Background: an optimization exercise with open tools, aiming at small area and a short achievable clock period. Do not read the settings as production practice. RTL that was checked went through simulation tests only; none was proved equivalent to the original. Some runs may be left out. An edit can pass the tests and still lose a function that they never use. Only the layout flow was run in runs 2 to 6; the RTL was not checked for function there.

Fig. 1: run 1, nets reached from selected ports
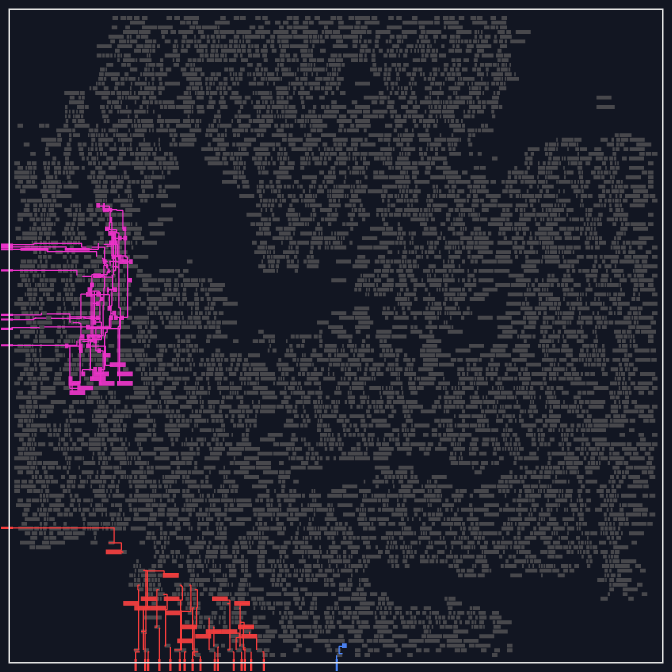
Fig. 2: run 1, placement density heat map
38 x 38 tiles, from white (low) to dark blue (high), 0 to 100% covered.
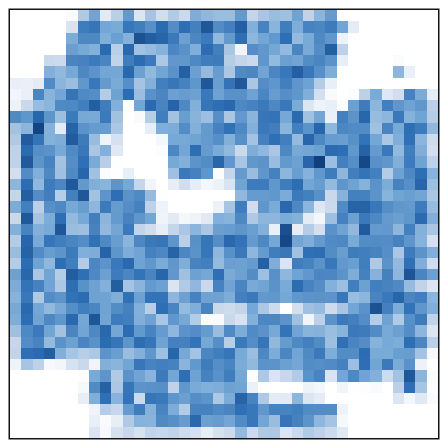
Fig. 3: run 1, track usage over the die
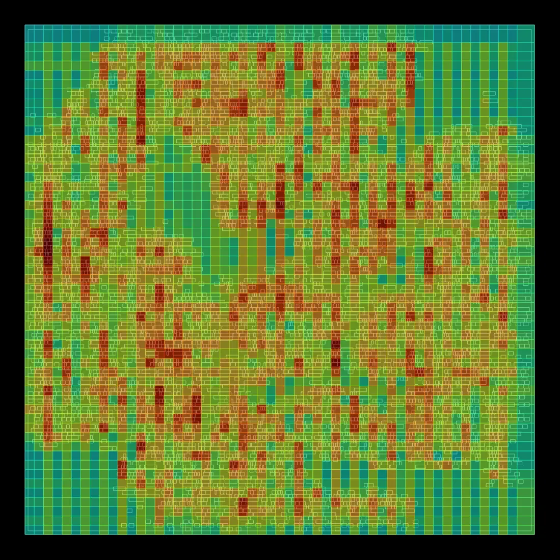
Fig. 4: run 1, signal wires by layer
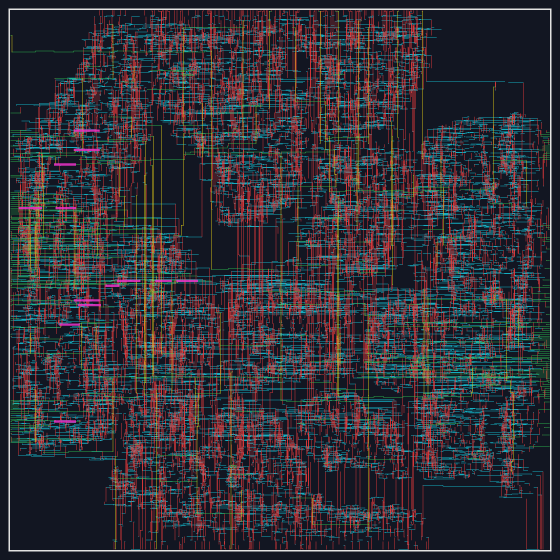
===== run.sh =====
#!/bin/bash
# synth_recipe.tcl (not shown) runs the flow's synth.tcl, then flattens the netlist and writes it again
# the make line also repeats each setting of config.mk as NAME=value (left out here)
make -C /OpenROAD-flow-scripts/flow DESIGN_CONFIG=/design/flow/config.mk WORK_HOME=/design/flow/orfs CLKGATE_MAP_FILE= SYNTH_SCRIPT=/design/flow/synth_recipe.tcl finish

===== config.mk =====
export PLATFORM = sky130hd
export DESIGN_NAME = Matrix_Multiplication
export DESIGN_NICKNAME = Matrix_Multiplication
export VERILOG_FILES = /design/flow/design.v
export SDC_FILE = /design/flow/constraint.sdc
export NUM_CORES = 4
export LEC_CHECK = 0
export CAP_MARGIN = 20
export CORE_MARGIN = 2
export CORE_UTILIZATION = 40
export SLEW_MARGIN = 20

===== constraint.sdc =====
create_clock -name core_clock -period 6.5 [get_ports {clk}]
set_input_delay 1.3000 -clock core_clock [delete_from_list [all_inputs] [get_ports {clk}]]
set_output_delay 1.3000 -clock core_clock [all_outputs]
set_load 0.01 [all_outputs]

===== design.v =====
module Systolic_array (
    input clk, reset,
    input [7:0] in_a, in_b,
    output reg [7:0] out_a, out_b,
    output reg [16:0] out_c
);
    always @(posedge clk or posedge reset) 
		begin
			if (reset) begin
				out_a <= 8'b0;
				out_b <= 8'b0;
				out_c <= 17'b0;
        end
			else 
				begin
					out_c <= out_c + (in_a * in_b);
					out_a <= in_a;
					out_b <= in_b;
				end
			end
endmodule
module Matrix_Multiplication (
  input clk, reset,
  input [7:0] a1, a2, a3, a4, b1, b2, b3, b4,
  output [16:0] c1, c2, c3, c4, c5, c6, c7, c8, c9, c10, c11, c12, c13, c14, c15, c16
);
  wire [7:0] 
  p12, p15, p23, p26, 
  p34, p37, p48, p56, 
  p59, p610, p67, p78, 
  p711, p812, p913, p910, 
  p1014, p1011, p1115, p1112, 
  p1216, p1314, p1415, p1516;
  Systolic_array B1(
    .clk(clk),
    .reset(reset),
    .in_a(a1),
    .in_b(b1),
    .out_a(p15),
    .out_b(p12),
    .out_c(c1)
  );
  Systolic_array B2(
    .clk(clk),
    .reset(reset),
    .in_a(a2),
    .in_b(p12),
    .out_a(p26),
    .out_b(p23),
    .out_c(c2)
  );
  Systolic_array B3(
    .clk(clk),
    .reset(reset),
    .in_a(a3),
    .in_b(p23),
    .out_a(p37),
    .out_b(p34),
    .out_c(c3)
  );
  Systolic_array B4(
    .clk(clk),
    .reset(reset),
    .in_a(a4),
    .in_b(p34),
    .out_a(p48),
    .out_b(),
    .out_c(c4)
  );
  Systolic_array B5(
    .clk(clk),
    .reset(reset),
    .in_a(p15),
    .in_b(b2),
    .out_a(p59),
    .out_b(p56),
    .out_c(c5)
  );
  Systolic_array B6(
    .clk(clk),
    .reset(reset),
    .in_a(p26),
    .in_b(p56),
    .out_a(p610),
    .out_b(p67),
    .out_c(c6)
  );
  Systolic_array B7(
    .clk(clk),
    .reset(reset),
    .in_a(p37),
    .in_b(p67),
    .out_a(p711),
    .out_b(p78),
    .out_c(c7)
  );
  Systolic_array B8(
    .clk(clk),
    .reset(reset),
    .in_a(p48),
    .in_b(p78),
    .out_a(p812),
    .out_b(),
    .out_c(c8)
  );
  Systolic_array B9(
    .clk(clk),
    .reset(reset),
    .in_a(p59),
    .in_b(b3),
    .out_a(p913),
    .out_b(p910),
    .out_c(c9)
  );
  Systolic_array B10(
    .clk(clk),
    .reset(reset),
    .in_a(p610),
    .in_b(p910),
    .out_a(p1014),
    .out_b(p1011),
    .out_c(c10)
  );
  Systolic_array B11(
    .clk(clk),
    .reset(reset),
    .in_a(p711),
    .in_b(p1011),
    .out_a(p1115),
    .out_b(p1112),
    .out_c(c11)
  );
  Systolic_array B12(
    .clk(clk),
    .reset(reset),
    .in_a(p812),
    .in_b(p1112),
    .out_a(p1216),
    .out_b(),
    .out_c(c12)
  );
  Systolic_array B13(
    .clk(clk),
    .reset(reset),
    .in_a(p913),
    .in_b(b4),
    .out_a(),
    .out_b(p1314),
    .out_c(c13)
  );
  Systolic_array B14(
    .clk(clk),
    .reset(reset),
    .in_a(p1014),
    .in_b(p1314),
    .out_a(),
    .out_b(p1415),
    .out_c(c14)
  );
  Systolic_array B15(
    .clk(clk),
    .reset(reset),
    .in_a(p1115),
    .in_b(p1415),
    .out_a(),
    .out_b(p1516),
    .out_c(c15)
  );
  Systolic_array B16(
    .clk(clk),
    .reset(reset),
    .in_a(p1216),
    .in_b(p1516),
    .out_a(),
    .out_b(),
    .out_c(c16)
  );
endmodule

==> impl_table.tex, run 1 <==
\begin{tabular}{lr}
\hline
Metric & Value \\
\hline
\multicolumn{2}{l}{\textbf{Critical path}} \\
Maximum fanout along the worst path & 5 \\
End of the worst register-to-register path & B16.out\_c[16] \\
Worst-case reg-to-reg path depth & 22 \\
R2R Setup Slk & 0.66 ns \\
Reg2Reg Launch Point & B15.out\_b[2] \\
Data required time of the critical path & 7.08 ns \\
Crit. End Element & register \\
Critical Path Max Stage Delay & 0.56 ns \\
Buffering stage count on the worst path with inverters included & 5 \\
Type of the worst setup path & in2reg \\
Critical Path Most Common Cell & sky130\_fd\_sc\_hd\_\_fa\_1 \\
WP data arrival & 6.84 ns \\
Crit start category & primary input \\
CP top delay family & adder cells \\
CP Cell Sequence & clkdlybuf4s50\_1, and2\_1, fa\_1, fa\_1, inv\_1, fa\_1, fa\_1, inv\_1, ha\_1, inv\_1, o21bai\_1, a2111oi\_2, buf\_4, or2\_2, xnor2\_1, ha\_1, and2\_1, a22o\_1, a211oi\_1, o31ai\_1, a21oi\_1, xnor2\_1 \\
Cell type of the slowest stage on the worst timing path & sky130\_fd\_sc\_hd\_\_clkdlybuf4s50\_1 \\
\multicolumn{2}{l}{\textbf{Yosys}} \\
Adder-cell share of the synthesized area & 0.400 \\
Synthesized-area fraction occupied by xor and xnor cells & 0.0616 \\
Cell types occupying the most area after synthesis & sky130\_fd\_sc\_hd\_\_fa\_1 (21\%), sky130\_fd\_sc\_hd\_\_dfrtp\_1 (21\%), sky130\_fd\_sc\_hd\_\_ha\_1 (19\%), sky130\_fd\_sc\_hd\_\_and2\_1 (9.7\%), sky130\_fd\_sc\_hd\_\_inv\_1 (6.3\%) \\
Post-synthesis simple-gate area fraction & 0.157 \\
Register area share after synthesis & 0.207 \\
Nets in the synthesized netlist & 7294 \\
Multiplexer share of the synthesized area & 0.00107 \\
Leading area contributor after synthesis & sky130\_fd\_sc\_hd\_\_fa\_1 \\
Post-Syn Area per Cell & 9.70 µm² \\
Number of enable flip-flop cells after synthesis & 0 \\
Leading cell type by number of instances after synthesis & sky130\_fd\_sc\_hd\_\_inv\_1 \\
Synthesis-stage register bit count & 464 \\
Main combinational cell family by area after synthesis & adder cells \\
Netlist Area Pre-Place & 56100 µm² \\
Total of warnings raised by yosys & 1 \\
Number of unique standard cell types used by synthesis & 75 \\
Share of the synthesized area in compound gates (AO/OA/AOI/OAI) & 0.109 \\
Top\_reg\_cell synth & sky130\_fd\_sc\_hd\_\_dfrtp\_1 \\
FFs w/ async S/R, synth & 1.00 \\
Synth top area share & 0.211 \\
Number of instances in the synthesized netlist & 5788 \\
Leading cell types by count after synthesis & sky130\_fd\_sc\_hd\_\_inv\_1 (949), sky130\_fd\_sc\_hd\_\_and2\_1 (869), sky130\_fd\_sc\_hd\_\_ha\_1 (848) \\
\multicolumn{2}{l}{\textbf{Drt}} \\
Remaining antenna violation count after routing & 0 \\
Total detailed-routing wirelength & 137000 µm \\
Residual DRC & 0 \\
Vias & 41644 \\
Via density per instance & 4.95 \\
First-pass DRT Iterations & 7 \\
Number of DRC markers after the initial detailed-route iteration & 1840 \\
\multicolumn{2}{l}{\textbf{Cells and area}} \\
Fin nets & 7977 \\
P\&R area growth vs syn & 18.3\% \\
Fraction of layout cells with a size suffix above 1 & 0.0726 \\
\multicolumn{2}{l}{\textbf{Clocking}} \\
CTS Root Cell & sky130\_fd\_sc\_hd\_\_clkbuf\_16 \\
Clock transition at the registers of the reported paths & 0.06 ns \\
Source-to-sink clock delay at the later pin of the worst-skew pair & 0.67 ns \\
CTS Buffer Depth & 3 \\
CTS tree & done \\
Total number of clock tree sinks & 464 \\
TritonCTS Buffers & 68 \\
H-tree lvl count & 3 \\
\multicolumn{2}{l}{\textbf{Timing}} \\
Final hold vios & 0 \\
Max-slew violation count & 0 \\
Minimum hold slack & 0.467 ns \\
Final critical-path share of the clock period & 0.963 \\
Worst slew slack as a fraction of its limit & 0.408 \\
Maximum clock skew at final layout & 0.0305 ns \\
Final setup vio count & 0 \\
Achievable Freq & 160 MHz \\
Actual transition at the worst max-transition pin & 0.888 ns \\
Final-layout setup total negative slack & 0 ns \\
Tmin final & 6.26 ns \\
\multicolumn{2}{l}{\textbf{Global route}} \\
Grt total ovfl & 0 \\
Number of antenna violations at the first check in global routing & 20 \\
Met1 capacity usage during global routing & 0.242 \\
Layer carrying the most global-route usage & met2 \\
Pin count of the biggest net entering global routing & 135 \\
Number of global-route vias before repair & 44217 \\
Met2 track demand over resource in global routing & 0.338 \\
Global-route wire length before repair & 227000 µm \\
Total global-route track usage & 0.196 \\
\multicolumn{2}{l}{\textbf{Placed design}} \\
Half-perimeter wire length of the detailed placement result & 113000 µm \\
Buffers added on ports & 337 \\
Global placer's final weighted congestion & 0.895 \\
\multicolumn{2}{l}{\textbf{Hold path}} \\
Hold EP & B12.out\_c[16] \\
Path class of the lowest-slack min-delay path & reg2reg \\
Number of instances on the worst hold path & 1 \\
Startpoint of the tightest hold check path & B12.out\_c[16] \\
\multicolumn{2}{l}{\textbf{Job}} \\
Reported max-cap violation count & 0 \\
\multicolumn{2}{l}{\textbf{Floorplan}} \\
Count of standard-cell rows & 137 \\
I/O Pins & 338 \\
Die height & 379 µm \\
Die extent in x & 379 µm \\
Area of the die & 143000 µm² \\
\multicolumn{2}{l}{\textbf{Run status}} \\
Result of the run & complete, no violations \\
\hline
\end{tabular}
About Fig. 1:
- magenta: a1 (bits 8; direction input; end cells 72; buffers 20; wire 1360 µm)
- red: c6 (bits 17; direction output; end cells 17; buffers 17; wire 732 µm)
- blue: reset (bits 1; direction input; end cells 1; buffers 1; wire 11.3 µm)

About Fig. 2:
- tiles over 75% full: 6.9%
- mean over tiles: 45%
- fullest tile: 94%
- emptiest ninth of the die: north-east
- nearly empty tiles: 14%
area of the core: 139000 µm²
utilization after layout: 0.477
initial cell density of the core: 0.403

About Fig. 3:
Global Route met3 Usage: 0.0433
Avg WL per Cell: 16.3 µm

About Fig. 4:
- magenta: M5 (wire length 179 µm)
- green: M3 (wire length 7010 µm)
- cyan: M1 (wire length 58.4 mm)
- red: M2 (wire length 66.2 mm)
- yellow: M4 (wire length 4850 µm)

[run 1: area by class of cell]
type                    count  area [µm²]
repair buffers            636        5670
inverters                 949        3570
multi-input cells        4352       40900
fillers                 13210       72900
well taps                1876        2350
diodes                      4        10.0
clock inverters            37         452
flip-flops and latches    464       11600
clock buffers              87        1880
[run 1: cells by family (layout without fill, tap and decap cells)]
| family | after synthesis | in the layout |
|---|---|---|
| AOI/OAI and AO/OA | 928 | 928 |
| xor gates and xnor gates | 395 | 395 |
| adders and majority gates | 1440 | 1440 |
| buffers and inverters | 972 | 1709 |
| DFF | 464 | 464 |
| muxes | 6 | 6 |
| other | 0 | 4 |
| and+or+nand+nor | 1583 | 1583 |
[run 1: registers in the layout, indices dropped and copies added (netlist names), 17 cells and up]
| signal | flops |
|---|---|
| B7.out_c | 17 |
| B14.out_c | 17 |
| B5.out_c | 17 |
| B13.out_c | 17 |
| B16.out_c | 17 |
| B6.out_c | 17 |
| B15.out_c | 17 |
| B4.out_c | 17 |
| B12.out_c | 17 |
| B2.out_c | 17 |
| B3.out_c | 17 |
| B10.out_c | 17 |
| B11.out_c | 17 |
| B9.out_c | 17 |
| B8.out_c | 17 |
| B1.out_c | 17 |
[run 1: layout by cell type (no fill, tap or decap), types with 47 or more instances in the layout]
master and n:
sky130_fd_sc_hd__buf_4 295, sky130_fd_sc_hd__clkbuf_16 70, sky130_fd_sc_hd__o21ai_0 117, sky130_fd_sc_hd__nor3_1 51
sky130_fd_sc_hd__o21a_1 47, sky130_fd_sc_hd__o21bai_1 86, sky130_fd_sc_hd__xor2_1 104, sky130_fd_sc_hd__xnor2_1 291
sky130_fd_sc_hd__fa_1 592, sky130_fd_sc_hd__ha_1 848, sky130_fd_sc_hd__dfrtp_1 464, sky130_fd_sc_hd__clkdlybuf4s50_1 335
sky130_fd_sc_hd__nor2_1 154, sky130_fd_sc_hd__nand2_1 274, sky130_fd_sc_hd__inv_1 948, sky130_fd_sc_hd__a21oi_1 308
sky130_fd_sc_hd__a21o_1 149, sky130_fd_sc_hd__and2_1 869
[run 1: how the worst max path moves through the flow]
stage	startpoint	to	cells after the start
6_report	b3[3]	B9.out_c[15]	22
5_1_grt	b3[3]	B9.out_c[15]	22
4_1_cts	b1[2]	B1.out_c[15]	22
3_5_place_dp	b1[2]	B1.out_c[15]	22
3_3_place_gp	b1[2]	B1.out_c[15]	22
2_1_floorplan	reset	B1.out_a[0]	1
[run 1: per-stage QoR]
stage | instances | instance area, µm² | worst slack [ns]
4_1_cts | 8401 | 66400 | 0.231
3_5_place_dp | 8277 | 64100 | -0.478
5_1_grt | 8403 | 66400 | -0.00489
2_1_floorplan | 5788 | 56100 | -1.08
3_3_place_gp | 8277 | 64100 | -0.503
6_report | 8405 | 66400 | 0.239
[run 1: timing repair]
item                       in CTS  in global routing
hold buffers                    0                  0
gates resized for setup         0                  8
setup buffers                   0                  0
setup endpoints to repair       0                  6
[run 1: routing by layer]
layer / share of wire / up-vias
met5: 0.0013 / -
met4: 0.035 / 26
met3: 0.051 / 212
met2: 0.48 / 648
met1: 0.43 / 20440
li1: - / 20318
Fig. 5: run 1, routed metal per tile
The bar under the picture is 100 µm long. 38 x 38 tiles, from white (low) to dark blue (high), scaled to the fullest tile. Values are wire area over tile area, all layers added.
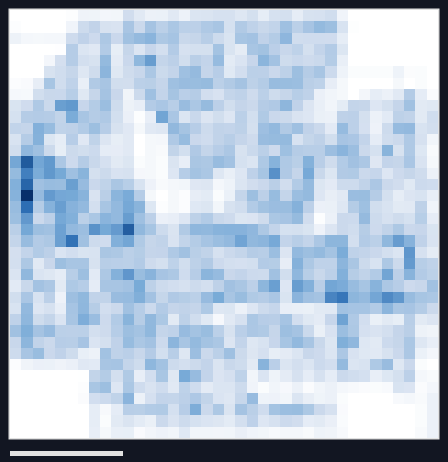

## Run 2: files that changed since run 1, shown whole
==> design.v <==
module Systolic_array (
    input clk, reset,
    input [7:0] in_a, in_b,
    output reg [16:0] out_c
);
  wire pp1;
  assign pp1 = in_a[0] & in_b[0];
  wire pp2;
  assign pp2 = in_a[0] & in_b[1];
  wire pp3;
  assign pp3 = in_a[0] & in_b[2];
  wire pp4;
  assign pp4 = in_a[0] & in_b[3];
  wire pp5;
  assign pp5 = in_a[0] & in_b[4];
  wire pp6;
  assign pp6 = in_a[0] & in_b[5];
  wire pp7;
  assign pp7 = in_a[0] & in_b[6];
  wire pp8;
  assign pp8 = in_a[0] & in_b[7];
  wire pp9;
  assign pp9 = in_a[1] & in_b[0];
  wire pp10;
  assign pp10 = in_a[1] & in_b[1];
  wire pp11;
  assign pp11 = in_a[1] & in_b[2];
  wire pp12;
  assign pp12 = in_a[1] & in_b[3];
  wire pp13;
  assign pp13 = in_a[1] & in_b[4];
  wire pp14;
  assign pp14 = in_a[1] & in_b[5];
  wire pp15;
  assign pp15 = in_a[1] & in_b[6];
  wire pp16;
  assign pp16 = in_a[1] & in_b[7];
  wire pp17;
  assign pp17 = in_a[2] & in_b[0];
  wire pp18;
  assign pp18 = in_a[2] & in_b[1];
  wire pp19;
  assign pp19 = in_a[2] & in_b[2];
  wire pp20;
  assign pp20 = in_a[2] & in_b[3];
  wire pp21;
  assign pp21 = in_a[2] & in_b[4];
  wire pp22;
  assign pp22 = in_a[2] & in_b[5];
  wire pp23;
  assign pp23 = in_a[2] & in_b[6];
  wire pp24;
  assign pp24 = in_a[2] & in_b[7];
  wire pp25;
  assign pp25 = in_a[3] & in_b[0];
  wire pp26;
  assign pp26 = in_a[3] & in_b[1];
  wire pp27;
  assign pp27 = in_a[3] & in_b[2];
  wire pp28;
  assign pp28 = in_a[3] & in_b[3];
  wire pp29;
  assign pp29 = in_a[3] & in_b[4];
  wire pp30;
  assign pp30 = in_a[3] & in_b[5];
  wire pp31;
  assign pp31 = in_a[3] & in_b[6];
  wire pp32;
  assign pp32 = in_a[3] & in_b[7];
  wire pp33;
  assign pp33 = in_a[4] & in_b[0];
  wire pp34;
  assign pp34 = in_a[4] & in_b[1];
  wire pp35;
  assign pp35 = in_a[4] & in_b[2];
  wire pp36;
  assign pp36 = in_a[4] & in_b[3];
  wire pp37;
  assign pp37 = in_a[4] & in_b[4];
  wire pp38;
  assign pp38 = in_a[4] & in_b[5];
  wire pp39;
  assign pp39 = in_a[4] & in_b[6];
  wire pp40;
  assign pp40 = in_a[4] & in_b[7];
  wire pp41;
  assign pp41 = in_a[5] & in_b[0];
  wire pp42;
  assign pp42 = in_a[5] & in_b[1];
  wire pp43;
  assign pp43 = in_a[5] & in_b[2];
  wire pp44;
  assign pp44 = in_a[5] & in_b[3];
  wire pp45;
  assign pp45 = in_a[5] & in_b[4];
  wire pp46;
  assign pp46 = in_a[5] & in_b[5];
  wire pp47;
  assign pp47 = in_a[5] & in_b[6];
  wire pp48;
  assign pp48 = in_a[5] & in_b[7];
  wire pp49;
  assign pp49 = in_a[6] & in_b[0];
  wire pp50;
  assign pp50 = in_a[6] & in_b[1];
  wire pp51;
  assign pp51 = in_a[6] & in_b[2];
  wire pp52;
  assign pp52 = in_a[6] & in_b[3];
  wire pp53;
  assign pp53 = in_a[6] & in_b[4];
  wire pp54;
  assign pp54 = in_a[6] & in_b[5];
  wire pp55;
  assign pp55 = in_a[6] & in_b[6];
  wire pp56;
  assign pp56 = in_a[6] & in_b[7];
  wire pp57;
  assign pp57 = in_a[7] & in_b[0];
  wire pp58;
  assign pp58 = in_a[7] & in_b[1];
  wire pp59;
  assign pp59 = in_a[7] & in_b[2];
  wire pp60;
  assign pp60 = in_a[7] & in_b[3];
  wire pp61;
  assign pp61 = in_a[7] & in_b[4];
  wire pp62;
  assign pp62 = in_a[7] & in_b[5];
  wire pp63;
  assign pp63 = in_a[7] & in_b[6];
  wire pp64;
  assign pp64 = in_a[7] & in_b[7];
  wire s65;
  wire k66;
  mm_ha u66 (.a(out_c[5]), .b(pp6), .s(s65), .co(k66));
  wire s67;
  wire k68;
  mm_fa u68 (.a(out_c[6]), .b(pp7), .c(pp14), .s(s67), .co(k68));
  wire s69;
  wire k70;
  mm_ha u70 (.a(pp21), .b(pp28), .s(s69), .co(k70));
  wire s71;
  wire k72;
  mm_fa u72 (.a(out_c[7]), .b(pp8), .c(pp15), .s(s71), .co(k72));
  wire s73;
  wire k74;
  mm_fa u74 (.a(pp22), .b(pp29), .c(pp36), .s(s73), .co(k74));
  wire s75;
  wire k76;
  mm_ha u76 (.a(pp43), .b(pp50), .s(s75), .co(k76));
  wire s77;
  wire k78;
  mm_fa u78 (.a(out_c[8]), .b(pp16), .c(pp23), .s(s77), .co(k78));
  wire s79;
  wire k80;
  mm_fa u80 (.a(pp30), .b(pp37), .c(pp44), .s(s79), .co(k80));
  wire s81;
  wire k82;
  mm_ha u82 (.a(pp51), .b(pp58), .s(s81), .co(k82));
  wire s83;
  wire k84;
  mm_fa u84 (.a(out_c[9]), .b(pp24), .c(pp31), .s(s83), .co(k84));
  wire s85;
  wire k86;
  mm_fa u86 (.a(pp38), .b(pp45), .c(pp52), .s(s85), .co(k86));
  wire s87;
  wire k88;
  mm_fa u88 (.a(out_c[10]), .b(pp32), .c(pp39), .s(s87), .co(k88));
  wire s89;
  wire k90;
  mm_ha u90 (.a(out_c[3]), .b(pp4), .s(s89), .co(k90));
  wire s91;
  wire k92;
  mm_fa u92 (.a(out_c[4]), .b(pp5), .c(pp12), .s(s91), .co(k92));
  wire s93;
  wire k94;
  mm_ha u94 (.a(pp19), .b(pp26), .s(s93), .co(k94));
  wire s95;
  wire k96;
  mm_fa u96 (.a(pp13), .b(pp20), .c(pp27), .s(s95), .co(k96));
  wire s97;
  wire k98;
  mm_fa u98 (.a(pp34), .b(pp41), .c(s65), .s(s97), .co(k98));
  wire s99;
  wire k100;
  mm_fa u100 (.a(pp35), .b(pp42), .c(pp49), .s(s99), .co(k100));
  wire s101;
  wire k102;
  mm_fa u102 (.a(k66), .b(s69), .c(s67), .s(s101), .co(k102));
  wire s103;
  wire k104;
  mm_fa u104 (.a(pp57), .b(k70), .c(s75), .s(s103), .co(k104));
  wire s105;
  wire k106;
  mm_fa u106 (.a(k68), .b(s71), .c(s73), .s(s105), .co(k106));
  wire s107;
  wire k108;
  mm_fa u108 (.a(k76), .b(s81), .c(k72), .s(s107), .co(k108));
  wire s109;
  wire k110;
  mm_fa u110 (.a(k74), .b(s77), .c(s79), .s(s109), .co(k110));
  wire s111;
  wire k112;
  mm_fa u112 (.a(pp59), .b(k82), .c(k78), .s(s111), .co(k112));
  wire s113;
  wire k114;
  mm_fa u114 (.a(k80), .b(s83), .c(s85), .s(s113), .co(k114));
  wire s115;
  wire k116;
  mm_fa u116 (.a(pp46), .b(pp53), .c(pp60), .s(s115), .co(k116));
  wire s117;
  wire k118;
  mm_fa u118 (.a(k84), .b(k86), .c(s87), .s(s117), .co(k118));
  wire s119;
  wire k120;
  mm_fa u120 (.a(out_c[11]), .b(pp40), .c(pp47), .s(s119), .co(k120));
  wire s121;
  wire k122;
  mm_fa u122 (.a(pp54), .b(pp61), .c(k88), .s(s121), .co(k122));
  wire s123;
  wire k124;
  mm_fa u124 (.a(out_c[12]), .b(pp48), .c(pp55), .s(s123), .co(k124));
  wire s125;
  wire k126;
  mm_ha u126 (.a(out_c[2]), .b(pp3), .s(s125), .co(k126));
  wire s127;
  wire k128;
  mm_fa u128 (.a(pp11), .b(pp18), .c(pp25), .s(s127), .co(k128));
  wire s129;
  wire k130;
  mm_fa u130 (.a(pp33), .b(k90), .c(s93), .s(s129), .co(k130));
  wire s131;
  wire k132;
  mm_fa u132 (.a(k94), .b(k92), .c(s95), .s(s131), .co(k132));
  wire s133;
  wire k134;
  mm_fa u134 (.a(k96), .b(s99), .c(k98), .s(s133), .co(k134));
  wire s135;
  wire k136;
  mm_fa u136 (.a(k100), .b(s103), .c(k102), .s(s135), .co(k136));
  wire s137;
  wire k138;
  mm_fa u138 (.a(k104), .b(k106), .c(s107), .s(s137), .co(k138));
  wire s139;
  wire k140;
  mm_fa u140 (.a(k108), .b(k110), .c(s111), .s(s139), .co(k140));
  wire s141;
  wire k142;
  mm_fa u142 (.a(s115), .b(k112), .c(k114), .s(s141), .co(k142));
  wire s143;
  wire k144;
  mm_fa u144 (.a(k116), .b(s119), .c(k118), .s(s143), .co(k144));
  wire s145;
  wire k146;
  mm_fa u146 (.a(pp62), .b(k120), .c(s123), .s(s145), .co(k146));
  wire s147;
  wire k148;
  mm_fa u148 (.a(out_c[13]), .b(pp56), .c(pp63), .s(s147), .co(k148));
  wire s149;
  wire k150;
  mm_ha u150 (.a(out_c[1]), .b(pp2), .s(s149), .co(k150));
  wire s151;
  wire k152;
  mm_fa u152 (.a(pp10), .b(pp17), .c(s125), .s(s151), .co(k152));
  wire s153;
  wire k154;
  mm_fa u154 (.a(k126), .b(s89), .c(s127), .s(s153), .co(k154));
  wire s155;
  wire k156;
  mm_fa u156 (.a(k128), .b(s91), .c(s129), .s(s155), .co(k156));
  wire s157;
  wire k158;
  mm_fa u158 (.a(k130), .b(s97), .c(s131), .s(s157), .co(k158));
  wire s159;
  wire k160;
  mm_fa u160 (.a(k132), .b(s101), .c(s133), .s(s159), .co(k160));
  wire s161;
  wire k162;
  mm_fa u162 (.a(s105), .b(k134), .c(s135), .s(s161), .co(k162));
  wire s163;
  wire k164;
  mm_fa u164 (.a(s109), .b(k136), .c(s137), .s(s163), .co(k164));
  wire s165;
  wire k166;
  mm_fa u166 (.a(s113), .b(k138), .c(s139), .s(s165), .co(k166));
  wire s167;
  wire k168;
  mm_fa u168 (.a(s117), .b(k140), .c(s141), .s(s167), .co(k168));
  wire s169;
  wire k170;
  mm_fa u170 (.a(s121), .b(k142), .c(s143), .s(s169), .co(k170));
  wire s171;
  wire k172;
  mm_fa u172 (.a(k122), .b(s145), .c(k144), .s(s171), .co(k172));
  wire s173;
  wire k174;
  mm_fa u174 (.a(k124), .b(s147), .c(k146), .s(s173), .co(k174));
  wire s175;
  wire k176;
  mm_fa u176 (.a(out_c[14]), .b(pp64), .c(k148), .s(s175), .co(k176));
  wire [16:0] x = {out_c[16], out_c[15], s175, s173, s171, s169, s167, s165, s163, s161, s159, s157, s155, s153, s151, pp9, out_c[0]};
  wire [16:0] y = {1'b0, k176, k174, k172, k170, k168, k166, k164, k162, k160, k158, k156, k154, k152, k150, s149, pp1};
  wire [16:0] sum = x + y;
  always @(posedge clk or posedge reset) begin
    if (reset) begin
      out_c <= 17'b0;
    end else begin
      out_c <= sum;
    end
  end
endmodule
module mm_fa (input a, b, c, output s, co);
  assign s = a ^ b ^ c;
  assign co = (a & b) | (c & (a ^ b));
endmodule
module mm_ha (input a, b, output s, co);
  assign s = a ^ b;
  assign co = a & b;
endmodule
module Matrix_Multiplication (
  input clk, reset,
  input [7:0] a1, a2, a3, a4, b1, b2, b3, b4,
  output [16:0] c1, c2, c3, c4, c5, c6, c7, c8, c9, c10, c11, c12, c13, c14, c15, c16
);
  reg [7:0] ad1_0, ad1_1, ad1_2, ad1_3, ad2_0, ad2_1, ad2_2, ad2_3, ad3_0, ad3_1, ad3_2, ad3_3;
  reg [7:0] bd1_0, bd1_1, bd1_2, bd1_3, bd2_0, bd2_1, bd2_2, bd2_3, bd3_0, bd3_1, bd3_2, bd3_3;
  wire [7:0] ad0_0 = a1, ad0_1 = a2, ad0_2 = a3, ad0_3 = a4;
  wire [7:0] bd0_0 = b1, bd0_1 = b2, bd0_2 = b3, bd0_3 = b4;
  always @(posedge clk or posedge reset) begin
    if (reset) begin
      ad1_0 <= 8'b0;
      ad1_1 <= 8'b0;
      ad1_2 <= 8'b0;
      ad1_3 <= 8'b0;
      ad2_0 <= 8'b0;
      ad2_1 <= 8'b0;
      ad2_2 <= 8'b0;
      ad2_3 <= 8'b0;
      ad3_0 <= 8'b0;
      ad3_1 <= 8'b0;
      ad3_2 <= 8'b0;
      ad3_3 <= 8'b0;
      bd1_0 <= 8'b0;
      bd1_1 <= 8'b0;
      bd1_2 <= 8'b0;
      bd1_3 <= 8'b0;
      bd2_0 <= 8'b0;
      bd2_1 <= 8'b0;
      bd2_2 <= 8'b0;
      bd2_3 <= 8'b0;
      bd3_0 <= 8'b0;
      bd3_1 <= 8'b0;
      bd3_2 <= 8'b0;
      bd3_3 <= 8'b0;
    end else begin
      ad1_0 <= ad0_0;
      ad1_1 <= ad0_1;
      ad1_2 <= ad0_2;
      ad1_3 <= ad0_3;
      ad2_0 <= ad1_0;
      ad2_1 <= ad1_1;
      ad2_2 <= ad1_2;
      ad2_3 <= ad1_3;
      ad3_0 <= ad2_0;
      ad3_1 <= ad2_1;
      ad3_2 <= ad2_2;
      ad3_3 <= ad2_3;
      bd1_0 <= bd0_0;
      bd1_1 <= bd0_1;
      bd1_2 <= bd0_2;
      bd1_3 <= bd0_3;
      bd2_0 <= bd1_0;
      bd2_1 <= bd1_1;
      bd2_2 <= bd1_2;
      bd2_3 <= bd1_3;
      bd3_0 <= bd2_0;
      bd3_1 <= bd2_1;
      bd3_2 <= bd2_2;
      bd3_3 <= bd2_3;
    end
  end
  Systolic_array B1 (.clk(clk), .reset(reset), .in_a(ad0_0), .in_b(bd0_0), .out_c(c1));
  Systolic_array B2 (.clk(clk), .reset(reset), .in_a(ad0_1), .in_b(bd1_0), .out_c(c2));
  Systolic_array B3 (.clk(clk), .reset(reset), .in_a(ad0_2), .in_b(bd2_0), .out_c(c3));
  Systolic_array B4 (.clk(clk), .reset(reset), .in_a(ad0_3), .in_b(bd3_0), .out_c(c4));
  Systolic_array B5 (.clk(clk), .reset(reset), .in_a(ad1_0), .in_b(bd0_1), .out_c(c5));
  Systolic_array B6 (.clk(clk), .reset(reset), .in_a(ad1_1), .in_b(bd1_1), .out_c(c6));
  Systolic_array B7 (.clk(clk), .reset(reset), .in_a(ad1_2), .in_b(bd2_1), .out_c(c7));
  Systolic_array B8 (.clk(clk), .reset(reset), .in_a(ad1_3), .in_b(bd3_1), .out_c(c8));
  Systolic_array B9 (.clk(clk), .reset(reset), .in_a(ad2_0), .in_b(bd0_2), .out_c(c9));
  Systolic_array B10 (.clk(clk), .reset(reset), .in_a(ad2_1), .in_b(bd1_2), .out_c(c10));
  Systolic_array B11 (.clk(clk), .reset(reset), .in_a(ad2_2), .in_b(bd2_2), .out_c(c11));
  Systolic_array B12 (.clk(clk), .reset(reset), .in_a(ad2_3), .in_b(bd3_2), .out_c(c12));
  Systolic_array B13 (.clk(clk), .reset(reset), .in_a(ad3_0), .in_b(bd0_3), .out_c(c13));
  Systolic_array B14 (.clk(clk), .reset(reset), .in_a(ad3_1), .in_b(bd1_3), .out_c(c14));
  Systolic_array B15 (.clk(clk), .reset(reset), .in_a(ad3_2), .in_b(bd2_3), .out_c(c15));
  Systolic_array B16 (.clk(clk), .reset(reset), .in_a(ad3_3), .in_b(bd3_3), .out_c(c16));
endmodule
==> config.mk <==
export PLATFORM = sky130hd
export DESIGN_NAME = Matrix_Multiplication
export DESIGN_NICKNAME = Matrix_Multiplication
export VERILOG_FILES = /design/flow/design.v
export SDC_FILE = /design/flow/constraint.sdc
export NUM_CORES = 4
export LEC_CHECK = 0
export CAP_MARGIN = 20
export CORE_MARGIN = 2
export CORE_UTILIZATION = 40
export SLEW_MARGIN = 20
export SYNTH_HIERARCHICAL = 1
export SYNTH_MINIMUM_KEEP_SIZE = 0
Fig. 6: run 2, routed metal per tile
The bar under the picture is 100 µm long. 35 x 35 tiles, from white (low) to dark blue (high), scaled to the fullest tile. Values are wire area over tile area, all layers added.
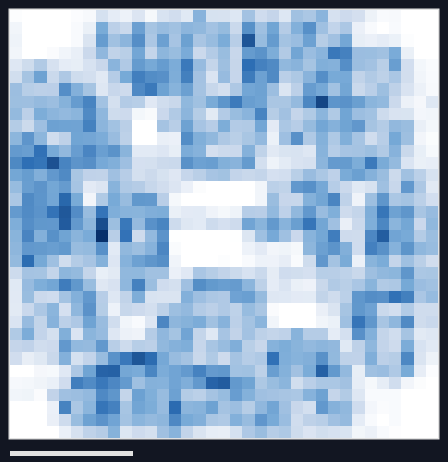
- densest ninth of the die: west
- nearly empty tiles: 7.6%
- mean over tiles: 0.16
- tiles over half the peak: 21%

Fig. 7: run 2, track usage over the die
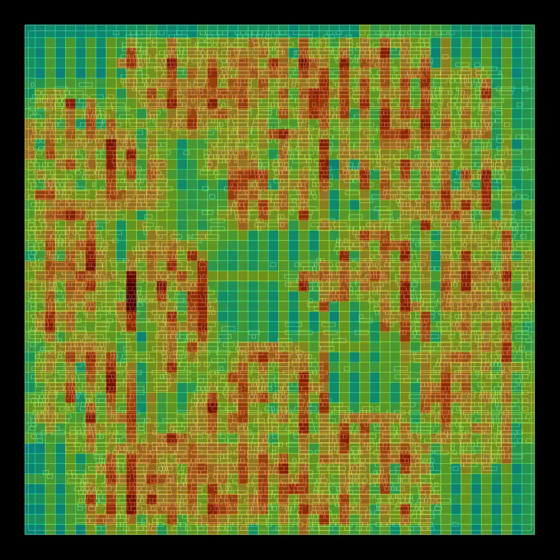
utilization after layout: 0.469
layer carrying the most global-route usage: met2
met2 track demand over resource in global routing: 0.345
met1 capacity usage during global routing: 0.274

==> run 2 against run 1 <==
Compared with the run above:
- count of clock-buffer cells in the layout increased by 7
- utilization is 0.75 points lower
- highest routed layer is now met4
- critical path type unchanged
- first-iteration DRC count is 36% lower
- largest cell class unchanged
- still clean on timing, DRC and antenna
- critical path depth is 9 lower
- worst setup slack improved by 1.4 ns
- via count shrank 28%
==> impl_table.tex, run 2 <==
\begin{tabular}{lr}
\hline
Metric & Value \\
\hline
\multicolumn{2}{l}{\textbf{Yosys}} \\
Number of enable flip-flop cells after synthesis & 0 (unchanged) \\
Number of unique standard cell types used by synthesis & 31 (was 75) \\
Total of warnings raised by yosys & 8 (was 1) \\
Leading cell types by count after synthesis & sky130\_fd\_sc\_hd\_\_and2\_1 (1040), sky130\_fd\_sc\_hd\_\_fa\_1 (784), sky130\_fd\_sc\_hd\_\_dfrtp\_1 (464) (was sky130\_fd\_sc\_hd\_\_inv\_1 (949), sky130\_fd\_sc\_hd\_\_and2\_1 (869), sky130\_fd\_sc\_hd\_\_ha\_1 (848)) \\
Leading cell type by number of instances after synthesis & sky130\_fd\_sc\_hd\_\_and2\_1 (was sky130\_fd\_sc\_hd\_\_inv\_1) \\
Synthesis-stage register bit count & 464 (unchanged) \\
Register area share after synthesis & 0.247 (was 0.207) \\
Nets in the synthesized netlist & 5043 (was 7294) \\
Number of instances in the synthesized netlist & 3809 (was 5788) \\
Cell types occupying the most area after synthesis & sky130\_fd\_sc\_hd\_\_fa\_1 (33\%), sky130\_fd\_sc\_hd\_\_dfrtp\_1 (25\%), sky130\_fd\_sc\_hd\_\_and2\_1 (14\%), sky130\_fd\_sc\_hd\_\_ha\_1 (10\%), sky130\_fd\_sc\_hd\_\_xnor2\_1 (3.3\%) (was sky130\_fd\_sc\_hd\_\_fa\_1 (21\%), sky130\_fd\_sc\_hd\_\_dfrtp\_1 (21\%), sky130\_fd\_sc\_hd\_\_ha\_1 (19\%), sky130\_fd\_sc\_hd\_\_and2\_1 (9.7\%), sky130\_fd\_sc\_hd\_\_inv\_1 (6.3\%)) \\
\multicolumn{2}{l}{\textbf{Clocking}} \\
CTS tree & done (unchanged) \\
CTS Buffer Depth & 3 (unchanged) \\
Setup bufs post-CTS & 0 (unchanged) \\
H-tree lvl count & 3 (unchanged) \\
Source-to-sink clock delay at the later pin of the worst-skew pair & 0.63 ns (was 0.67 ns) \\
Hold buffer count at CTS & 0 (unchanged) \\
TritonCTS Buffers & 66 (was 68) \\
Clock transition at the registers of the reported paths & 0.05 ns (was 0.06 ns) \\
\multicolumn{2}{l}{\textbf{Cells and area}} \\
Fraction of layout cells with a size suffix above 1 & 0.0714 (was 0.0726) \\
Fin nets & 5453 (was 7977) \\
Leading cell type in the layout, fill and taps excluded & sky130\_fd\_sc\_hd\_\_and2\_1 (was sky130\_fd\_sc\_hd\_\_inv\_1) \\
Number of filler instances in the final layout & 10617 (was 13210) \\
Number of standard cells in the final layout excluding fillers & 5795 (was 8405) \\
Multi-input combinational cell area & 35200 µm² (was 40900 µm²) \\
Most used cells in the layout excluding fill and tap cells & sky130\_fd\_sc\_hd\_\_and2\_1 (1040), sky130\_fd\_sc\_hd\_\_fa\_1 (784), sky130\_fd\_sc\_hd\_\_dfrtp\_1 (464), sky130\_fd\_sc\_hd\_\_ha\_1 (384), sky130\_fd\_sc\_hd\_\_clkdlybuf4s50\_1 (336) (was sky130\_fd\_sc\_hd\_\_inv\_1 (948), sky130\_fd\_sc\_hd\_\_and2\_1 (869), sky130\_fd\_sc\_hd\_\_ha\_1 (848), sky130\_fd\_sc\_hd\_\_fa\_1 (592), sky130\_fd\_sc\_hd\_\_dfrtp\_1 (464)) \\
\multicolumn{2}{l}{\textbf{Run status}} \\
Result of the run & complete, no violations (unchanged) \\
\multicolumn{2}{l}{\textbf{Timing}} \\
Maximum clock skew at final layout & 0.0244 ns (was 0.0305 ns) \\
Final critical-path share of the clock period & 0.749 (was 0.963) \\
Achievable Freq & 205 MHz (was 160 MHz) \\
Min setup slack post-route & 1.63 ns (was 0.239 ns) \\
Final setup vio count & 0 (unchanged) \\
Final hold vios & 0 (unchanged) \\
Max-slew violation count & 0 (unchanged) \\
Worst slew slack as a fraction of its limit & 0.476 (was 0.408) \\
\multicolumn{2}{l}{\textbf{Critical path}} \\
Type of the worst setup path & in2reg (unchanged) \\
Reg2Reg Launch Point & bd1\_1[4] (was B15.out\_b[2]) \\
Origin of the worst setup path & a1[1] (was b3[3]) \\
Buffering stage count on the worst path with inverters included & 1 (was 5) \\
Cell type of the slowest stage on the worst timing path & sky130\_fd\_sc\_hd\_\_clkdlybuf4s50\_1 (unchanged) \\
WP data arrival & 5.40 ns (was 6.84 ns) \\
R2R Setup Slk & 2.41 ns (was 0.66 ns) \\
Critical Path Max Stage Delay & 0.70 ns (was 0.56 ns) \\
Worst-case reg-to-reg path depth & 12 (was 22) \\
Maximum fanout along the worst path & 9 (was 5) \\
Crit start category & primary input (unchanged) \\
Crit. path cell count & 13 (was 22) \\
Worst Setup EP & B1.out\_c[14] (was B9.out\_c[15]) \\
CP Cell Sequence & clkdlybuf4s50\_1, and2\_1, fa\_1, fa\_1, fa\_1, fa\_1, ha\_1, a21oi\_1, nor2b\_1, o21ai\_1, o21ai\_4, o41ai\_2, xnor2\_1 (was clkdlybuf4s50\_1, and2\_1, fa\_1, fa\_1, inv\_1, fa\_1, fa\_1, inv\_1, ha\_1, inv\_1, o21bai\_1, a2111oi\_2, buf\_4, or2\_2, xnor2\_1, ha\_1, and2\_1, a22o\_1, a211oi\_1, o31ai\_1, a21oi\_1, xnor2\_1) \\
Crit. End Element & register (unchanged) \\
Data required time of the critical path & 7.03 ns (was 7.08 ns) \\
\multicolumn{2}{l}{\textbf{Floorplan}} \\
Die extent in x & 347 µm (was 379 µm) \\
Initial cell density of the core & 0.404 (was 0.403) \\
Count of standard-cell rows & 125 (was 137) \\
Area of the die & 120000 µm² (was 143000 µm²) \\
\multicolumn{2}{l}{\textbf{Global route}} \\
Number of global-route vias before repair & 34246 (was 44217) \\
Global-route wire length before repair & 195000 µm (was 227000 µm) \\
Number of antenna violations at the first check in global routing & 1 (was 20) \\
\multicolumn{2}{l}{\textbf{Placed design}} \\
Worst setup timing slack at the placement stage & 1.03 ns (was -0.478 ns) \\
Global placer's final weighted congestion & 0.877 (was 0.895) \\
\multicolumn{2}{l}{\textbf{Hold path}} \\
Path class of the lowest-slack min-delay path & reg2reg (unchanged) \\
\multicolumn{2}{l}{\textbf{Drt}} \\
Remaining antenna violation count after routing & 0 (unchanged) \\
Number of DRC markers after the initial detailed-route iteration & 1186 (was 1840) \\
Via density per instance & 5.16 (was 4.95) \\
Total detailed-routing wirelength & 118000 µm (was 137000 µm) \\
\hline
\end{tabular}
Fig. 8: run 2, nets reached from selected ports
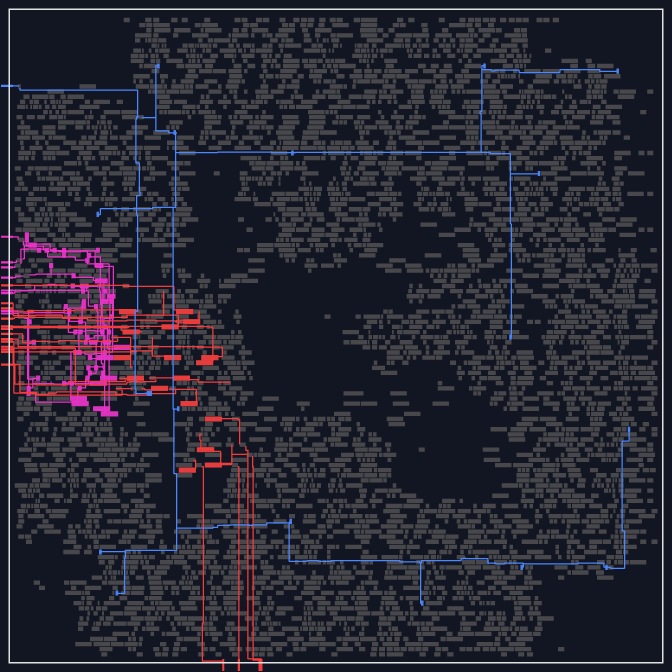
- magenta: a1 (bits 8; direction input; end cells 72; buffers 9; wire 1130 µm)
- red: c6 (bits 17; direction output; end cells 17; buffers 17; wire 1980 µm)
- blue: reset (bits 1; direction input; end cells 17; buffers 2; wire 1440 µm)
I/O Pins: 338
buffers added on ports: 337

run 2: worst min-delay path by stage:
stage,from,to,depth (start not counted)
floorplan,ad1_0[0],ad2_0[0],0
global placement,B15.out_c[16],B15.out_c[16],1
detailed placement,B8.out_c[16],B8.out_c[16],1
CTS,B8.out_c[16],B8.out_c[16],1
global route,B15.out_c[16],B15.out_c[16],1
finish,B14.out_c[16],B14.out_c[16],1
run 2: worst reg2reg max path: cells and delay by family, from the launching register on:
family,cells,cell delay [ns]
adder cells (fa/ha/maj),5,2.16
AO/OA/AOI/OAI,4,0.74
flip-flops,1,0.65
XOR/XNOR,1,0.17
AND/OR/NAND/NOR,2,0.29
run 2: per-module statistics from Yosys (local to each module, per instance):
module	times used	cell area, µm²
mm_fa	768	20.0
Matrix_Multiplication	1	4810
Systolic_array	16	1570
mm_ha	128	12.5
run 2: cells by family after synthesis:
family	count (synthesis)	share of synthesized area
AO/OA/AOI/OAI	624	0.104
XOR/XNOR	240	0.0448
adder cells (fa/ha/maj)	1168	0.436
buffers and inverters	33	0.00264
flip-flops	464	0.247
AND/OR/NAND/NOR	1280	0.165
run 2: final cells by class:
cell class | count | share of cell area
Timing Repair Buffer | 342 | 0.0628
Clock buffer | 94 | 0.0361
Inverter | 33 | 0.00234
Tap cell | 1524 | 0.0349
Sequential cell | 464 | 0.213
Antenna cell | 2 | 0.0000917
Clock inverter | 24 | 0.00573
Multi-Input combinational cell | 3312 | 0.645
run 2: stage by stage:
stage	instance area [µm²]	hold WS, ns
2_1_floorplan	47000	0.431
3_3_place_gp	52300	0.462
3_5_place_dp	52300	0.464
4_1_cts	54600	0.478
5_1_grt	54600	0.490
6_report	54600	0.471
run 2: per-layer routing:
layer | vias to the layer above | track usage | share of wire
li1 | 13618 | - | -
met5 | - | 0 | 0
met1 | 15668 | 0.274 | 0.44
met3 | 157 | 0.0417 | 0.048
met2 | 485 | 0.345 | 0.49
met4 | 0 | 0.0607 | 0.027
## Run 3: files that changed since run 2, shown whole
==> design.v <==
module Systolic_array (
    input clk, reset,
    input [7:0] in_a, in_b,
    output reg [16:0] out_c
);
  wire pp1;
  assign pp1 = in_a[0] & in_b[0];
  wire pp2;
  assign pp2 = in_a[0] & in_b[1];
  wire pp3;
  assign pp3 = in_a[0] & in_b[2];
  wire pp4;
  assign pp4 = in_a[0] & in_b[3];
  wire pp5;
  assign pp5 = in_a[0] & in_b[4];
  wire pp6;
  assign pp6 = in_a[0] & in_b[5];
  wire pp7;
  assign pp7 = in_a[0] & in_b[6];
  wire pp8;
  assign pp8 = in_a[0] & in_b[7];
  wire pp9;
  assign pp9 = in_a[1] & in_b[0];
  wire pp10;
  assign pp10 = in_a[1] & in_b[1];
  wire pp11;
  assign pp11 = in_a[1] & in_b[2];
  wire pp12;
  assign pp12 = in_a[1] & in_b[3];
  wire pp13;
  assign pp13 = in_a[1] & in_b[4];
  wire pp14;
  assign pp14 = in_a[1] & in_b[5];
  wire pp15;
  assign pp15 = in_a[1] & in_b[6];
  wire pp16;
  assign pp16 = in_a[1] & in_b[7];
  wire pp17;
  assign pp17 = in_a[2] & in_b[0];
  wire pp18;
  assign pp18 = in_a[2] & in_b[1];
  wire pp19;
  assign pp19 = in_a[2] & in_b[2];
  wire pp20;
  assign pp20 = in_a[2] & in_b[3];
  wire pp21;
  assign pp21 = in_a[2] & in_b[4];
  wire pp22;
  assign pp22 = in_a[2] & in_b[5];
  wire pp23;
  assign pp23 = in_a[2] & in_b[6];
  wire pp24;
  assign pp24 = in_a[2] & in_b[7];
  wire pp25;
  assign pp25 = in_a[3] & in_b[0];
  wire pp26;
  assign pp26 = in_a[3] & in_b[1];
  wire pp27;
  assign pp27 = in_a[3] & in_b[2];
  wire pp28;
  assign pp28 = in_a[3] & in_b[3];
  wire pp29;
  assign pp29 = in_a[3] & in_b[4];
  wire pp30;
  assign pp30 = in_a[3] & in_b[5];
  wire pp31;
  assign pp31 = in_a[3] & in_b[6];
  wire pp32;
  assign pp32 = in_a[3] & in_b[7];
  wire pp33;
  assign pp33 = in_a[4] & in_b[0];
  wire pp34;
  assign pp34 = in_a[4] & in_b[1];
  wire pp35;
  assign pp35 = in_a[4] & in_b[2];
  wire pp36;
  assign pp36 = in_a[4] & in_b[3];
  wire pp37;
  assign pp37 = in_a[4] & in_b[4];
  wire pp38;
  assign pp38 = in_a[4] & in_b[5];
  wire pp39;
  assign pp39 = in_a[4] & in_b[6];
  wire pp40;
  assign pp40 = in_a[4] & in_b[7];
  wire pp41;
  assign pp41 = in_a[5] & in_b[0];
  wire pp42;
  assign pp42 = in_a[5] & in_b[1];
  wire pp43;
  assign pp43 = in_a[5] & in_b[2];
  wire pp44;
  assign pp44 = in_a[5] & in_b[3];
  wire pp45;
  assign pp45 = in_a[5] & in_b[4];
  wire pp46;
  assign pp46 = in_a[5] & in_b[5];
  wire pp47;
  assign pp47 = in_a[5] & in_b[6];
  wire pp48;
  assign pp48 = in_a[5] & in_b[7];
  wire pp49;
  assign pp49 = in_a[6] & in_b[0];
  wire pp50;
  assign pp50 = in_a[6] & in_b[1];
  wire pp51;
  assign pp51 = in_a[6] & in_b[2];
  wire pp52;
  assign pp52 = in_a[6] & in_b[3];
  wire pp53;
  assign pp53 = in_a[6] & in_b[4];
  wire pp54;
  assign pp54 = in_a[6] & in_b[5];
  wire pp55;
  assign pp55 = in_a[6] & in_b[6];
  wire pp56;
  assign pp56 = in_a[6] & in_b[7];
  wire pp57;
  assign pp57 = in_a[7] & in_b[0];
  wire pp58;
  assign pp58 = in_a[7] & in_b[1];
  wire pp59;
  assign pp59 = in_a[7] & in_b[2];
  wire pp60;
  assign pp60 = in_a[7] & in_b[3];
  wire pp61;
  assign pp61 = in_a[7] & in_b[4];
  wire pp62;
  assign pp62 = in_a[7] & in_b[5];
  wire pp63;
  assign pp63 = in_a[7] & in_b[6];
  wire pp64;
  assign pp64 = in_a[7] & in_b[7];
  wire s65;
  wire k66;
  mm_ha u66 (.a(out_c[5]), .b(pp6), .s(s65), .co(k66));
  wire s67;
  wire k68;
  mm_fa u68 (.a(out_c[6]), .b(pp7), .c(pp14), .s(s67), .co(k68));
  wire s69;
  wire k70;
  mm_ha u70 (.a(pp21), .b(pp28), .s(s69), .co(k70));
  wire s71;
  wire k72;
  mm_fa u72 (.a(out_c[7]), .b(pp8), .c(pp15), .s(s71), .co(k72));
  wire s73;
  wire k74;
  mm_fa u74 (.a(pp22), .b(pp29), .c(pp36), .s(s73), .co(k74));
  wire s75;
  wire k76;
  mm_ha u76 (.a(pp43), .b(pp50), .s(s75), .co(k76));
  wire s77;
  wire k78;
  mm_fa u78 (.a(out_c[8]), .b(pp16), .c(pp23), .s(s77), .co(k78));
  wire s79;
  wire k80;
  mm_fa u80 (.a(pp30), .b(pp37), .c(pp44), .s(s79), .co(k80));
  wire s81;
  wire k82;
  mm_ha u82 (.a(pp51), .b(pp58), .s(s81), .co(k82));
  wire s83;
  wire k84;
  mm_fa u84 (.a(out_c[9]), .b(pp24), .c(pp31), .s(s83), .co(k84));
  wire s85;
  wire k86;
  mm_fa u86 (.a(pp38), .b(pp45), .c(pp52), .s(s85), .co(k86));
  wire s87;
  wire k88;
  mm_fa u88 (.a(out_c[10]), .b(pp32), .c(pp39), .s(s87), .co(k88));
  wire s89;
  wire k90;
  mm_ha u90 (.a(out_c[3]), .b(pp4), .s(s89), .co(k90));
  wire s91;
  wire k92;
  mm_fa u92 (.a(out_c[4]), .b(pp5), .c(pp12), .s(s91), .co(k92));
  wire s93;
  wire k94;
  mm_ha u94 (.a(pp19), .b(pp26), .s(s93), .co(k94));
  wire s95;
  wire k96;
  mm_fa u96 (.a(pp13), .b(pp20), .c(pp27), .s(s95), .co(k96));
  wire s97;
  wire k98;
  mm_fa u98 (.a(pp34), .b(pp41), .c(s65), .s(s97), .co(k98));
  wire s99;
  wire k100;
  mm_fa u100 (.a(pp35), .b(pp42), .c(pp49), .s(s99), .co(k100));
  wire s101;
  wire k102;
  mm_fa u102 (.a(k66), .b(s69), .c(s67), .s(s101), .co(k102));
  wire s103;
  wire k104;
  mm_fa u104 (.a(pp57), .b(k70), .c(s75), .s(s103), .co(k104));
  wire s105;
  wire k106;
  mm_fa u106 (.a(k68), .b(s71), .c(s73), .s(s105), .co(k106));
  wire s107;
  wire k108;
  mm_fa u108 (.a(k76), .b(s81), .c(k72), .s(s107), .co(k108));
  wire s109;
  wire k110;
  mm_fa u110 (.a(k74), .b(s77), .c(s79), .s(s109), .co(k110));
  wire s111;
  wire k112;
  mm_fa u112 (.a(pp59), .b(k82), .c(k78), .s(s111), .co(k112));
  wire s113;
  wire k114;
  mm_fa u114 (.a(k80), .b(s83), .c(s85), .s(s113), .co(k114));
  wire s115;
  wire k116;
  mm_fa u116 (.a(pp46), .b(pp53), .c(pp60), .s(s115), .co(k116));
  wire s117;
  wire k118;
  mm_fa u118 (.a(k84), .b(k86), .c(s87), .s(s117), .co(k118));
  wire s119;
  wire k120;
  mm_fa u120 (.a(out_c[11]), .b(pp40), .c(pp47), .s(s119), .co(k120));
  wire s121;
  wire k122;
  mm_fa u122 (.a(pp54), .b(pp61), .c(k88), .s(s121), .co(k122));
  wire s123;
  wire k124;
  mm_fa u124 (.a(out_c[12]), .b(pp48), .c(pp55), .s(s123), .co(k124));
  wire s125;
  wire k126;
  mm_ha u126 (.a(out_c[2]), .b(pp3), .s(s125), .co(k126));
  wire s127;
  wire k128;
  mm_fa u128 (.a(pp11), .b(pp18), .c(pp25), .s(s127), .co(k128));
  wire s129;
  wire k130;
  mm_fa u130 (.a(pp33), .b(k90), .c(s93), .s(s129), .co(k130));
  wire s131;
  wire k132;
  mm_fa u132 (.a(k94), .b(k92), .c(s95), .s(s131), .co(k132));
  wire s133;
  wire k134;
  mm_fa u134 (.a(k96), .b(s99), .c(k98), .s(s133), .co(k134));
  wire s135;
  wire k136;
  mm_fa u136 (.a(k100), .b(s103), .c(k102), .s(s135), .co(k136));
  wire s137;
  wire k138;
  mm_fa u138 (.a(k104), .b(s107), .c(k106), .s(s137), .co(k138));
  wire s139;
  wire k140;
  mm_fa u140 (.a(k108), .b(s111), .c(k110), .s(s139), .co(k140));
  wire s141;
  wire k142;
  mm_fa u142 (.a(s115), .b(k112), .c(k114), .s(s141), .co(k142));
  wire s143;
  wire k144;
  mm_fa u144 (.a(k116), .b(s119), .c(s121), .s(s143), .co(k144));
  wire s145;
  wire k146;
  mm_fa u146 (.a(pp62), .b(k120), .c(s123), .s(s145), .co(k146));
  wire s147;
  wire k148;
  mm_fa u148 (.a(out_c[13]), .b(pp56), .c(pp63), .s(s147), .co(k148));
  wire s149;
  wire k150;
  mm_ha u150 (.a(out_c[1]), .b(pp2), .s(s149), .co(k150));
  wire s151;
  wire k152;
  mm_fa u152 (.a(pp10), .b(pp17), .c(s125), .s(s151), .co(k152));
  wire s153;
  wire k154;
  mm_fa u154 (.a(k126), .b(s89), .c(s127), .s(s153), .co(k154));
  wire s155;
  wire k156;
  mm_fa u156 (.a(k128), .b(s91), .c(s129), .s(s155), .co(k156));
  wire s157;
  wire k158;
  mm_fa u158 (.a(k130), .b(s97), .c(s131), .s(s157), .co(k158));
  wire s159;
  wire k160;
  mm_fa u160 (.a(k132), .b(s101), .c(s133), .s(s159), .co(k160));
  wire s161;
  wire k162;
  mm_fa u162 (.a(s105), .b(k134), .c(s135), .s(s161), .co(k162));
  wire s163;
  wire k164;
  mm_fa u164 (.a(s109), .b(k136), .c(s137), .s(s163), .co(k164));
  wire s165;
  wire k166;
  mm_fa u166 (.a(s113), .b(k138), .c(s139), .s(s165), .co(k166));
  wire s167;
  wire k168;
  mm_fa u168 (.a(s117), .b(k140), .c(s141), .s(s167), .co(k168));
  wire s169;
  wire k170;
  mm_fa u170 (.a(k118), .b(k142), .c(s143), .s(s169), .co(k170));
  wire s171;
  wire k172;
  mm_fa u172 (.a(k122), .b(s145), .c(k144), .s(s171), .co(k172));
  wire s173;
  wire k174;
  mm_fa u174 (.a(k124), .b(s147), .c(k146), .s(s173), .co(k174));
  wire s175;
  wire k176;
  mm_fa u176 (.a(out_c[14]), .b(pp64), .c(k148), .s(s175), .co(k176));
  wire s177;
  wire k178;
  mm_ha u178 (.a(out_c[0]), .b(pp1), .s(s177), .co(k178));
  wire s179;
  wire k180;
  mm_fa u180 (.a(pp9), .b(k178), .c(s149), .s(s179), .co(k180));
  wire s181;
  wire k182;
  mm_fa u182 (.a(k150), .b(k180), .c(s151), .s(s181), .co(k182));
  wire [13:0] cx = {out_c[16], out_c[15], s175, s173, s171, s169, s167, s165, s163, s161, s159, s157, s155, s153};
  wire [13:0] cy = {1'b0, k176, k174, k172, k170, k168, k166, k164, k162, k160, k158, k156, k154, k152};
  wire [13:0] cs = cx + cy + k182;
  wire [16:0] sum = {cs[13], cs[12], cs[11], cs[10], cs[9], cs[8], cs[7], cs[6], cs[5], cs[4], cs[3], cs[2], cs[1], cs[0], s181, s179, s177};
  always @(posedge clk or posedge reset) begin
    if (reset)
      out_c <= 17'b0;
    else
      out_c <= sum;
  end
endmodule
module Systolic_array_int (
    input clk, reset,
    input [7:0] in_a, in_b,
    output reg [16:0] out_c
);
  wire pp1;
  assign pp1 = in_a[0] & in_b[0];
  wire pp2;
  assign pp2 = in_a[0] & in_b[1];
  wire pp3;
  assign pp3 = in_a[0] & in_b[2];
  wire pp4;
  assign pp4 = in_a[0] & in_b[3];
  wire pp5;
  assign pp5 = in_a[0] & in_b[4];
  wire pp6;
  assign pp6 = in_a[0] & in_b[5];
  wire pp7;
  assign pp7 = in_a[0] & in_b[6];
  wire pp8;
  assign pp8 = in_a[0] & in_b[7];
  wire pp9;
  assign pp9 = in_a[1] & in_b[0];
  wire pp10;
  assign pp10 = in_a[1] & in_b[1];
  wire pp11;
  assign pp11 = in_a[1] & in_b[2];
  wire pp12;
  assign pp12 = in_a[1] & in_b[3];
  wire pp13;
  assign pp13 = in_a[1] & in_b[4];
  wire pp14;
  assign pp14 = in_a[1] & in_b[5];
  wire pp15;
  assign pp15 = in_a[1] & in_b[6];
  wire pp16;
  assign pp16 = in_a[1] & in_b[7];
  wire pp17;
  assign pp17 = in_a[2] & in_b[0];
  wire pp18;
  assign pp18 = in_a[2] & in_b[1];
  wire pp19;
  assign pp19 = in_a[2] & in_b[2];
  wire pp20;
  assign pp20 = in_a[2] & in_b[3];
  wire pp21;
  assign pp21 = in_a[2] & in_b[4];
  wire pp22;
  assign pp22 = in_a[2] & in_b[5];
  wire pp23;
  assign pp23 = in_a[2] & in_b[6];
  wire pp24;
  assign pp24 = in_a[2] & in_b[7];
  wire pp25;
  assign pp25 = in_a[3] & in_b[0];
  wire pp26;
  assign pp26 = in_a[3] & in_b[1];
  wire pp27;
  assign pp27 = in_a[3] & in_b[2];
  wire pp28;
  assign pp28 = in_a[3] & in_b[3];
  wire pp29;
  assign pp29 = in_a[3] & in_b[4];
  wire pp30;
  assign pp30 = in_a[3] & in_b[5];
  wire pp31;
  assign pp31 = in_a[3] & in_b[6];
  wire pp32;
  assign pp32 = in_a[3] & in_b[7];
  wire pp33;
  assign pp33 = in_a[4] & in_b[0];
  wire pp34;
  assign pp34 = in_a[4] & in_b[1];
  wire pp35;
  assign pp35 = in_a[4] & in_b[2];
  wire pp36;
  assign pp36 = in_a[4] & in_b[3];
  wire pp37;
  assign pp37 = in_a[4] & in_b[4];
  wire pp38;
  assign pp38 = in_a[4] & in_b[5];
  wire pp39;
  assign pp39 = in_a[4] & in_b[6];
  wire pp40;
  assign pp40 = in_a[4] & in_b[7];
  wire pp41;
  assign pp41 = in_a[5] & in_b[0];
  wire pp42;
  assign pp42 = in_a[5] & in_b[1];
  wire pp43;
  assign pp43 = in_a[5] & in_b[2];
  wire pp44;
  assign pp44 = in_a[5] & in_b[3];
  wire pp45;
  assign pp45 = in_a[5] & in_b[4];
  wire pp46;
  assign pp46 = in_a[5] & in_b[5];
  wire pp47;
  assign pp47 = in_a[5] & in_b[6];
  wire pp48;
  assign pp48 = in_a[5] & in_b[7];
  wire pp49;
  assign pp49 = in_a[6] & in_b[0];
  wire pp50;
  assign pp50 = in_a[6] & in_b[1];
  wire pp51;
  assign pp51 = in_a[6] & in_b[2];
  wire pp52;
  assign pp52 = in_a[6] & in_b[3];
  wire pp53;
  assign pp53 = in_a[6] & in_b[4];
  wire pp54;
  assign pp54 = in_a[6] & in_b[5];
  wire pp55;
  assign pp55 = in_a[6] & in_b[6];
  wire pp56;
  assign pp56 = in_a[6] & in_b[7];
  wire pp57;
  assign pp57 = in_a[7] & in_b[0];
  wire pp58;
  assign pp58 = in_a[7] & in_b[1];
  wire pp59;
  assign pp59 = in_a[7] & in_b[2];
  wire pp60;
  assign pp60 = in_a[7] & in_b[3];
  wire pp61;
  assign pp61 = in_a[7] & in_b[4];
  wire pp62;
  assign pp62 = in_a[7] & in_b[5];
  wire pp63;
  assign pp63 = in_a[7] & in_b[6];
  wire pp64;
  assign pp64 = in_a[7] & in_b[7];
  wire s65;
  wire k66;
  mm_ha u66 (.a(out_c[5]), .b(pp6), .s(s65), .co(k66));
  wire s67;
  wire k68;
  mm_fa u68 (.a(out_c[6]), .b(pp7), .c(pp14), .s(s67), .co(k68));
  wire s69;
  wire k70;
  mm_ha u70 (.a(pp21), .b(pp28), .s(s69), .co(k70));
  wire s71;
  wire k72;
  mm_fa u72 (.a(out_c[7]), .b(pp8), .c(pp15), .s(s71), .co(k72));
  wire s73;
  wire k74;
  mm_fa u74 (.a(pp22), .b(pp29), .c(pp36), .s(s73), .co(k74));
  wire s75;
  wire k76;
  mm_ha u76 (.a(pp43), .b(pp50), .s(s75), .co(k76));
  wire s77;
  wire k78;
  mm_fa u78 (.a(out_c[8]), .b(pp16), .c(pp23), .s(s77), .co(k78));
  wire s79;
  wire k80;
  mm_fa u80 (.a(pp30), .b(pp37), .c(pp44), .s(s79), .co(k80));
  wire s81;
  wire k82;
  mm_ha u82 (.a(pp51), .b(pp58), .s(s81), .co(k82));
  wire s83;
  wire k84;
  mm_fa u84 (.a(out_c[9]), .b(pp24), .c(pp31), .s(s83), .co(k84));
  wire s85;
  wire k86;
  mm_fa u86 (.a(pp38), .b(pp45), .c(pp52), .s(s85), .co(k86));
  wire s87;
  wire k88;
  mm_fa u88 (.a(out_c[10]), .b(pp32), .c(pp39), .s(s87), .co(k88));
  wire s89;
  wire k90;
  mm_ha u90 (.a(out_c[3]), .b(pp4), .s(s89), .co(k90));
  wire s91;
  wire k92;
  mm_fa u92 (.a(out_c[4]), .b(pp5), .c(pp12), .s(s91), .co(k92));
  wire s93;
  wire k94;
  mm_ha u94 (.a(pp19), .b(pp26), .s(s93), .co(k94));
  wire s95;
  wire k96;
  mm_fa u96 (.a(pp13), .b(pp20), .c(pp27), .s(s95), .co(k96));
  wire s97;
  wire k98;
  mm_fa u98 (.a(pp34), .b(pp41), .c(s65), .s(s97), .co(k98));
  wire s99;
  wire k100;
  mm_fa u100 (.a(pp35), .b(pp42), .c(pp49), .s(s99), .co(k100));
  wire s101;
  wire k102;
  mm_fa u102 (.a(k66), .b(s69), .c(s67), .s(s101), .co(k102));
  wire s103;
  wire k104;
  mm_fa u104 (.a(pp57), .b(k70), .c(s75), .s(s103), .co(k104));
  wire s105;
  wire k106;
  mm_fa u106 (.a(k68), .b(s71), .c(s73), .s(s105), .co(k106));
  wire s107;
  wire k108;
  mm_fa u108 (.a(k76), .b(s81), .c(k72), .s(s107), .co(k108));
  wire s109;
  wire k110;
  mm_fa u110 (.a(k74), .b(s77), .c(s79), .s(s109), .co(k110));
  wire s111;
  wire k112;
  mm_fa u112 (.a(pp59), .b(k82), .c(k78), .s(s111), .co(k112));
  wire s113;
  wire k114;
  mm_fa u114 (.a(k80), .b(s83), .c(s85), .s(s113), .co(k114));
  wire s115;
  wire k116;
  mm_fa u116 (.a(pp46), .b(pp53), .c(pp60), .s(s115), .co(k116));
  wire s117;
  wire k118;
  mm_fa u118 (.a(k84), .b(k86), .c(s87), .s(s117), .co(k118));
  wire s119;
  wire k120;
  mm_fa u120 (.a(out_c[11]), .b(pp40), .c(pp47), .s(s119), .co(k120));
  wire s121;
  wire k122;
  mm_fa u122 (.a(pp54), .b(pp61), .c(k88), .s(s121), .co(k122));
  wire s123;
  wire k124;
  mm_fa u124 (.a(out_c[12]), .b(pp48), .c(pp55), .s(s123), .co(k124));
  wire s125;
  wire k126;
  mm_ha u126 (.a(out_c[2]), .b(pp3), .s(s125), .co(k126));
  wire s127;
  wire k128;
  mm_fa u128 (.a(pp11), .b(pp18), .c(pp25), .s(s127), .co(k128));
  wire s129;
  wire k130;
  mm_fa u130 (.a(pp33), .b(k90), .c(s93), .s(s129), .co(k130));
  wire s131;
  wire k132;
  mm_fa u132 (.a(k94), .b(k92), .c(s95), .s(s131), .co(k132));
  wire s133;
  wire k134;
  mm_fa u134 (.a(k96), .b(s99), .c(k98), .s(s133), .co(k134));
  wire s135;
  wire k136;
  mm_fa u136 (.a(k100), .b(s103), .c(k102), .s(s135), .co(k136));
  wire s137;
  wire k138;
  mm_fa u138 (.a(k104), .b(s107), .c(k106), .s(s137), .co(k138));
  wire s139;
  wire k140;
  mm_fa u140 (.a(k108), .b(s111), .c(k110), .s(s139), .co(k140));
  wire s141;
  wire k142;
  mm_fa u142 (.a(s115), .b(k112), .c(k114), .s(s141), .co(k142));
  wire s143;
  wire k144;
  mm_fa u144 (.a(k116), .b(s119), .c(s121), .s(s143), .co(k144));
  wire s145;
  wire k146;
  mm_fa u146 (.a(pp62), .b(k120), .c(s123), .s(s145), .co(k146));
  wire s147;
  wire k148;
  mm_fa u148 (.a(out_c[13]), .b(pp56), .c(pp63), .s(s147), .co(k148));
  wire s149;
  wire k150;
  mm_ha u150 (.a(out_c[1]), .b(pp2), .s(s149), .co(k150));
  wire s151;
  wire k152;
  mm_fa u152 (.a(pp10), .b(pp17), .c(s125), .s(s151), .co(k152));
  wire s153;
  wire k154;
  mm_fa u154 (.a(k126), .b(s89), .c(s127), .s(s153), .co(k154));
  wire s155;
  wire k156;
  mm_fa u156 (.a(k128), .b(s91), .c(s129), .s(s155), .co(k156));
  wire s157;
  wire k158;
  mm_fa u158 (.a(k130), .b(s97), .c(s131), .s(s157), .co(k158));
  wire s159;
  wire k160;
  mm_fa u160 (.a(k132), .b(s101), .c(s133), .s(s159), .co(k160));
  wire s161;
  wire k162;
  mm_fa u162 (.a(s105), .b(k134), .c(s135), .s(s161), .co(k162));
  wire s163;
  wire k164;
  mm_fa u164 (.a(s109), .b(k136), .c(s137), .s(s163), .co(k164));
  wire s165;
  wire k166;
  mm_fa u166 (.a(s113), .b(k138), .c(s139), .s(s165), .co(k166));
  wire s167;
  wire k168;
  mm_fa u168 (.a(s117), .b(k140), .c(s141), .s(s167), .co(k168));
  wire s169;
  wire k170;
  mm_fa u170 (.a(k118), .b(k142), .c(s143), .s(s169), .co(k170));
  wire s171;
  wire k172;
  mm_fa u172 (.a(k122), .b(s145), .c(k144), .s(s171), .co(k172));
  wire s173;
  wire k174;
  mm_fa u174 (.a(k124), .b(s147), .c(k146), .s(s173), .co(k174));
  wire s175;
  wire k176;
  mm_fa u176 (.a(out_c[14]), .b(pp64), .c(k148), .s(s175), .co(k176));
  wire s177;
  wire k178;
  mm_ha u178 (.a(out_c[0]), .b(pp1), .s(s177), .co(k178));
  wire s179;
  wire k180;
  mm_fa u180 (.a(pp9), .b(k178), .c(s149), .s(s179), .co(k180));
  wire s181;
  wire k182;
  mm_fa u182 (.a(k150), .b(k180), .c(s151), .s(s181), .co(k182));
  wire s183;
  wire k184;
  mm_fa u184 (.a(k152), .b(s153), .c(k182), .s(s183), .co(k184));
  wire s185;
  wire k186;
  mm_fa u186 (.a(k154), .b(s155), .c(k184), .s(s185), .co(k186));
  wire s187;
  wire k188;
  mm_fa u188 (.a(k156), .b(s157), .c(k186), .s(s187), .co(k188));
  wire s189;
  wire k190;
  mm_fa u190 (.a(k158), .b(s159), .c(k188), .s(s189), .co(k190));
  wire [9:0] cx = {out_c[16], out_c[15], s175, s173, s171, s169, s167, s165, s163, s161};
  wire [9:0] cy = {1'b0, k176, k174, k172, k170, k168, k166, k164, k162, k160};
  wire [9:0] cs = cx + cy + k190;
  wire [16:0] sum = {cs[9], cs[8], cs[7], cs[6], cs[5], cs[4], cs[3], cs[2], cs[1], cs[0], s189, s187, s185, s183, s181, s179, s177};
  always @(posedge clk or posedge reset) begin
    if (reset)
      out_c <= 17'b0;
    else
      out_c <= sum;
  end
endmodule
module mm_fa (input a, b, c, output s, co);
  assign s = a ^ b ^ c;
  assign co = (a & b) | (c & (a ^ b));
endmodule
module mm_ha (input a, b, output s, co);
  assign s = a ^ b;
  assign co = a & b;
endmodule
module Matrix_Multiplication (
  input clk, reset,
  input [7:0] a1, a2, a3, a4, b1, b2, b3, b4,
  output [16:0] c1, c2, c3, c4, c5, c6, c7, c8, c9, c10, c11, c12, c13, c14, c15, c16
);
  reg [7:0] ad1_0, ad1_1, ad1_2, ad1_3, ad2_0, ad2_1, ad2_2, ad2_3, ad3_0, ad3_1, ad3_2, ad3_3;
  reg [7:0] bd1_0, bd1_1, bd1_2, bd1_3, bd2_0, bd2_1, bd2_2, bd2_3, bd3_0, bd3_1, bd3_2, bd3_3;
  wire [7:0] ad0_0 = a1, ad0_1 = a2, ad0_2 = a3, ad0_3 = a4;
  wire [7:0] bd0_0 = b1, bd0_1 = b2, bd0_2 = b3, bd0_3 = b4;
  always @(posedge clk or posedge reset) begin
    if (reset) begin
      ad1_0 <= 8'b0;
      ad1_1 <= 8'b0;
      ad1_2 <= 8'b0;
      ad1_3 <= 8'b0;
      ad2_0 <= 8'b0;
      ad2_1 <= 8'b0;
      ad2_2 <= 8'b0;
      ad2_3 <= 8'b0;
      ad3_0 <= 8'b0;
      ad3_1 <= 8'b0;
      ad3_2 <= 8'b0;
      ad3_3 <= 8'b0;
      bd1_0 <= 8'b0;
      bd1_1 <= 8'b0;
      bd1_2 <= 8'b0;
      bd1_3 <= 8'b0;
      bd2_0 <= 8'b0;
      bd2_1 <= 8'b0;
      bd2_2 <= 8'b0;
      bd2_3 <= 8'b0;
      bd3_0 <= 8'b0;
      bd3_1 <= 8'b0;
      bd3_2 <= 8'b0;
      bd3_3 <= 8'b0;
    end else begin
      ad1_0 <= ad0_0;
      ad1_1 <= ad0_1;
      ad1_2 <= ad0_2;
      ad1_3 <= ad0_3;
      ad2_0 <= ad1_0;
      ad2_1 <= ad1_1;
      ad2_2 <= ad1_2;
      ad2_3 <= ad1_3;
      ad3_0 <= ad2_0;
      ad3_1 <= ad2_1;
      ad3_2 <= ad2_2;
      ad3_3 <= ad2_3;
      bd1_0 <= bd0_0;
      bd1_1 <= bd0_1;
      bd1_2 <= bd0_2;
      bd1_3 <= bd0_3;
      bd2_0 <= bd1_0;
      bd2_1 <= bd1_1;
      bd2_2 <= bd1_2;
      bd2_3 <= bd1_3;
      bd3_0 <= bd2_0;
      bd3_1 <= bd2_1;
      bd3_2 <= bd2_2;
      bd3_3 <= bd2_3;
    end
  end
  Systolic_array B1 (.clk(clk), .reset(reset), .in_a(ad0_0), .in_b(bd0_0), .out_c(c1));
  Systolic_array B2 (.clk(clk), .reset(reset), .in_a(ad0_1), .in_b(bd1_0), .out_c(c2));
  Systolic_array B3 (.clk(clk), .reset(reset), .in_a(ad0_2), .in_b(bd2_0), .out_c(c3));
  Systolic_array B4 (.clk(clk), .reset(reset), .in_a(ad0_3), .in_b(bd3_0), .out_c(c4));
  Systolic_array B5 (.clk(clk), .reset(reset), .in_a(ad1_0), .in_b(bd0_1), .out_c(c5));
  Systolic_array_int B6 (.clk(clk), .reset(reset), .in_a(ad1_1), .in_b(bd1_1), .out_c(c6));
  Systolic_array_int B7 (.clk(clk), .reset(reset), .in_a(ad1_2), .in_b(bd2_1), .out_c(c7));
  Systolic_array_int B8 (.clk(clk), .reset(reset), .in_a(ad1_3), .in_b(bd3_1), .out_c(c8));
  Systolic_array B9 (.clk(clk), .reset(reset), .in_a(ad2_0), .in_b(bd0_2), .out_c(c9));
  Systolic_array_int B10 (.clk(clk), .reset(reset), .in_a(ad2_1), .in_b(bd1_2), .out_c(c10));
  Systolic_array_int B11 (.clk(clk), .reset(reset), .in_a(ad2_2), .in_b(bd2_2), .out_c(c11));
  Systolic_array_int B12 (.clk(clk), .reset(reset), .in_a(ad2_3), .in_b(bd3_2), .out_c(c12));
  Systolic_array B13 (.clk(clk), .reset(reset), .in_a(ad3_0), .in_b(bd0_3), .out_c(c13));
  Systolic_array_int B14 (.clk(clk), .reset(reset), .in_a(ad3_1), .in_b(bd1_3), .out_c(c14));
  Systolic_array_int B15 (.clk(clk), .reset(reset), .in_a(ad3_2), .in_b(bd2_3), .out_c(c15));
  Systolic_array_int B16 (.clk(clk), .reset(reset), .in_a(ad3_3), .in_b(bd3_3), .out_c(c16));
endmodule
Fig. 9: run 3, nets reached from selected ports
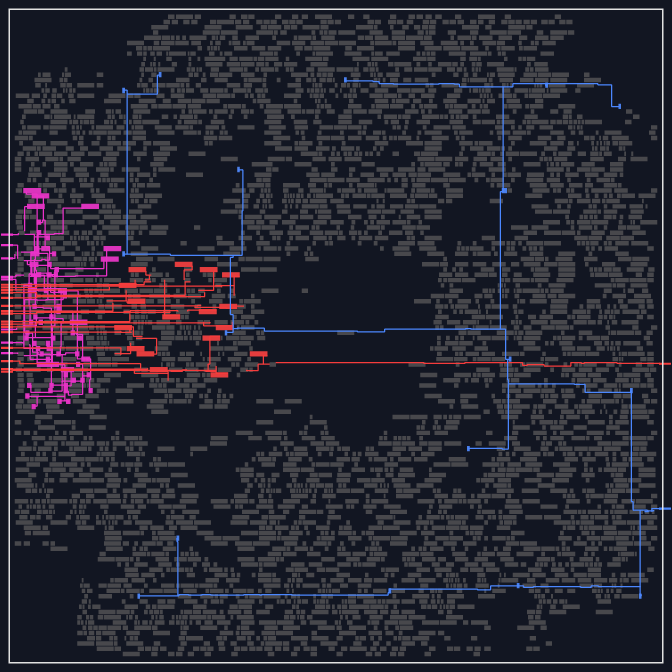
- blue: reset (bits 1; direction input; end cells 17; buffers 2; wire 1280 µm)
- red: c6 (bits 17; direction output; end cells 17; buffers 17; wire 1880 µm)
- magenta: a1 (bits 8; direction input; end cells 72; buffers 8; wire 1220 µm)

Fig. 10: run 3, placement density heat map
34 x 34 tiles, from white (low) to dark blue (high), 0 to 100% covered.
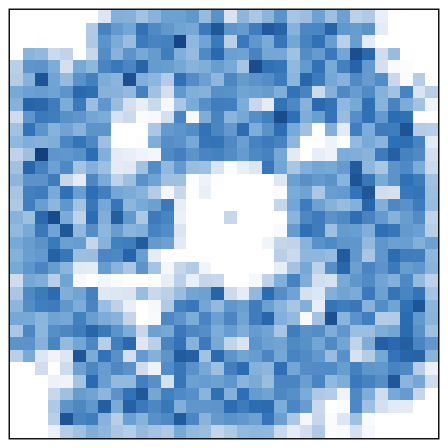
- tiles over 75% full: 6.4%
- nearly empty tiles: 13%
- fullest tile: 93%

Fig. 11: run 3, routed metal per tile
The bar under the picture is 100 µm long. 34 x 34 tiles, from white (low) to dark blue (high), scaled to the fullest tile. Values are wire area over tile area, all layers added.
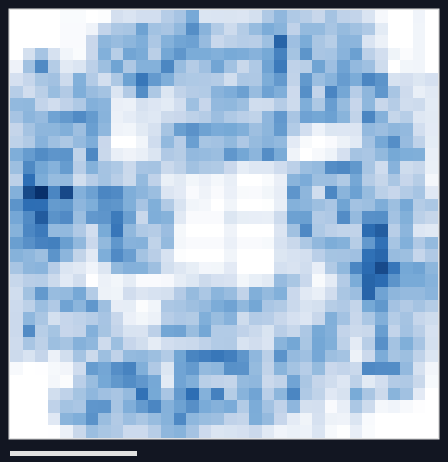
- nearly empty tiles: 7.5%
- emptiest ninth of the die: centre
- mean over tiles: 0.15
Avg WL per Cell: 20.6 µm
vias: 27438

==> run 3 against run 2 <==
Compared with the run above:
- clock skew is 0.0061 ns lower
- cell count shrank 6.5%
- fmax fell by 4.0%
- routed wire length fell by 5.8%
- largest cell class unchanged
- still clean
- die area down 5.7%
- global-route usage barely moved
- first-iteration DRC count rose by 13%
==> impl_table.tex, run 3 <==
\begin{tabular}{lr}
\hline
Metric & Value \\
\hline
\multicolumn{2}{l}{\textbf{Critical path}} \\
Crit start category & primary input (unchanged) \\
Worst-case reg-to-reg path depth & 16 (was 12) \\
Origin of the worst setup path & b3[5] (was a1[1]) \\
Maximum fanout along the worst path & 9 (unchanged) \\
WP data arrival & 5.61 ns (was 5.40 ns) \\
Worst Setup EP & B9.out\_c[16] (was B1.out\_c[14]) \\
Type of the worst setup path & in2reg (unchanged) \\
End of the worst register-to-register path & B6.out\_c[15] (was B6.out\_c[14]) \\
\multicolumn{2}{l}{\textbf{Placed design}} \\
Placed Instance Area & 49500 µm² (was 52300 µm²) \\
Half-perimeter wire length of the detailed placement result & 88700 µm (was 94900 µm) \\
Buffers added on ports & 337 (unchanged) \\
\multicolumn{2}{l}{\textbf{Clocking}} \\
Hold buffer count at CTS & 0 (unchanged) \\
Clock transition at the registers of the reported paths & 0.06 ns (was 0.05 ns) \\
Total number of clock tree sinks & 464 (unchanged) \\
H-tree lvl count & 2 (was 3) \\
Source-to-sink clock delay at the later pin of the worst-skew pair & 0.66 ns (was 0.63 ns) \\
\multicolumn{2}{l}{\textbf{Yosys}} \\
Register area share after synthesis & 0.262 (was 0.247) \\
Number of instances in the synthesized netlist & 3487 (was 3809) \\
Number of enable flip-flop cells after synthesis & 0 (unchanged) \\
Leading area contributor after synthesis & sky130\_fd\_sc\_hd\_\_fa\_1 (unchanged) \\
Netlist Area Pre-Place & 44300 µm² (was 47000 µm²) \\
Cell types occupying the most area after synthesis & sky130\_fd\_sc\_hd\_\_fa\_1 (39\%), sky130\_fd\_sc\_hd\_\_dfrtp\_1 (26\%), sky130\_fd\_sc\_hd\_\_and2\_1 (14\%), sky130\_fd\_sc\_hd\_\_ha\_1 (8.5\%), sky130\_fd\_sc\_hd\_\_xnor2\_1 (2.2\%) (was sky130\_fd\_sc\_hd\_\_fa\_1 (33\%), sky130\_fd\_sc\_hd\_\_dfrtp\_1 (25\%), sky130\_fd\_sc\_hd\_\_and2\_1 (14\%), sky130\_fd\_sc\_hd\_\_ha\_1 (10\%), sky130\_fd\_sc\_hd\_\_xnor2\_1 (3.3\%)) \\
Top\_reg\_cell synth & sky130\_fd\_sc\_hd\_\_dfrtp\_1 (unchanged) \\
Leading cell type by number of instances after synthesis & sky130\_fd\_sc\_hd\_\_and2\_1 (unchanged) \\
Number of unique standard cell types used by synthesis & 35 (was 31) \\
\multicolumn{2}{l}{\textbf{Drt}} \\
Residual DRC & 0 (unchanged) \\
Number of DRC markers after the initial detailed-route iteration & 1345 (was 1186) \\
Remaining antenna violation count after routing & 0 (unchanged) \\
\multicolumn{2}{l}{\textbf{Timing}} \\
Final critical-path share of the clock period & 0.780 (was 0.749) \\
Achievable Freq & 197 MHz (was 205 MHz) \\
Final-layout setup total negative slack & 0 ns (unchanged) \\
Final setup vio count & 0 (unchanged) \\
Worst slew slack as a fraction of its limit & 0.431 (was 0.476) \\
Actual transition at the worst max-transition pin & 0.853 ns (was 0.785 ns) \\
Max-slew violation count & 0 (unchanged) \\
\multicolumn{2}{l}{\textbf{Cells and area}} \\
Final design instance area without fill & 51500 µm² (was 54600 µm²) \\
Most used cells in the layout excluding fill and tap cells & sky130\_fd\_sc\_hd\_\_and2\_1 (1024), sky130\_fd\_sc\_hd\_\_fa\_1 (868), sky130\_fd\_sc\_hd\_\_dfrtp\_1 (464), sky130\_fd\_sc\_hd\_\_clkdlybuf4s50\_1 (336), sky130\_fd\_sc\_hd\_\_ha\_1 (300) (was sky130\_fd\_sc\_hd\_\_and2\_1 (1040), sky130\_fd\_sc\_hd\_\_fa\_1 (784), sky130\_fd\_sc\_hd\_\_dfrtp\_1 (464), sky130\_fd\_sc\_hd\_\_ha\_1 (384), sky130\_fd\_sc\_hd\_\_clkdlybuf4s50\_1 (336)) \\
Area used by sequential logic in the layout & 11600 µm² (unchanged) \\
Multi-input combinational cell area & 32300 µm² (was 35200 µm²) \\
Leading cell type in the layout, fill and taps excluded & sky130\_fd\_sc\_hd\_\_and2\_1 (unchanged) \\
Number of filler instances in the final layout & 10042 (was 10617) \\
\multicolumn{2}{l}{\textbf{Floorplan}} \\
Count of standard-cell rows & 122 (was 125) \\
Initial cell density of the core & 0.402 (was 0.404) \\
Die extent in x & 337 µm (was 347 µm) \\
Area of the core & 110000 µm² (was 116000 µm²) \\
Area of the die & 113000 µm² (was 120000 µm²) \\
\multicolumn{2}{l}{\textbf{Hold path}} \\
Path class of the lowest-slack min-delay path & reg2reg (unchanged) \\
\multicolumn{2}{l}{\textbf{Global route}} \\
Number of global-route vias before repair & 31248 (was 34246) \\
Grt total ovfl & 0 (unchanged) \\
Number of antenna violations at the first check in global routing & 1 (unchanged) \\
Pin count of the biggest net entering global routing & 145 (was 110) \\
\multicolumn{2}{l}{\textbf{Run status}} \\
Result of the run & complete, no violations (unchanged) \\
\hline
\end{tabular}
run 3: cell types whose count changed after synthesis, moves of 27 or more:
cell                       change
sky130_fd_sc_hd__xnor2_1      -64
sky130_fd_sc_hd__xor2_1       -27
sky130_fd_sc_hd__nand3_1      +43
sky130_fd_sc_hd__fa_1         +84
sky130_fd_sc_hd__ha_1         -84
sky130_fd_sc_hd__a211o_1      -32
sky130_fd_sc_hd__a21oi_1      -86
sky130_fd_sc_hd__o21bai_1     -48
sky130_fd_sc_hd__nor2_1       -32
sky130_fd_sc_hd__inv_1        +56
sky130_fd_sc_hd__a211oi_2     -32
sky130_fd_sc_hd__a21o_1       -55
sky130_fd_sc_hd__o21ai_2      -32
run 3: worst min path at each step:
stage	slack (ns)	depth (start not counted)	start	endpoint
after global placement	0.46	1	B14.out_c[16]	B14.out_c[16]
after global routing	0.49	1	B8.out_c[16]	B8.out_c[16]
final	0.47	1	B9.out_c[16]	B9.out_c[16]
after detailed placement	0.47	1	B7.out_c[16]	B7.out_c[16]
after floorplan	0.43	0	bd1_0[7]	bd2_0[7]
after CTS	0.47	1	B14.out_c[16]	B14.out_c[16]
run 3: logic make-up after synthesis:
kind of cell | Yosys count | synth area share
flip-flops | 464 | 0.262
buffers and inverters | 96 | 0.00834
multiplexers | 7 | 0.00158
AND/OR/NAND/NOR | 1332 | 0.180
XOR/XNOR | 149 | 0.0295
AO/OA/AOI/OAI | 271 | 0.0408
adder cells (fa/ha/maj) | 1168 | 0.477
run 3: Yosys stat by module (local to each module, per instance):
module | flip-flops and latches | cells inside | times used
Matrix_Multiplication | 192 | 193 | 1
mm_fa | 0 | 1 | 836
mm_ha | 0 | 1 | 144
Systolic_array_int | 17 | 135 | 9
Systolic_array | 17 | 157 | 7
run 3: final cells by class:
| class | count | share of cell area |
|---|---|---|
| diodes | 1 | 0.0000486 |
| flip-flops and latches | 464 | 0.225 |
| clock inverters | 31 | 0.00673 |
| multi-input cells | 2927 | 0.627 |
| repair buffers | 342 | 0.0664 |
| clock buffers | 76 | 0.0319 |
| inverters | 89 | 0.00656 |
| well taps | 1488 | 0.0361 |
run 3: routing by layer:
layer  global-route usage  vias up  share of wire
met3               0.0418      123          0.050
met5                    0        -              0
met2                0.347      470           0.49
li1                     -    12163              -
met1                0.275    14682           0.43
met4               0.0551        0          0.027
run 3: per-stage QoR:
stage	std cells	hold slack, ns	setup slack (ns)	util
floorplan	3487	0.431	1.77	-
global placement	5310	0.461	0.789	0.449
detailed placement	5310	0.465	0.778	0.449
CTS	5417	0.474	1.48	0.467
global route	5417	0.493	1.16	0.467
finish	5418	0.471	1.43	0.467
run 3: critical path, stage by stage:
cell                              delay (ns)
sky130_fd_sc_hd__clkdlybuf4s50_1        0.74
sky130_fd_sc_hd__and2_1                 0.21
sky130_fd_sc_hd__fa_1                   0.44
sky130_fd_sc_hd__fa_1                   0.40
sky130_fd_sc_hd__fa_1                   0.51
sky130_fd_sc_hd__fa_1                   0.42
sky130_fd_sc_hd__ha_1                   0.36
sky130_fd_sc_hd__nand2_1                0.08
sky130_fd_sc_hd__or3b_1                 0.39
sky130_fd_sc_hd__a311oi_2               0.41
sky130_fd_sc_hd__o221ai_1               0.21
sky130_fd_sc_hd__xnor2_1                0.15
Fig. 12: run 3, signal wires by layer
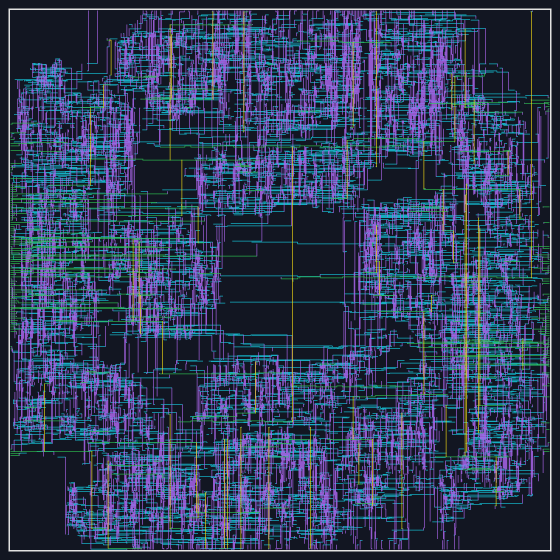

--- run 4 (diff from run 3) ---
--- a/config.mk
+++ b/config.mk
@@ -8,6 +8,7 @@
 export CAP_MARGIN = 20
 export CORE_MARGIN = 2
 export CORE_UTILIZATION = 40
+export SETUP_SLACK_MARGIN = 2.0
 export SLEW_MARGIN = 20
 export SYNTH_HIERARCHICAL = 1
 export SYNTH_MINIMUM_KEEP_SIZE = 0
Fig. 13: run 4, signal wires by layer
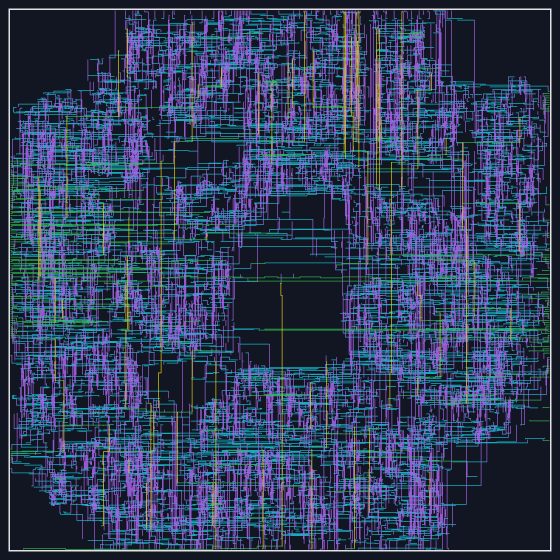
- yellow: M4 (wire length 3500 µm)
- green: M3 (wire length 5820 µm)
- cyan: M1 (wire length 49.5 mm)
- purple: M2 (wire length 54.7 mm)
total detailed-routing wirelength: 114000 µm
Avg WL per Cell: 20.8 µm
vias: 27648
total global-route track usage: 0.210

Fig. 14: run 4, routed metal per tile
The bar under the picture is 100 µm long. 34 x 34 tiles, from white (low) to dark blue (high), scaled to the fullest tile. Values are wire area over tile area, all layers added.
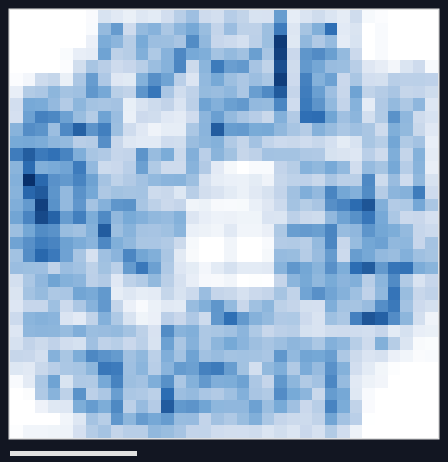
- densest ninth of the die: west
- emptiest ninth of the die: centre
- nearly empty tiles: 8.5%
- fullest tile: 0.48
- tiles over half the peak: 20%
- mean over tiles: 0.16

Fig. 15: run 4, placement density heat map
34 x 34 tiles, from white (low) to dark blue (high), 0 to 100% covered.
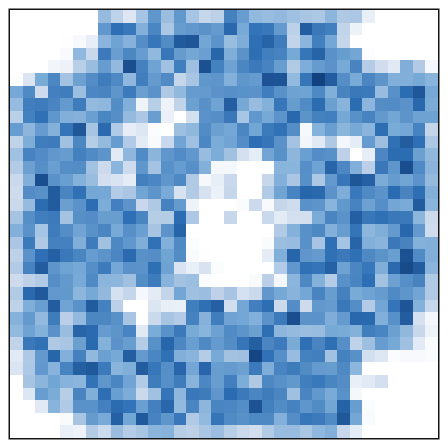
- fullest tile: 93%
- nearly empty tiles: 12%
- emptiest ninth of the die: centre
- mean over tiles: 45%

==> run 4 against run 3 <==
Compared with the run above:
- cell count up 0.94%
- register-to-register slack better by 0.33 ns
- final area up 2.7%
- critical path type is now reg2reg
- critical endpoint is now B16.out_c[16]
- highest routed layer unchanged
==> impl_table.tex, run 4 <==
\begin{tabular}{lr}
\hline
Metric & Value \\
\hline
\multicolumn{2}{l}{\textbf{Hold path}} \\
Path class of the lowest-slack min-delay path & reg2reg (unchanged) \\
Startpoint of the tightest hold check path & B15.out\_c[16] (was B9.out\_c[16]) \\
\multicolumn{2}{l}{\textbf{Critical path}} \\
End of the worst register-to-register path & B16.out\_c[16] (was B6.out\_c[15]) \\
Crit. path cell count & 15 (was 12) \\
R2R Setup Slk & 2.02 ns (was 1.69 ns) \\
Worst Setup EP & B16.out\_c[16] (was B9.out\_c[16]) \\
Worst-case reg-to-reg path depth & 15 (was 16) \\
WP data arrival & 5.05 ns (was 5.61 ns) \\
Crit start category & register (was primary input) \\
Critical Path Max Stage Delay & 0.50 ns (was 0.74 ns) \\
Origin of the worst setup path & bd3\_3[2] (was b3[5]) \\
Reg2Reg Launch Point & bd3\_3[2] (was bd1\_1[2]) \\
Maximum fanout along the worst path & 7 (was 9) \\
CP top delay family & adder cells (unchanged) \\
Cell type of the slowest stage on the worst timing path & sky130\_fd\_sc\_hd\_\_fa\_1 (was sky130\_fd\_sc\_hd\_\_clkdlybuf4s50\_1) \\
CP Cell Sequence & and2\_4, ha\_4, fa\_1, fa\_2, fa\_2, fa\_2, fa\_2, fa\_2, inv\_2, fa\_2, nor2b\_1, o2111ai\_1, nand3\_2, o221ai\_1, xnor2\_1 (was clkdlybuf4s50\_1, and2\_1, fa\_1, fa\_1, fa\_1, fa\_1, ha\_1, nand2\_1, or3b\_1, a311oi\_2, o221ai\_1, xnor2\_1) \\
Crit. End Element & register (unchanged) \\
Data required time of the critical path & 7.07 ns (was 7.04 ns) \\
Type of the worst setup path & reg2reg (was in2reg) \\
\multicolumn{2}{l}{\textbf{Clocking}} \\
TritonCTS Buffers & 60 (unchanged) \\
Clock transition at the registers of the reported paths & 0.06 ns (about the same) \\
Total number of clock tree sinks & 464 (unchanged) \\
CTS Root Cell & sky130\_fd\_sc\_hd\_\_clkbuf\_16 (unchanged) \\
Hold buffer count at CTS & 0 (unchanged) \\
CTS tree & done (unchanged) \\
H-tree lvl count & 2 (unchanged) \\
\multicolumn{2}{l}{\textbf{Global route}} \\
Number of antenna violations at the first check in global routing & 1 (unchanged) \\
Global-route wire length before repair & 183000 µm (was 181000 µm) \\
Number of global-route vias before repair & 31549 (was 31248) \\
Grt total ovfl & 0 (unchanged) \\
Pin count of the biggest net entering global routing & 144 (was 145) \\
\multicolumn{2}{l}{\textbf{Timing}} \\
Final critical-path share of the clock period & 0.689 (was 0.780) \\
Final-layout setup total negative slack & 0 ns (unchanged) \\
Maximum clock skew at final layout & 0.0328 ns (was 0.0183 ns) \\
Achievable Freq & 223 MHz (was 197 MHz) \\
Tmin final & 4.48 ns (was 5.07 ns) \\
Max-slew violation count & 0 (unchanged) \\
Final setup vio count & 0 (unchanged) \\
Worst slew slack as a fraction of its limit & 0.397 (was 0.431) \\
Final hold vios & 0 (unchanged) \\
Actual transition at the worst max-transition pin & 0.904 ns (was 0.853 ns) \\
\multicolumn{2}{l}{\textbf{Floorplan}} \\
I/O Pins & 338 (unchanged) \\
Area of the core & 110000 µm² (unchanged) \\
Count of standard-cell rows & 122 (unchanged) \\
Initial cell density of the core & 0.402 (unchanged) \\
Die extent in x & 337 µm (unchanged) \\
\multicolumn{2}{l}{\textbf{Yosys}} \\
Number of instances in the synthesized netlist & 3487 (unchanged) \\
Cell types occupying the most area after synthesis & sky130\_fd\_sc\_hd\_\_fa\_1 (39\%), sky130\_fd\_sc\_hd\_\_dfrtp\_1 (26\%), sky130\_fd\_sc\_hd\_\_and2\_1 (14\%), sky130\_fd\_sc\_hd\_\_ha\_1 (8.5\%), sky130\_fd\_sc\_hd\_\_xnor2\_1 (2.2\%) (unchanged) \\
Nets in the synthesized netlist & 4721 (unchanged) \\
Leading area contributor after synthesis & sky130\_fd\_sc\_hd\_\_fa\_1 (unchanged) \\
Synth top area share & 0.393 (unchanged) \\
Leading cell type by number of instances after synthesis & sky130\_fd\_sc\_hd\_\_and2\_1 (unchanged) \\
Netlist Area Pre-Place & 44300 µm² (unchanged) \\
Number of enable flip-flop cells after synthesis & 0 (unchanged) \\
Register area share after synthesis & 0.262 (unchanged) \\
Synthesis-stage register bit count & 464 (unchanged) \\
Leading cell types by count after synthesis & sky130\_fd\_sc\_hd\_\_and2\_1 (1024), sky130\_fd\_sc\_hd\_\_fa\_1 (868), sky130\_fd\_sc\_hd\_\_dfrtp\_1 (464) (unchanged) \\
Top\_reg\_cell synth & sky130\_fd\_sc\_hd\_\_dfrtp\_1 (unchanged) \\
Post-Syn Area per Cell & 12.7 µm² (unchanged) \\
FFs w/ async S/R, synth & 1.00 (unchanged) \\
Total of warnings raised by yosys & 9 (unchanged) \\
Number of unique standard cell types used by synthesis & 35 (unchanged) \\
\multicolumn{2}{l}{\textbf{Cells and area}} \\
Antenna Cells & 0 (was 1) \\
P\&R area growth vs syn & 19.5\% (was 16.4\%) \\
Fraction of layout cells with a size suffix above 1 & 0.130 (was 0.0361) \\
Most used cells in the layout excluding fill and tap cells & sky130\_fd\_sc\_hd\_\_and2\_1 (1004), sky130\_fd\_sc\_hd\_\_fa\_1 (787), sky130\_fd\_sc\_hd\_\_dfrtp\_1 (414), sky130\_fd\_sc\_hd\_\_clkdlybuf4s50\_1 (272), sky130\_fd\_sc\_hd\_\_ha\_1 (270) (was sky130\_fd\_sc\_hd\_\_and2\_1 (1024), sky130\_fd\_sc\_hd\_\_fa\_1 (868), sky130\_fd\_sc\_hd\_\_dfrtp\_1 (464), sky130\_fd\_sc\_hd\_\_clkdlybuf4s50\_1 (336), sky130\_fd\_sc\_hd\_\_ha\_1 (300)) \\
Utilization after layout & 0.480 (was 0.467) \\
Leading cell type in the layout, fill and taps excluded & sky130\_fd\_sc\_hd\_\_and2\_1 (unchanged) \\
Fin nets & 5166 (was 5118) \\
Number of filler instances in the final layout & 9949 (was 10042) \\
\multicolumn{2}{l}{\textbf{Placed design}} \\
Half-perimeter wire length of the detailed placement result & 89600 µm (was 88700 µm) \\
Global placer's final weighted congestion & 0.837 (was 0.863) \\
Buffers added on ports & 337 (unchanged) \\
Placed Instance Area & 50000 µm² (was 49500 µm²) \\
\multicolumn{2}{l}{\textbf{Drt}} \\
Residual DRC & 0 (unchanged) \\
First-pass DRT Iterations & 5 (unchanged) \\
Via density per instance & 5.06 (about the same) \\
\multicolumn{2}{l}{\textbf{Job}} \\
Reported max-cap violation count & 0 (unchanged) \\
\multicolumn{2}{l}{\textbf{Run status}} \\
Result of the run & complete, no violations (unchanged) \\
\hline
\end{tabular}
-- run 4: cell counts after synthesis --
No cell type changed its count.
-- run 4: logic make-up (layout without fill, tap and decap cells) --
kind of cell,count (synthesis),in the layout,synth area share
AO/OA/AOI/OAI,271,271,0.0408
XOR/XNOR,149,149,0.0295
adder cells (fa/ha/maj),1168,1168,0.477
buffers and inverters,96,590,0.00834
flip-flops,464,464,0.262
multiplexers,7,7,0.00158
AND/OR/NAND/NOR,1332,1332,0.180
-- run 4: area by class of cell --
| class | count | area [µm²] | area share |
|---|---|---|---|
| clock inverters | 36 | 475 | 0.00899 |
| repair buffers | 390 | 3530 | 0.0668 |
| well taps | 1488 | 1860 | 0.0352 |
| flip-flops and latches | 464 | 11700 | 0.221 |
| multi-input cells | 2927 | 33300 | 0.630 |
| clock buffers | 75 | 1670 | 0.0316 |
| inverters | 89 | 338 | 0.00639 |
-- run 4: how the worst min path moves through the flow --
stage | depth (start not counted) | endpoint | slack, ns
global route | 1 | B16.out_c[16] | 0.48
detailed placement | 1 | B6.out_c[16] | 0.46
finish | 1 | B15.out_c[16] | 0.47
global placement | 1 | B16.out_c[16] | 0.46
floorplan | 0 | bd2_0[7] | 0.43
CTS | 1 | B15.out_c[16] | 0.47
-- run 4: Yosys stat by module, one instance, submodules excluded --
module | cells inside | times used
Systolic_array_int | 135 | 9
mm_ha | 1 | 144
Systolic_array | 157 | 7
mm_fa | 1 | 836
Matrix_Multiplication | 193 | 1
-- run 4: worst reg2reg max path: stages (launching register included) --
cell                        delay (ns)
sky130_fd_sc_hd__dfrtp_2          0.45
sky130_fd_sc_hd__and2_4           0.18
sky130_fd_sc_hd__ha_4             0.23
sky130_fd_sc_hd__fa_1             0.50
sky130_fd_sc_hd__fa_2             0.39
sky130_fd_sc_hd__fa_2             0.38
sky130_fd_sc_hd__fa_2             0.37
sky130_fd_sc_hd__fa_2             0.38
sky130_fd_sc_hd__fa_2             0.37
sky130_fd_sc_hd__inv_2            0.06
sky130_fd_sc_hd__fa_2             0.22
sky130_fd_sc_hd__nor2b_1          0.07
sky130_fd_sc_hd__o2111ai_1        0.23
sky130_fd_sc_hd__nand3_2          0.17
sky130_fd_sc_hd__o221ai_1         0.24
sky130_fd_sc_hd__xnor2_1          0.14
-- run 4: per-layer routing --
metal	GRT usage	routed length, µm	up-vias	share of wire
li1	-	-	12250	-
met1	0.282	49500	14716	0.44
met2	0.343	54700	520	0.48
met3	0.0427	5820	162	0.051
met4	0.0649	3500	0	0.031
met5	0	0	-	0
-- run 4: stage by stage --
step | hold WS, ns | instances | setup WS, ns
6_report | 0.467 | 5469 | 2.02
5_1_grt | 0.483 | 5469 | 1.87
3_5_place_dp | 0.462 | 5309 | 0.929
4_1_cts | 0.474 | 5453 | 1.88
2_1_floorplan | 0.431 | 3487 | 1.91
3_3_place_gp | 0.461 | 5309 | 1.02
-- run 4: repair_timing --
action                     CTS  global route
pin swaps                   28           103
buffers inserted            33            16
setup endpoints to repair  102            71
cloned                       0             0
gates resized for setup    192           205
Fig. 16: run 4, nets reached from selected ports
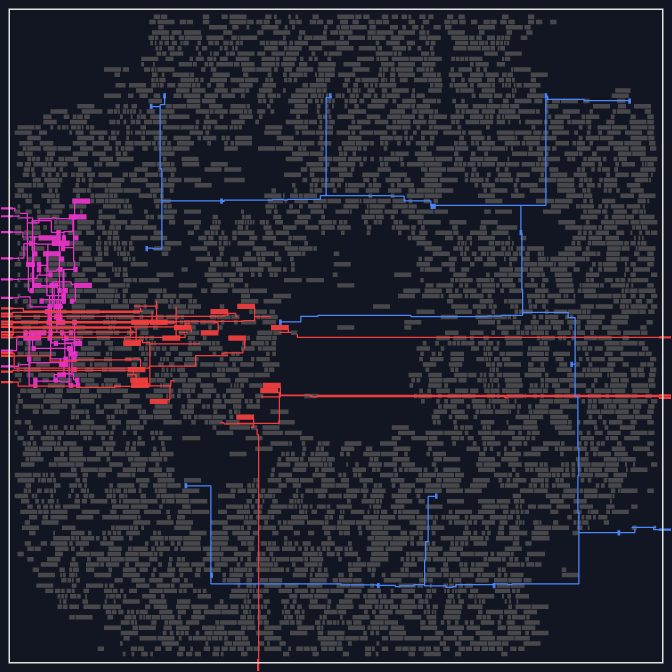

--- run 5 (diff from run 4) ---
--- a/config.mk
+++ b/config.mk
@@ -8,7 +8,7 @@
 export CAP_MARGIN = 20
 export CORE_MARGIN = 2
 export CORE_UTILIZATION = 40
-export SETUP_SLACK_MARGIN = 2.0
+export SETUP_SLACK_MARGIN = 2.5
 export SLEW_MARGIN = 20
 export SYNTH_HIERARCHICAL = 1
 export SYNTH_MINIMUM_KEEP_SIZE = 0
Fig. 17: run 5, nets reached from selected ports
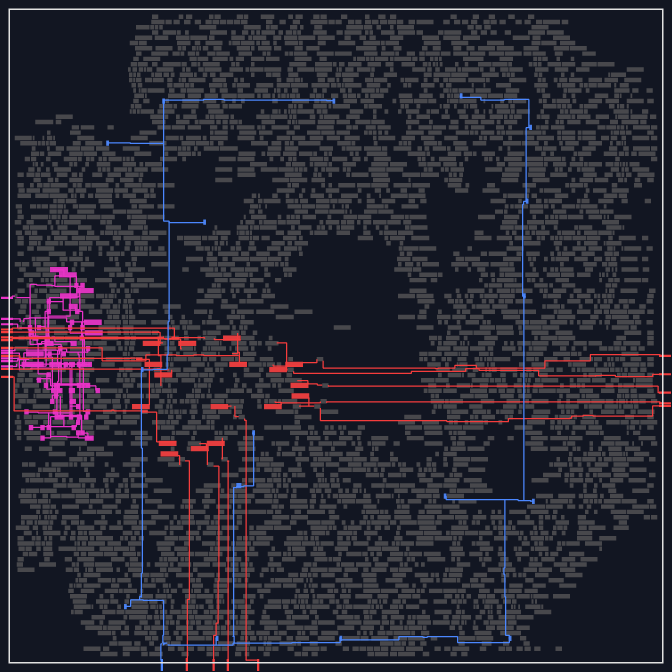
- blue: reset (bits 1; direction input; end cells 17; buffers 2; wire 1160 µm)
- magenta: a1 (bits 8; direction input; end cells 72; buffers 9; wire 1100 µm)
- red: c6 (bits 17; direction output; end cells 17; buffers 17; wire 2410 µm)

Fig. 18: run 5, signal wires by layer
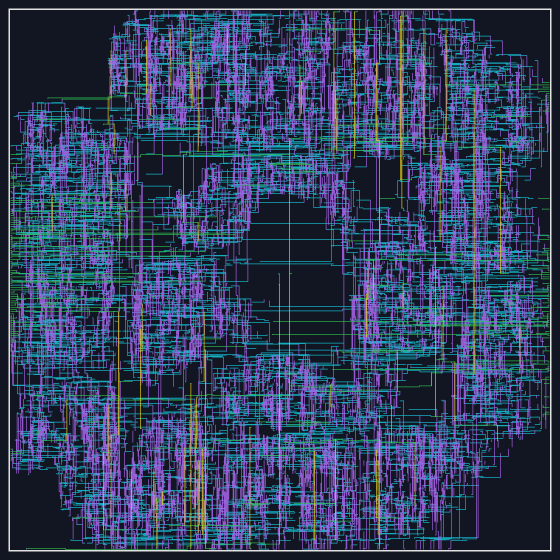
- green: M3 (wire length 5790 µm)
- cyan: M1 (wire length 50.3 mm)
- yellow: M4 (wire length 3690 µm)
- purple: M2 (wire length 58.0 mm)

Fig. 19: run 5, placement density heat map
34 x 34 tiles, from white (low) to dark blue (high), 0 to 100% covered.
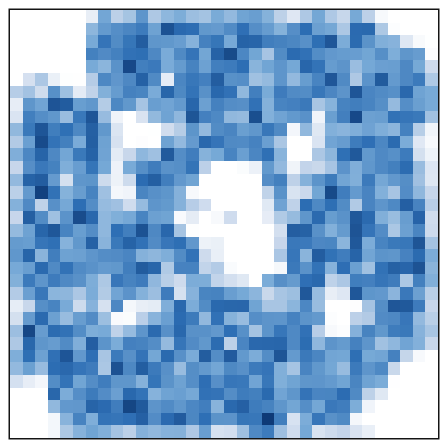
- nearly empty tiles: 12%
- emptiest ninth of the die: centre
- tiles over 75% full: 11%
- fullest tile: 96%

==> run 5 against run 4 <==
Compared with the run above:
- die area unchanged
- register-to-register slack improved by 0.11 ns
- routed wire length grew 3.7%
- synthesized area unchanged
- still clean
- sequential cell count unchanged
- critical path depth is 1 higher
- global-route usage grew 0.78 points
- hold slack about the same
- critical endpoint is now B10.out_c[15]
- worst setup slack improved by 0.11 ns
- synthesized cell count unchanged
==> impl_table.tex, run 5 <==
\begin{tabular}{lr}
\hline
Metric & Value \\
\hline
\multicolumn{2}{l}{\textbf{Run status}} \\
Result of the run & complete, no violations (unchanged) \\
\multicolumn{2}{l}{\textbf{Floorplan}} \\
I/O Pins & 338 (unchanged) \\
Die height & 337 µm (unchanged) \\
Count of standard-cell rows & 122 (unchanged) \\
Initial cell density of the core & 0.402 (unchanged) \\
Area of the core & 110000 µm² (unchanged) \\
\multicolumn{2}{l}{\textbf{Timing}} \\
Achievable Freq & 229 MHz (was 223 MHz) \\
Maximum clock skew at final layout & 0.0302 ns (was 0.0328 ns) \\
Max-slew violation count & 0 (unchanged) \\
Final-layout setup total negative slack & 0 ns (unchanged) \\
Minimum hold slack & 0.467 ns (about the same) \\
Actual transition at the worst max-transition pin & 0.940 ns (was 0.904 ns) \\
Final setup vio count & 0 (unchanged) \\
Final hold vios & 0 (unchanged) \\
Min setup slack post-route & 2.14 ns (was 2.02 ns) \\
\multicolumn{2}{l}{\textbf{Yosys}} \\
Nets in the synthesized netlist & 4721 (unchanged) \\
Cell types occupying the most area after synthesis & sky130\_fd\_sc\_hd\_\_fa\_1 (39\%), sky130\_fd\_sc\_hd\_\_dfrtp\_1 (26\%), sky130\_fd\_sc\_hd\_\_and2\_1 (14\%), sky130\_fd\_sc\_hd\_\_ha\_1 (8.5\%), sky130\_fd\_sc\_hd\_\_xnor2\_1 (2.2\%) (unchanged) \\
Top\_reg\_cell synth & sky130\_fd\_sc\_hd\_\_dfrtp\_1 (unchanged) \\
Netlist Area Pre-Place & 44300 µm² (unchanged) \\
Register area share after synthesis & 0.262 (unchanged) \\
Synthesis-stage register bit count & 464 (unchanged) \\
Leading cell types by count after synthesis & sky130\_fd\_sc\_hd\_\_and2\_1 (1024), sky130\_fd\_sc\_hd\_\_fa\_1 (868), sky130\_fd\_sc\_hd\_\_dfrtp\_1 (464) (unchanged) \\
Number of unique standard cell types used by synthesis & 35 (unchanged) \\
Total of warnings raised by yosys & 9 (unchanged) \\
Leading area contributor after synthesis & sky130\_fd\_sc\_hd\_\_fa\_1 (unchanged) \\
Post-Syn Area per Cell & 12.7 µm² (unchanged) \\
Number of instances in the synthesized netlist & 3487 (unchanged) \\
Number of enable flip-flop cells after synthesis & 0 (unchanged) \\
Leading cell type by number of instances after synthesis & sky130\_fd\_sc\_hd\_\_and2\_1 (unchanged) \\
\multicolumn{2}{l}{\textbf{Hold path}} \\
Number of instances on the worst hold path & 1 (unchanged) \\
Hold EP & B16.out\_c[16] (was B15.out\_c[16]) \\
Path class of the lowest-slack min-delay path & reg2reg (unchanged) \\
\multicolumn{2}{l}{\textbf{Clocking}} \\
CTS Root Cell & sky130\_fd\_sc\_hd\_\_clkbuf\_16 (unchanged) \\
TritonCTS Buffers & 67 (was 60) \\
H-tree lvl count & 3 (was 2) \\
Source-to-sink clock delay at the later pin of the worst-skew pair & 0.63 ns (was 0.66 ns) \\
Hold buffer count at CTS & 0 (unchanged) \\
Clock transition at the registers of the reported paths & 0.05 ns (was 0.06 ns) \\
CTS Buffer Depth & 3 (unchanged) \\
\multicolumn{2}{l}{\textbf{Critical path}} \\
Data required time of the critical path & 7.02 ns (was 7.07 ns) \\
Reg2Reg Launch Point & bd1\_2[2] (was bd3\_3[2]) \\
End of the worst register-to-register path & B10.out\_c[15] (was B16.out\_c[16]) \\
Cell type of the slowest stage on the worst timing path & sky130\_fd\_sc\_hd\_\_dfrtp\_2 (was sky130\_fd\_sc\_hd\_\_fa\_1) \\
Worst-case reg-to-reg path depth & 16 (was 15) \\
CP Cell Sequence & and2\_4, ha\_4, fa\_1, fa\_2, fa\_2, fa\_2, fa\_2, fa\_2, inv\_2, fa\_2, fa\_2, nand2b\_4, a21oi\_4, a21o\_1, a21oi\_2, xnor2\_1 (was and2\_4, ha\_4, fa\_1, fa\_2, fa\_2, fa\_2, fa\_2, fa\_2, inv\_2, fa\_2, nor2b\_1, o2111ai\_1, nand3\_2, o221ai\_1, xnor2\_1) \\
WP data arrival & 4.89 ns (was 5.05 ns) \\
Type of the worst setup path & reg2reg (unchanged) \\
Critical Path Most Common Cell & sky130\_fd\_sc\_hd\_\_fa\_2 (unchanged) \\
Critical Path Max Stage Delay & 0.47 ns (was 0.50 ns) \\
Crit. End Element & register (unchanged) \\
R2R Setup Slk & 2.14 ns (was 2.02 ns) \\
\multicolumn{2}{l}{\textbf{Drt}} \\
Via density per instance & 5.08 (was 5.06) \\
Number of DRC markers after the initial detailed-route iteration & 1030 (was 1154) \\
Total detailed-routing wirelength & 118000 µm (was 114000 µm) \\
First-pass DRT Iterations & 4 (was 5) \\
Residual DRC & 0 (unchanged) \\
Vias & 28449 (was 27648) \\
Avg WL per Cell & 21.0 µm (was 20.8 µm) \\
\multicolumn{2}{l}{\textbf{Placed design}} \\
Global placer's final weighted congestion & 0.866 (was 0.837) \\
Placed Instance Area & 50300 µm² (was 50000 µm²) \\
Buffers added on ports & 337 (unchanged) \\
Half-perimeter wire length of the detailed placement result & 89900 µm (was 89600 µm) \\
\multicolumn{2}{l}{\textbf{Global route}} \\
Number of global-route vias before repair & 32818 (was 31549) \\
Met1 capacity usage during global routing & 0.289 (was 0.282) \\
Total global-route track usage & 0.218 (was 0.210) \\
Grt total ovfl & 0 (unchanged) \\
Layer carrying the most global-route usage & met2 (unchanged) \\
Number of antenna violations at the first check in global routing & 1 (unchanged) \\
Pin count of the biggest net entering global routing & 68 (was 144) \\
Global Route met3 Usage & 0.0461 (was 0.0427) \\
\multicolumn{2}{l}{\textbf{Cells and area}} \\
P\&R area growth vs syn & 26.9\% (was 19.5\%) \\
Final design instance area without fill & 56200 µm² (was 52900 µm²) \\
Fraction of layout cells with a size suffix above 1 & 0.230 (was 0.130) \\
Fin nets & 5295 (was 5166) \\
\multicolumn{2}{l}{\textbf{Job}} \\
Reported max-cap violation count & 0 (unchanged) \\
\hline
\end{tabular}
==> run 5: routing by layer <==
layer	part of all wire	wire (µm)	up-vias
met5	0	0	-
met4	0.031	3690	0
met3	0.049	5790	175
met2	0.49	58000	544
met1	0.43	50300	15227
li1	-	-	12503
==> run 5: worst max-delay path, delay by kind of cell (launching register included) <==
| family | cells | cell delay [ns] |
|---|---|---|
| DFF | 1 | 0.47 |
| xor gates and xnor gates | 1 | 0.13 |
| buffers and inverters | 1 | 0.06 |
| AOI/OAI and AO/OA | 3 | 0.40 |
| adders and majority gates | 9 | 2.88 |
| and+or+nand+nor | 2 | 0.33 |
==> run 5: timing repair <==
item,in CTS,in global routing
cloned,2,1
pin swaps,201,220
gates resized for setup,721,249
buffers inserted,125,42
setup endpoints to repair,143,124
==> run 5: logic make-up (layout without fill, tap and decap cells) <==
kind of cell	after synthesis	count (layout)	synth area share
AOI/OAI and AO/OA	271	271	0.0408
and+or+nand+nor	1332	1332	0.180
buffers and inverters	96	721	0.00834
DFF	464	464	0.262
muxes	7	7	0.00158
xor gates and xnor gates	149	149	0.0295
adders and majority gates	1168	1168	0.477
==> run 5: modules after synthesis, one instance, submodules excluded <==
| module | times used | cells inside | flip-flops and latches | area, µm² |
|---|---|---|---|---|
| mm_fa | 836 | 1 | 0 | 20.0 |
| mm_ha | 144 | 1 | 0 | 12.5 |
| Matrix_Multiplication | 1 | 193 | 192 | 4810 |
| Systolic_array | 7 | 157 | 17 | 1420 |
| Systolic_array_int | 9 | 135 | 17 | 1220 |
==> run 5: layout make-up <==
| class | count | area [µm²] |
|---|---|---|
| multi-input combinational | 2927 | 34900 |
| fill | 9638 | 54000 |
| tap | 1488 | 1860 |
| timing repair buffer | 512 | 5030 |
| sequential | 464 | 11700 |
| clock buffer | 91 | 1960 |
| clock inverter | 29 | 380 |
| inverter | 89 | 338 |
==> run 5: worst max-delay path by stage <==
| stage | end | slack (ns) | cells after the start | startpoint |
|---|---|---|---|---|
| floorplan | B1.out_c[16] | 1.91 | 11 | b1[6] |
| detailed placement | B9.out_c[16] | 0.93 | 12 | b3[5] |
| CTS | B8.out_c[15] | 2.09 | 16 | bd3_1[2] |
| finish | B10.out_c[15] | 2.14 | 16 | bd1_2[2] |
| global route | B10.out_c[15] | 1.98 | 16 | bd1_2[2] |
| global placement | B9.out_c[16] | 0.95 | 12 | b3[5] |
==> run 5: per-stage QoR <==
step            util
2_1_floorplan      -
6_report       0.510
4_1_cts        0.498
5_1_grt        0.510
3_3_place_gp   0.456
3_5_place_dp   0.456
Fig. 20: run 5, routed metal per tile
The bar under the picture is 100 µm long. 34 x 34 tiles, from white (low) to dark blue (high), scaled to the fullest tile. Values are wire area over tile area, all layers added.
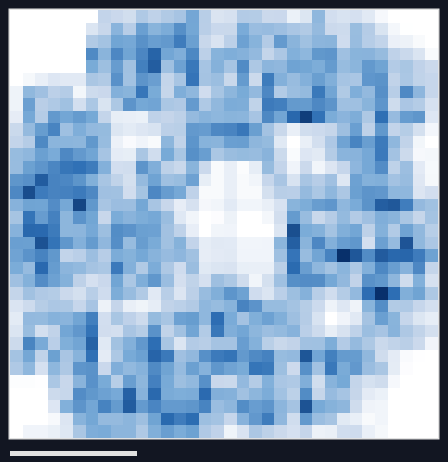

--- run 6 (diff from run 5) ---
--- a/config.mk
+++ b/config.mk
@@ -8,7 +8,7 @@
 export CAP_MARGIN = 20
 export CORE_MARGIN = 2
 export CORE_UTILIZATION = 40
-export SETUP_SLACK_MARGIN = 2.5
+export SETUP_SLACK_MARGIN = 3.0
 export SLEW_MARGIN = 20
 export SYNTH_HIERARCHICAL = 1
 export SYNTH_MINIMUM_KEEP_SIZE = 0
Fig. 21: run 6, routed metal per tile
The bar under the picture is 100 µm long. 34 x 34 tiles, from white (low) to dark blue (high), scaled to the fullest tile. Values are wire area over tile area, all layers added.
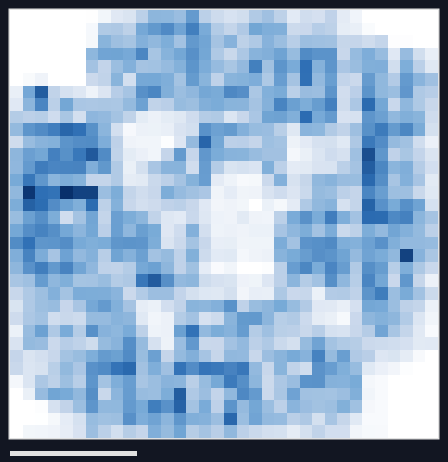
- fullest tile: 0.47
- mean over tiles: 0.16
- tiles over half the peak: 22%

Fig. 22: run 6, nets reached from selected ports
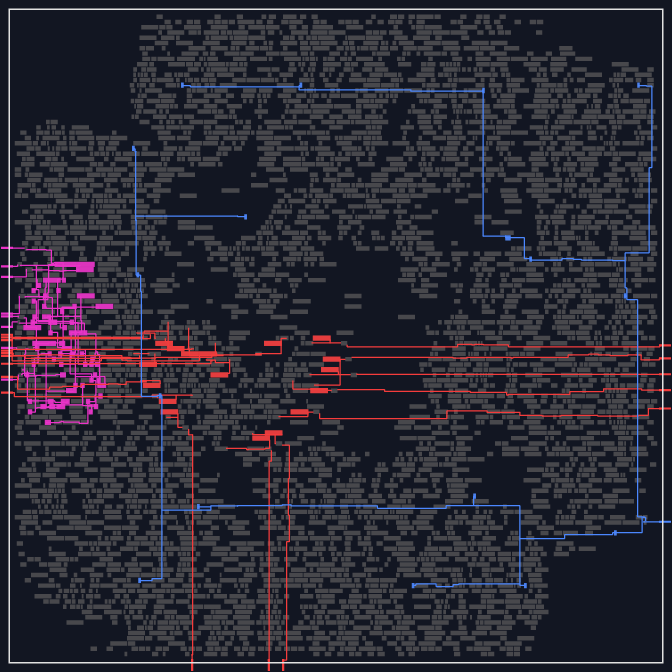
- red: c6 (bits 17; direction output; end cells 17; buffers 17; wire 2400 µm)
- magenta: a1 (bits 8; direction input; end cells 72; buffers 10; wire 1080 µm)
- blue: reset (bits 1; direction input; end cells 17; buffers 2; wire 1280 µm)

Fig. 23: run 6, signal wires by layer
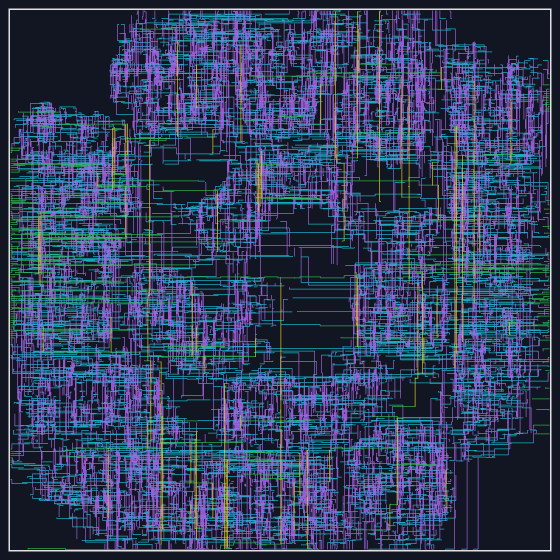
- green: M3 (wire length 5990 µm)
- yellow: M4 (wire length 3420 µm)
- cyan: M1 (wire length 51.0 mm)
- purple: M2 (wire length 56.9 mm)

==> run 6 against run 5 <==
Compared with the run above:
- still clean on timing, DRC and antenna
- utilization rose by 0.26 points
- synthesized cell count did not move
- worst setup slack improved by 0.012 ns
- routed wire length fell by 0.32%
- non-clock buffer count rose by 7
- final area rose by 0.52%
- largest cell class unchanged
==> impl_table.tex, run 6 <==
\begin{tabular}{lr}
\hline
Metric & Value \\
\hline
\multicolumn{2}{l}{\textbf{Run status}} \\
Result of the run & complete, no violations (unchanged) \\
\multicolumn{2}{l}{\textbf{Yosys}} \\
Register area share after synthesis & 0.262 (unchanged) \\
Netlist Area Pre-Place & 44300 µm² (unchanged) \\
Nets in the synthesized netlist & 4721 (unchanged) \\
Synthesis-stage register bit count & 464 (unchanged) \\
Number of unique standard cell types used by synthesis & 35 (unchanged) \\
Post-Syn Area per Cell & 12.7 µm² (unchanged) \\
FFs w/ async S/R, synth & 1.00 (unchanged) \\
Number of enable flip-flop cells after synthesis & 0 (unchanged) \\
Leading area contributor after synthesis & sky130\_fd\_sc\_hd\_\_fa\_1 (unchanged) \\
\multicolumn{2}{l}{\textbf{Critical path}} \\
Data required time of the critical path & 7.03 ns (was 7.02 ns) \\
Maximum fanout along the worst path & 8 (was 4) \\
Type of the worst setup path & reg2reg (unchanged) \\
R2R Setup Slk & 2.15 ns (was 2.14 ns) \\
Crit start category & register (unchanged) \\
Worst-case reg-to-reg path depth & 15 (was 16) \\
Cell type of the slowest stage on the worst timing path & sky130\_fd\_sc\_hd\_\_fa\_2 (was sky130\_fd\_sc\_hd\_\_dfrtp\_2) \\
Critical Path Max Stage Delay & 0.58 ns (was 0.47 ns) \\
Crit. End Element & register (unchanged) \\
\multicolumn{2}{l}{\textbf{Timing}} \\
Final-layout setup total negative slack & 0 ns (unchanged) \\
Worst slew slack as a fraction of its limit & 0.453 (was 0.374) \\
Maximum clock skew at final layout & 0.0229 ns (was 0.0302 ns) \\
Min setup slack post-route & 2.15 ns (was 2.14 ns) \\
\multicolumn{2}{l}{\textbf{Floorplan}} \\
Area of the die & 113000 µm² (unchanged) \\
Initial cell density of the core & 0.402 (unchanged) \\
Die height & 337 µm (unchanged) \\
I/O Pins & 338 (unchanged) \\
\multicolumn{2}{l}{\textbf{Clocking}} \\
CTS Buffer Depth & 3 (unchanged) \\
TritonCTS Buffers & 66 (was 67) \\
Source-to-sink clock delay at the later pin of the worst-skew pair & 0.62 ns (was 0.63 ns) \\
CTS Root Cell & sky130\_fd\_sc\_hd\_\_clkbuf\_16 (unchanged) \\
Hold buffer count at CTS & 0 (unchanged) \\
H-tree lvl count & 3 (unchanged) \\
\multicolumn{2}{l}{\textbf{Placed design}} \\
Global placer's final weighted congestion & 0.846 (was 0.866) \\
Buffers added on ports & 337 (unchanged) \\
Placed Instance Area & 50500 µm² (was 50300 µm²) \\
Worst setup timing slack at the placement stage & 0.804 ns (was 0.930 ns) \\
Half-perimeter wire length of the detailed placement result & 89300 µm (was 89900 µm) \\
\multicolumn{2}{l}{\textbf{Hold path}} \\
Path class of the lowest-slack min-delay path & reg2reg (unchanged) \\
\multicolumn{2}{l}{\textbf{Global route}} \\
Grt total ovfl & 0 (unchanged) \\
Number of global-route vias before repair & 32497 (was 32818) \\
Total global-route track usage & 0.216 (was 0.218) \\
\multicolumn{2}{l}{\textbf{Drt}} \\
Avg WL per Cell & 20.9 µm (was 21.0 µm) \\
First-pass DRT Iterations & 5 (was 4) \\
Number of DRC markers after the initial detailed-route iteration & 1111 (was 1030) \\
\multicolumn{2}{l}{\textbf{Cells and area}} \\
Multi-input combinational cell area & 35200 µm² (was 34900 µm²) \\
Antenna Cells & 0 (unchanged) \\
P\&R area growth vs syn & 27.5\% (was 26.9\%) \\
Leading cell type in the layout, fill and taps excluded & sky130\_fd\_sc\_hd\_\_and2\_1 (unchanged) \\
Fraction of layout cells with a size suffix above 1 & 0.243 (was 0.230) \\
Number of filler instances in the final layout & 9624 (was 9638) \\
\hline
\end{tabular}
## run 6: per-layer routing
| layer | vias up | wire, µm | GRT usage |
|---|---|---|---|
| met5 | - | 0 | 0 |
| met4 | 0 | 3420 | 0.0664 |
| met3 | 162 | 5990 | 0.0423 |
| met2 | 533 | 56900 | 0.354 |
| met1 | 15229 | 51000 | 0.291 |
| li1 | 12530 | - | - |
## run 6: repair_timing
item | CTS | global route
resized for setup | 759 | 224
endpoints found under the setup margin | 186 | 161
setup buffers | 136 | 39
pin swaps | 192 | 211
gates cloned | 1 | 1
## run 6: logic make-up after synthesis
family,after synthesis,synth area share
AND/OR/NAND/NOR,1332,0.180
adder cells (fa/ha/maj),1168,0.477
flip-flops,464,0.262
AO/OA/AOI/OAI,271,0.0408
XOR/XNOR,149,0.0295
buffers and inverters,96,0.00834
multiplexers,7,0.00158
## run 6: worst min path at each step
stage | endpoint | slack, ns | start | depth (start not counted)
global route | B12.out_c[16] | 0.48 | B12.out_c[16] | 1
finish | B16.out_c[16] | 0.46 | B16.out_c[16] | 1
detailed placement | B16.out_c[16] | 0.46 | B16.out_c[16] | 1
global placement | B15.out_c[16] | 0.45 | B15.out_c[16] | 1
floorplan | bd2_1[0] | 0.43 | bd1_1[0] | 0
CTS | B15.out_c[16] | 0.47 | B15.out_c[16] | 1
## run 6: cell type report
cell class	count	area share
well taps	1488	0.0330
clock buffers	87	0.0338
inverters	89	0.00598
clock inverters	29	0.00711
repair buffers	519	0.0903
flip-flops and latches	464	0.207
multi-input cells	2927	0.623
## run 6: modules after synthesis (local to each module, per instance)
module	cell area [µm²]	flip-flops and latches	copies in the design
Matrix_Multiplication	4810	192	1
Systolic_array	1420	17	7
Systolic_array_int	1220	17	9
mm_fa	20.0	0	836
mm_ha	12.5	0	144
## run 6: critical path: cells and delay by family (launching register included)
kind	cells	cell delay, ns
XOR/XNOR	1	0.12
AO/OA/AOI/OAI	3	0.37
buffers and inverters	1	0.06
AND/OR/NAND/NOR	2	0.32
adder cells (fa/ha/maj)	8	2.91
flip-flops	1	0.48
## run 6: stage by stage
stage / util / hold slack, ns / instances
after floorplan: - / 0.431 / 3487
after global placement: 0.458 / 0.451 / 5310
after detailed placement: 0.458 / 0.456 / 5310
after CTS: 0.500 / 0.465 / 5563
after global routing: 0.512 / 0.482 / 5603
final: 0.512 / 0.459 / 5603

[re-timing with driven ports]
How much do the figures lean on ideal ports? The routed layouts below were timed once more, with nothing changed but the port constraints. Step 1 sets driving cells, clkbuf_16 on the clock port and buf_2 on the other inputs (assumed; they add their load-dependent delay and slew). Step 2, shift: input delay + t, output delay - t, t = (earliest + latest rising clock arrival at the registers) / 2. This alone moves slack from input paths to output paths. a / b / c = no drivers / after step 1 / after step 2; a / b = the first two.
run | shift t [ns] | setup slack, ns | clock arrival spread, ns | worst data-port slew with drivers (ns) | cell pins on the clock port's net
run 1 | 0.728 | 0.239 / 0.262 / -0.466 | 0.036 / 0.036 | 0.15 | 1
run 2 | 0.686 | 1.631 / 1.679 / 0.993 | 0.031 / 0.031 | 0.08 | 1
run 3 | 0.718 | 1.427 / 1.472 / 0.753 | 0.023 / 0.023 | 0.07 | 1
run 4 | 0.707 | 2.023 / 2.023 / 1.389 | 0.039 / 0.038 | 0.07 | 1
run 5 | 0.686 | 2.135 / 2.135 / 1.565 | 0.035 / 0.035 | 0.13 | 1
run 6 | 0.678 | 2.147 / 2.147 / 1.525 | 0.028 / 0.028 | 0.12 | 1
Met with ideal ports but missed after step 2: setup timing in run 1. The setup slack of run 1, which loses most, moves by +0.023 ns with the drivers and by -0.705 ns with both steps.
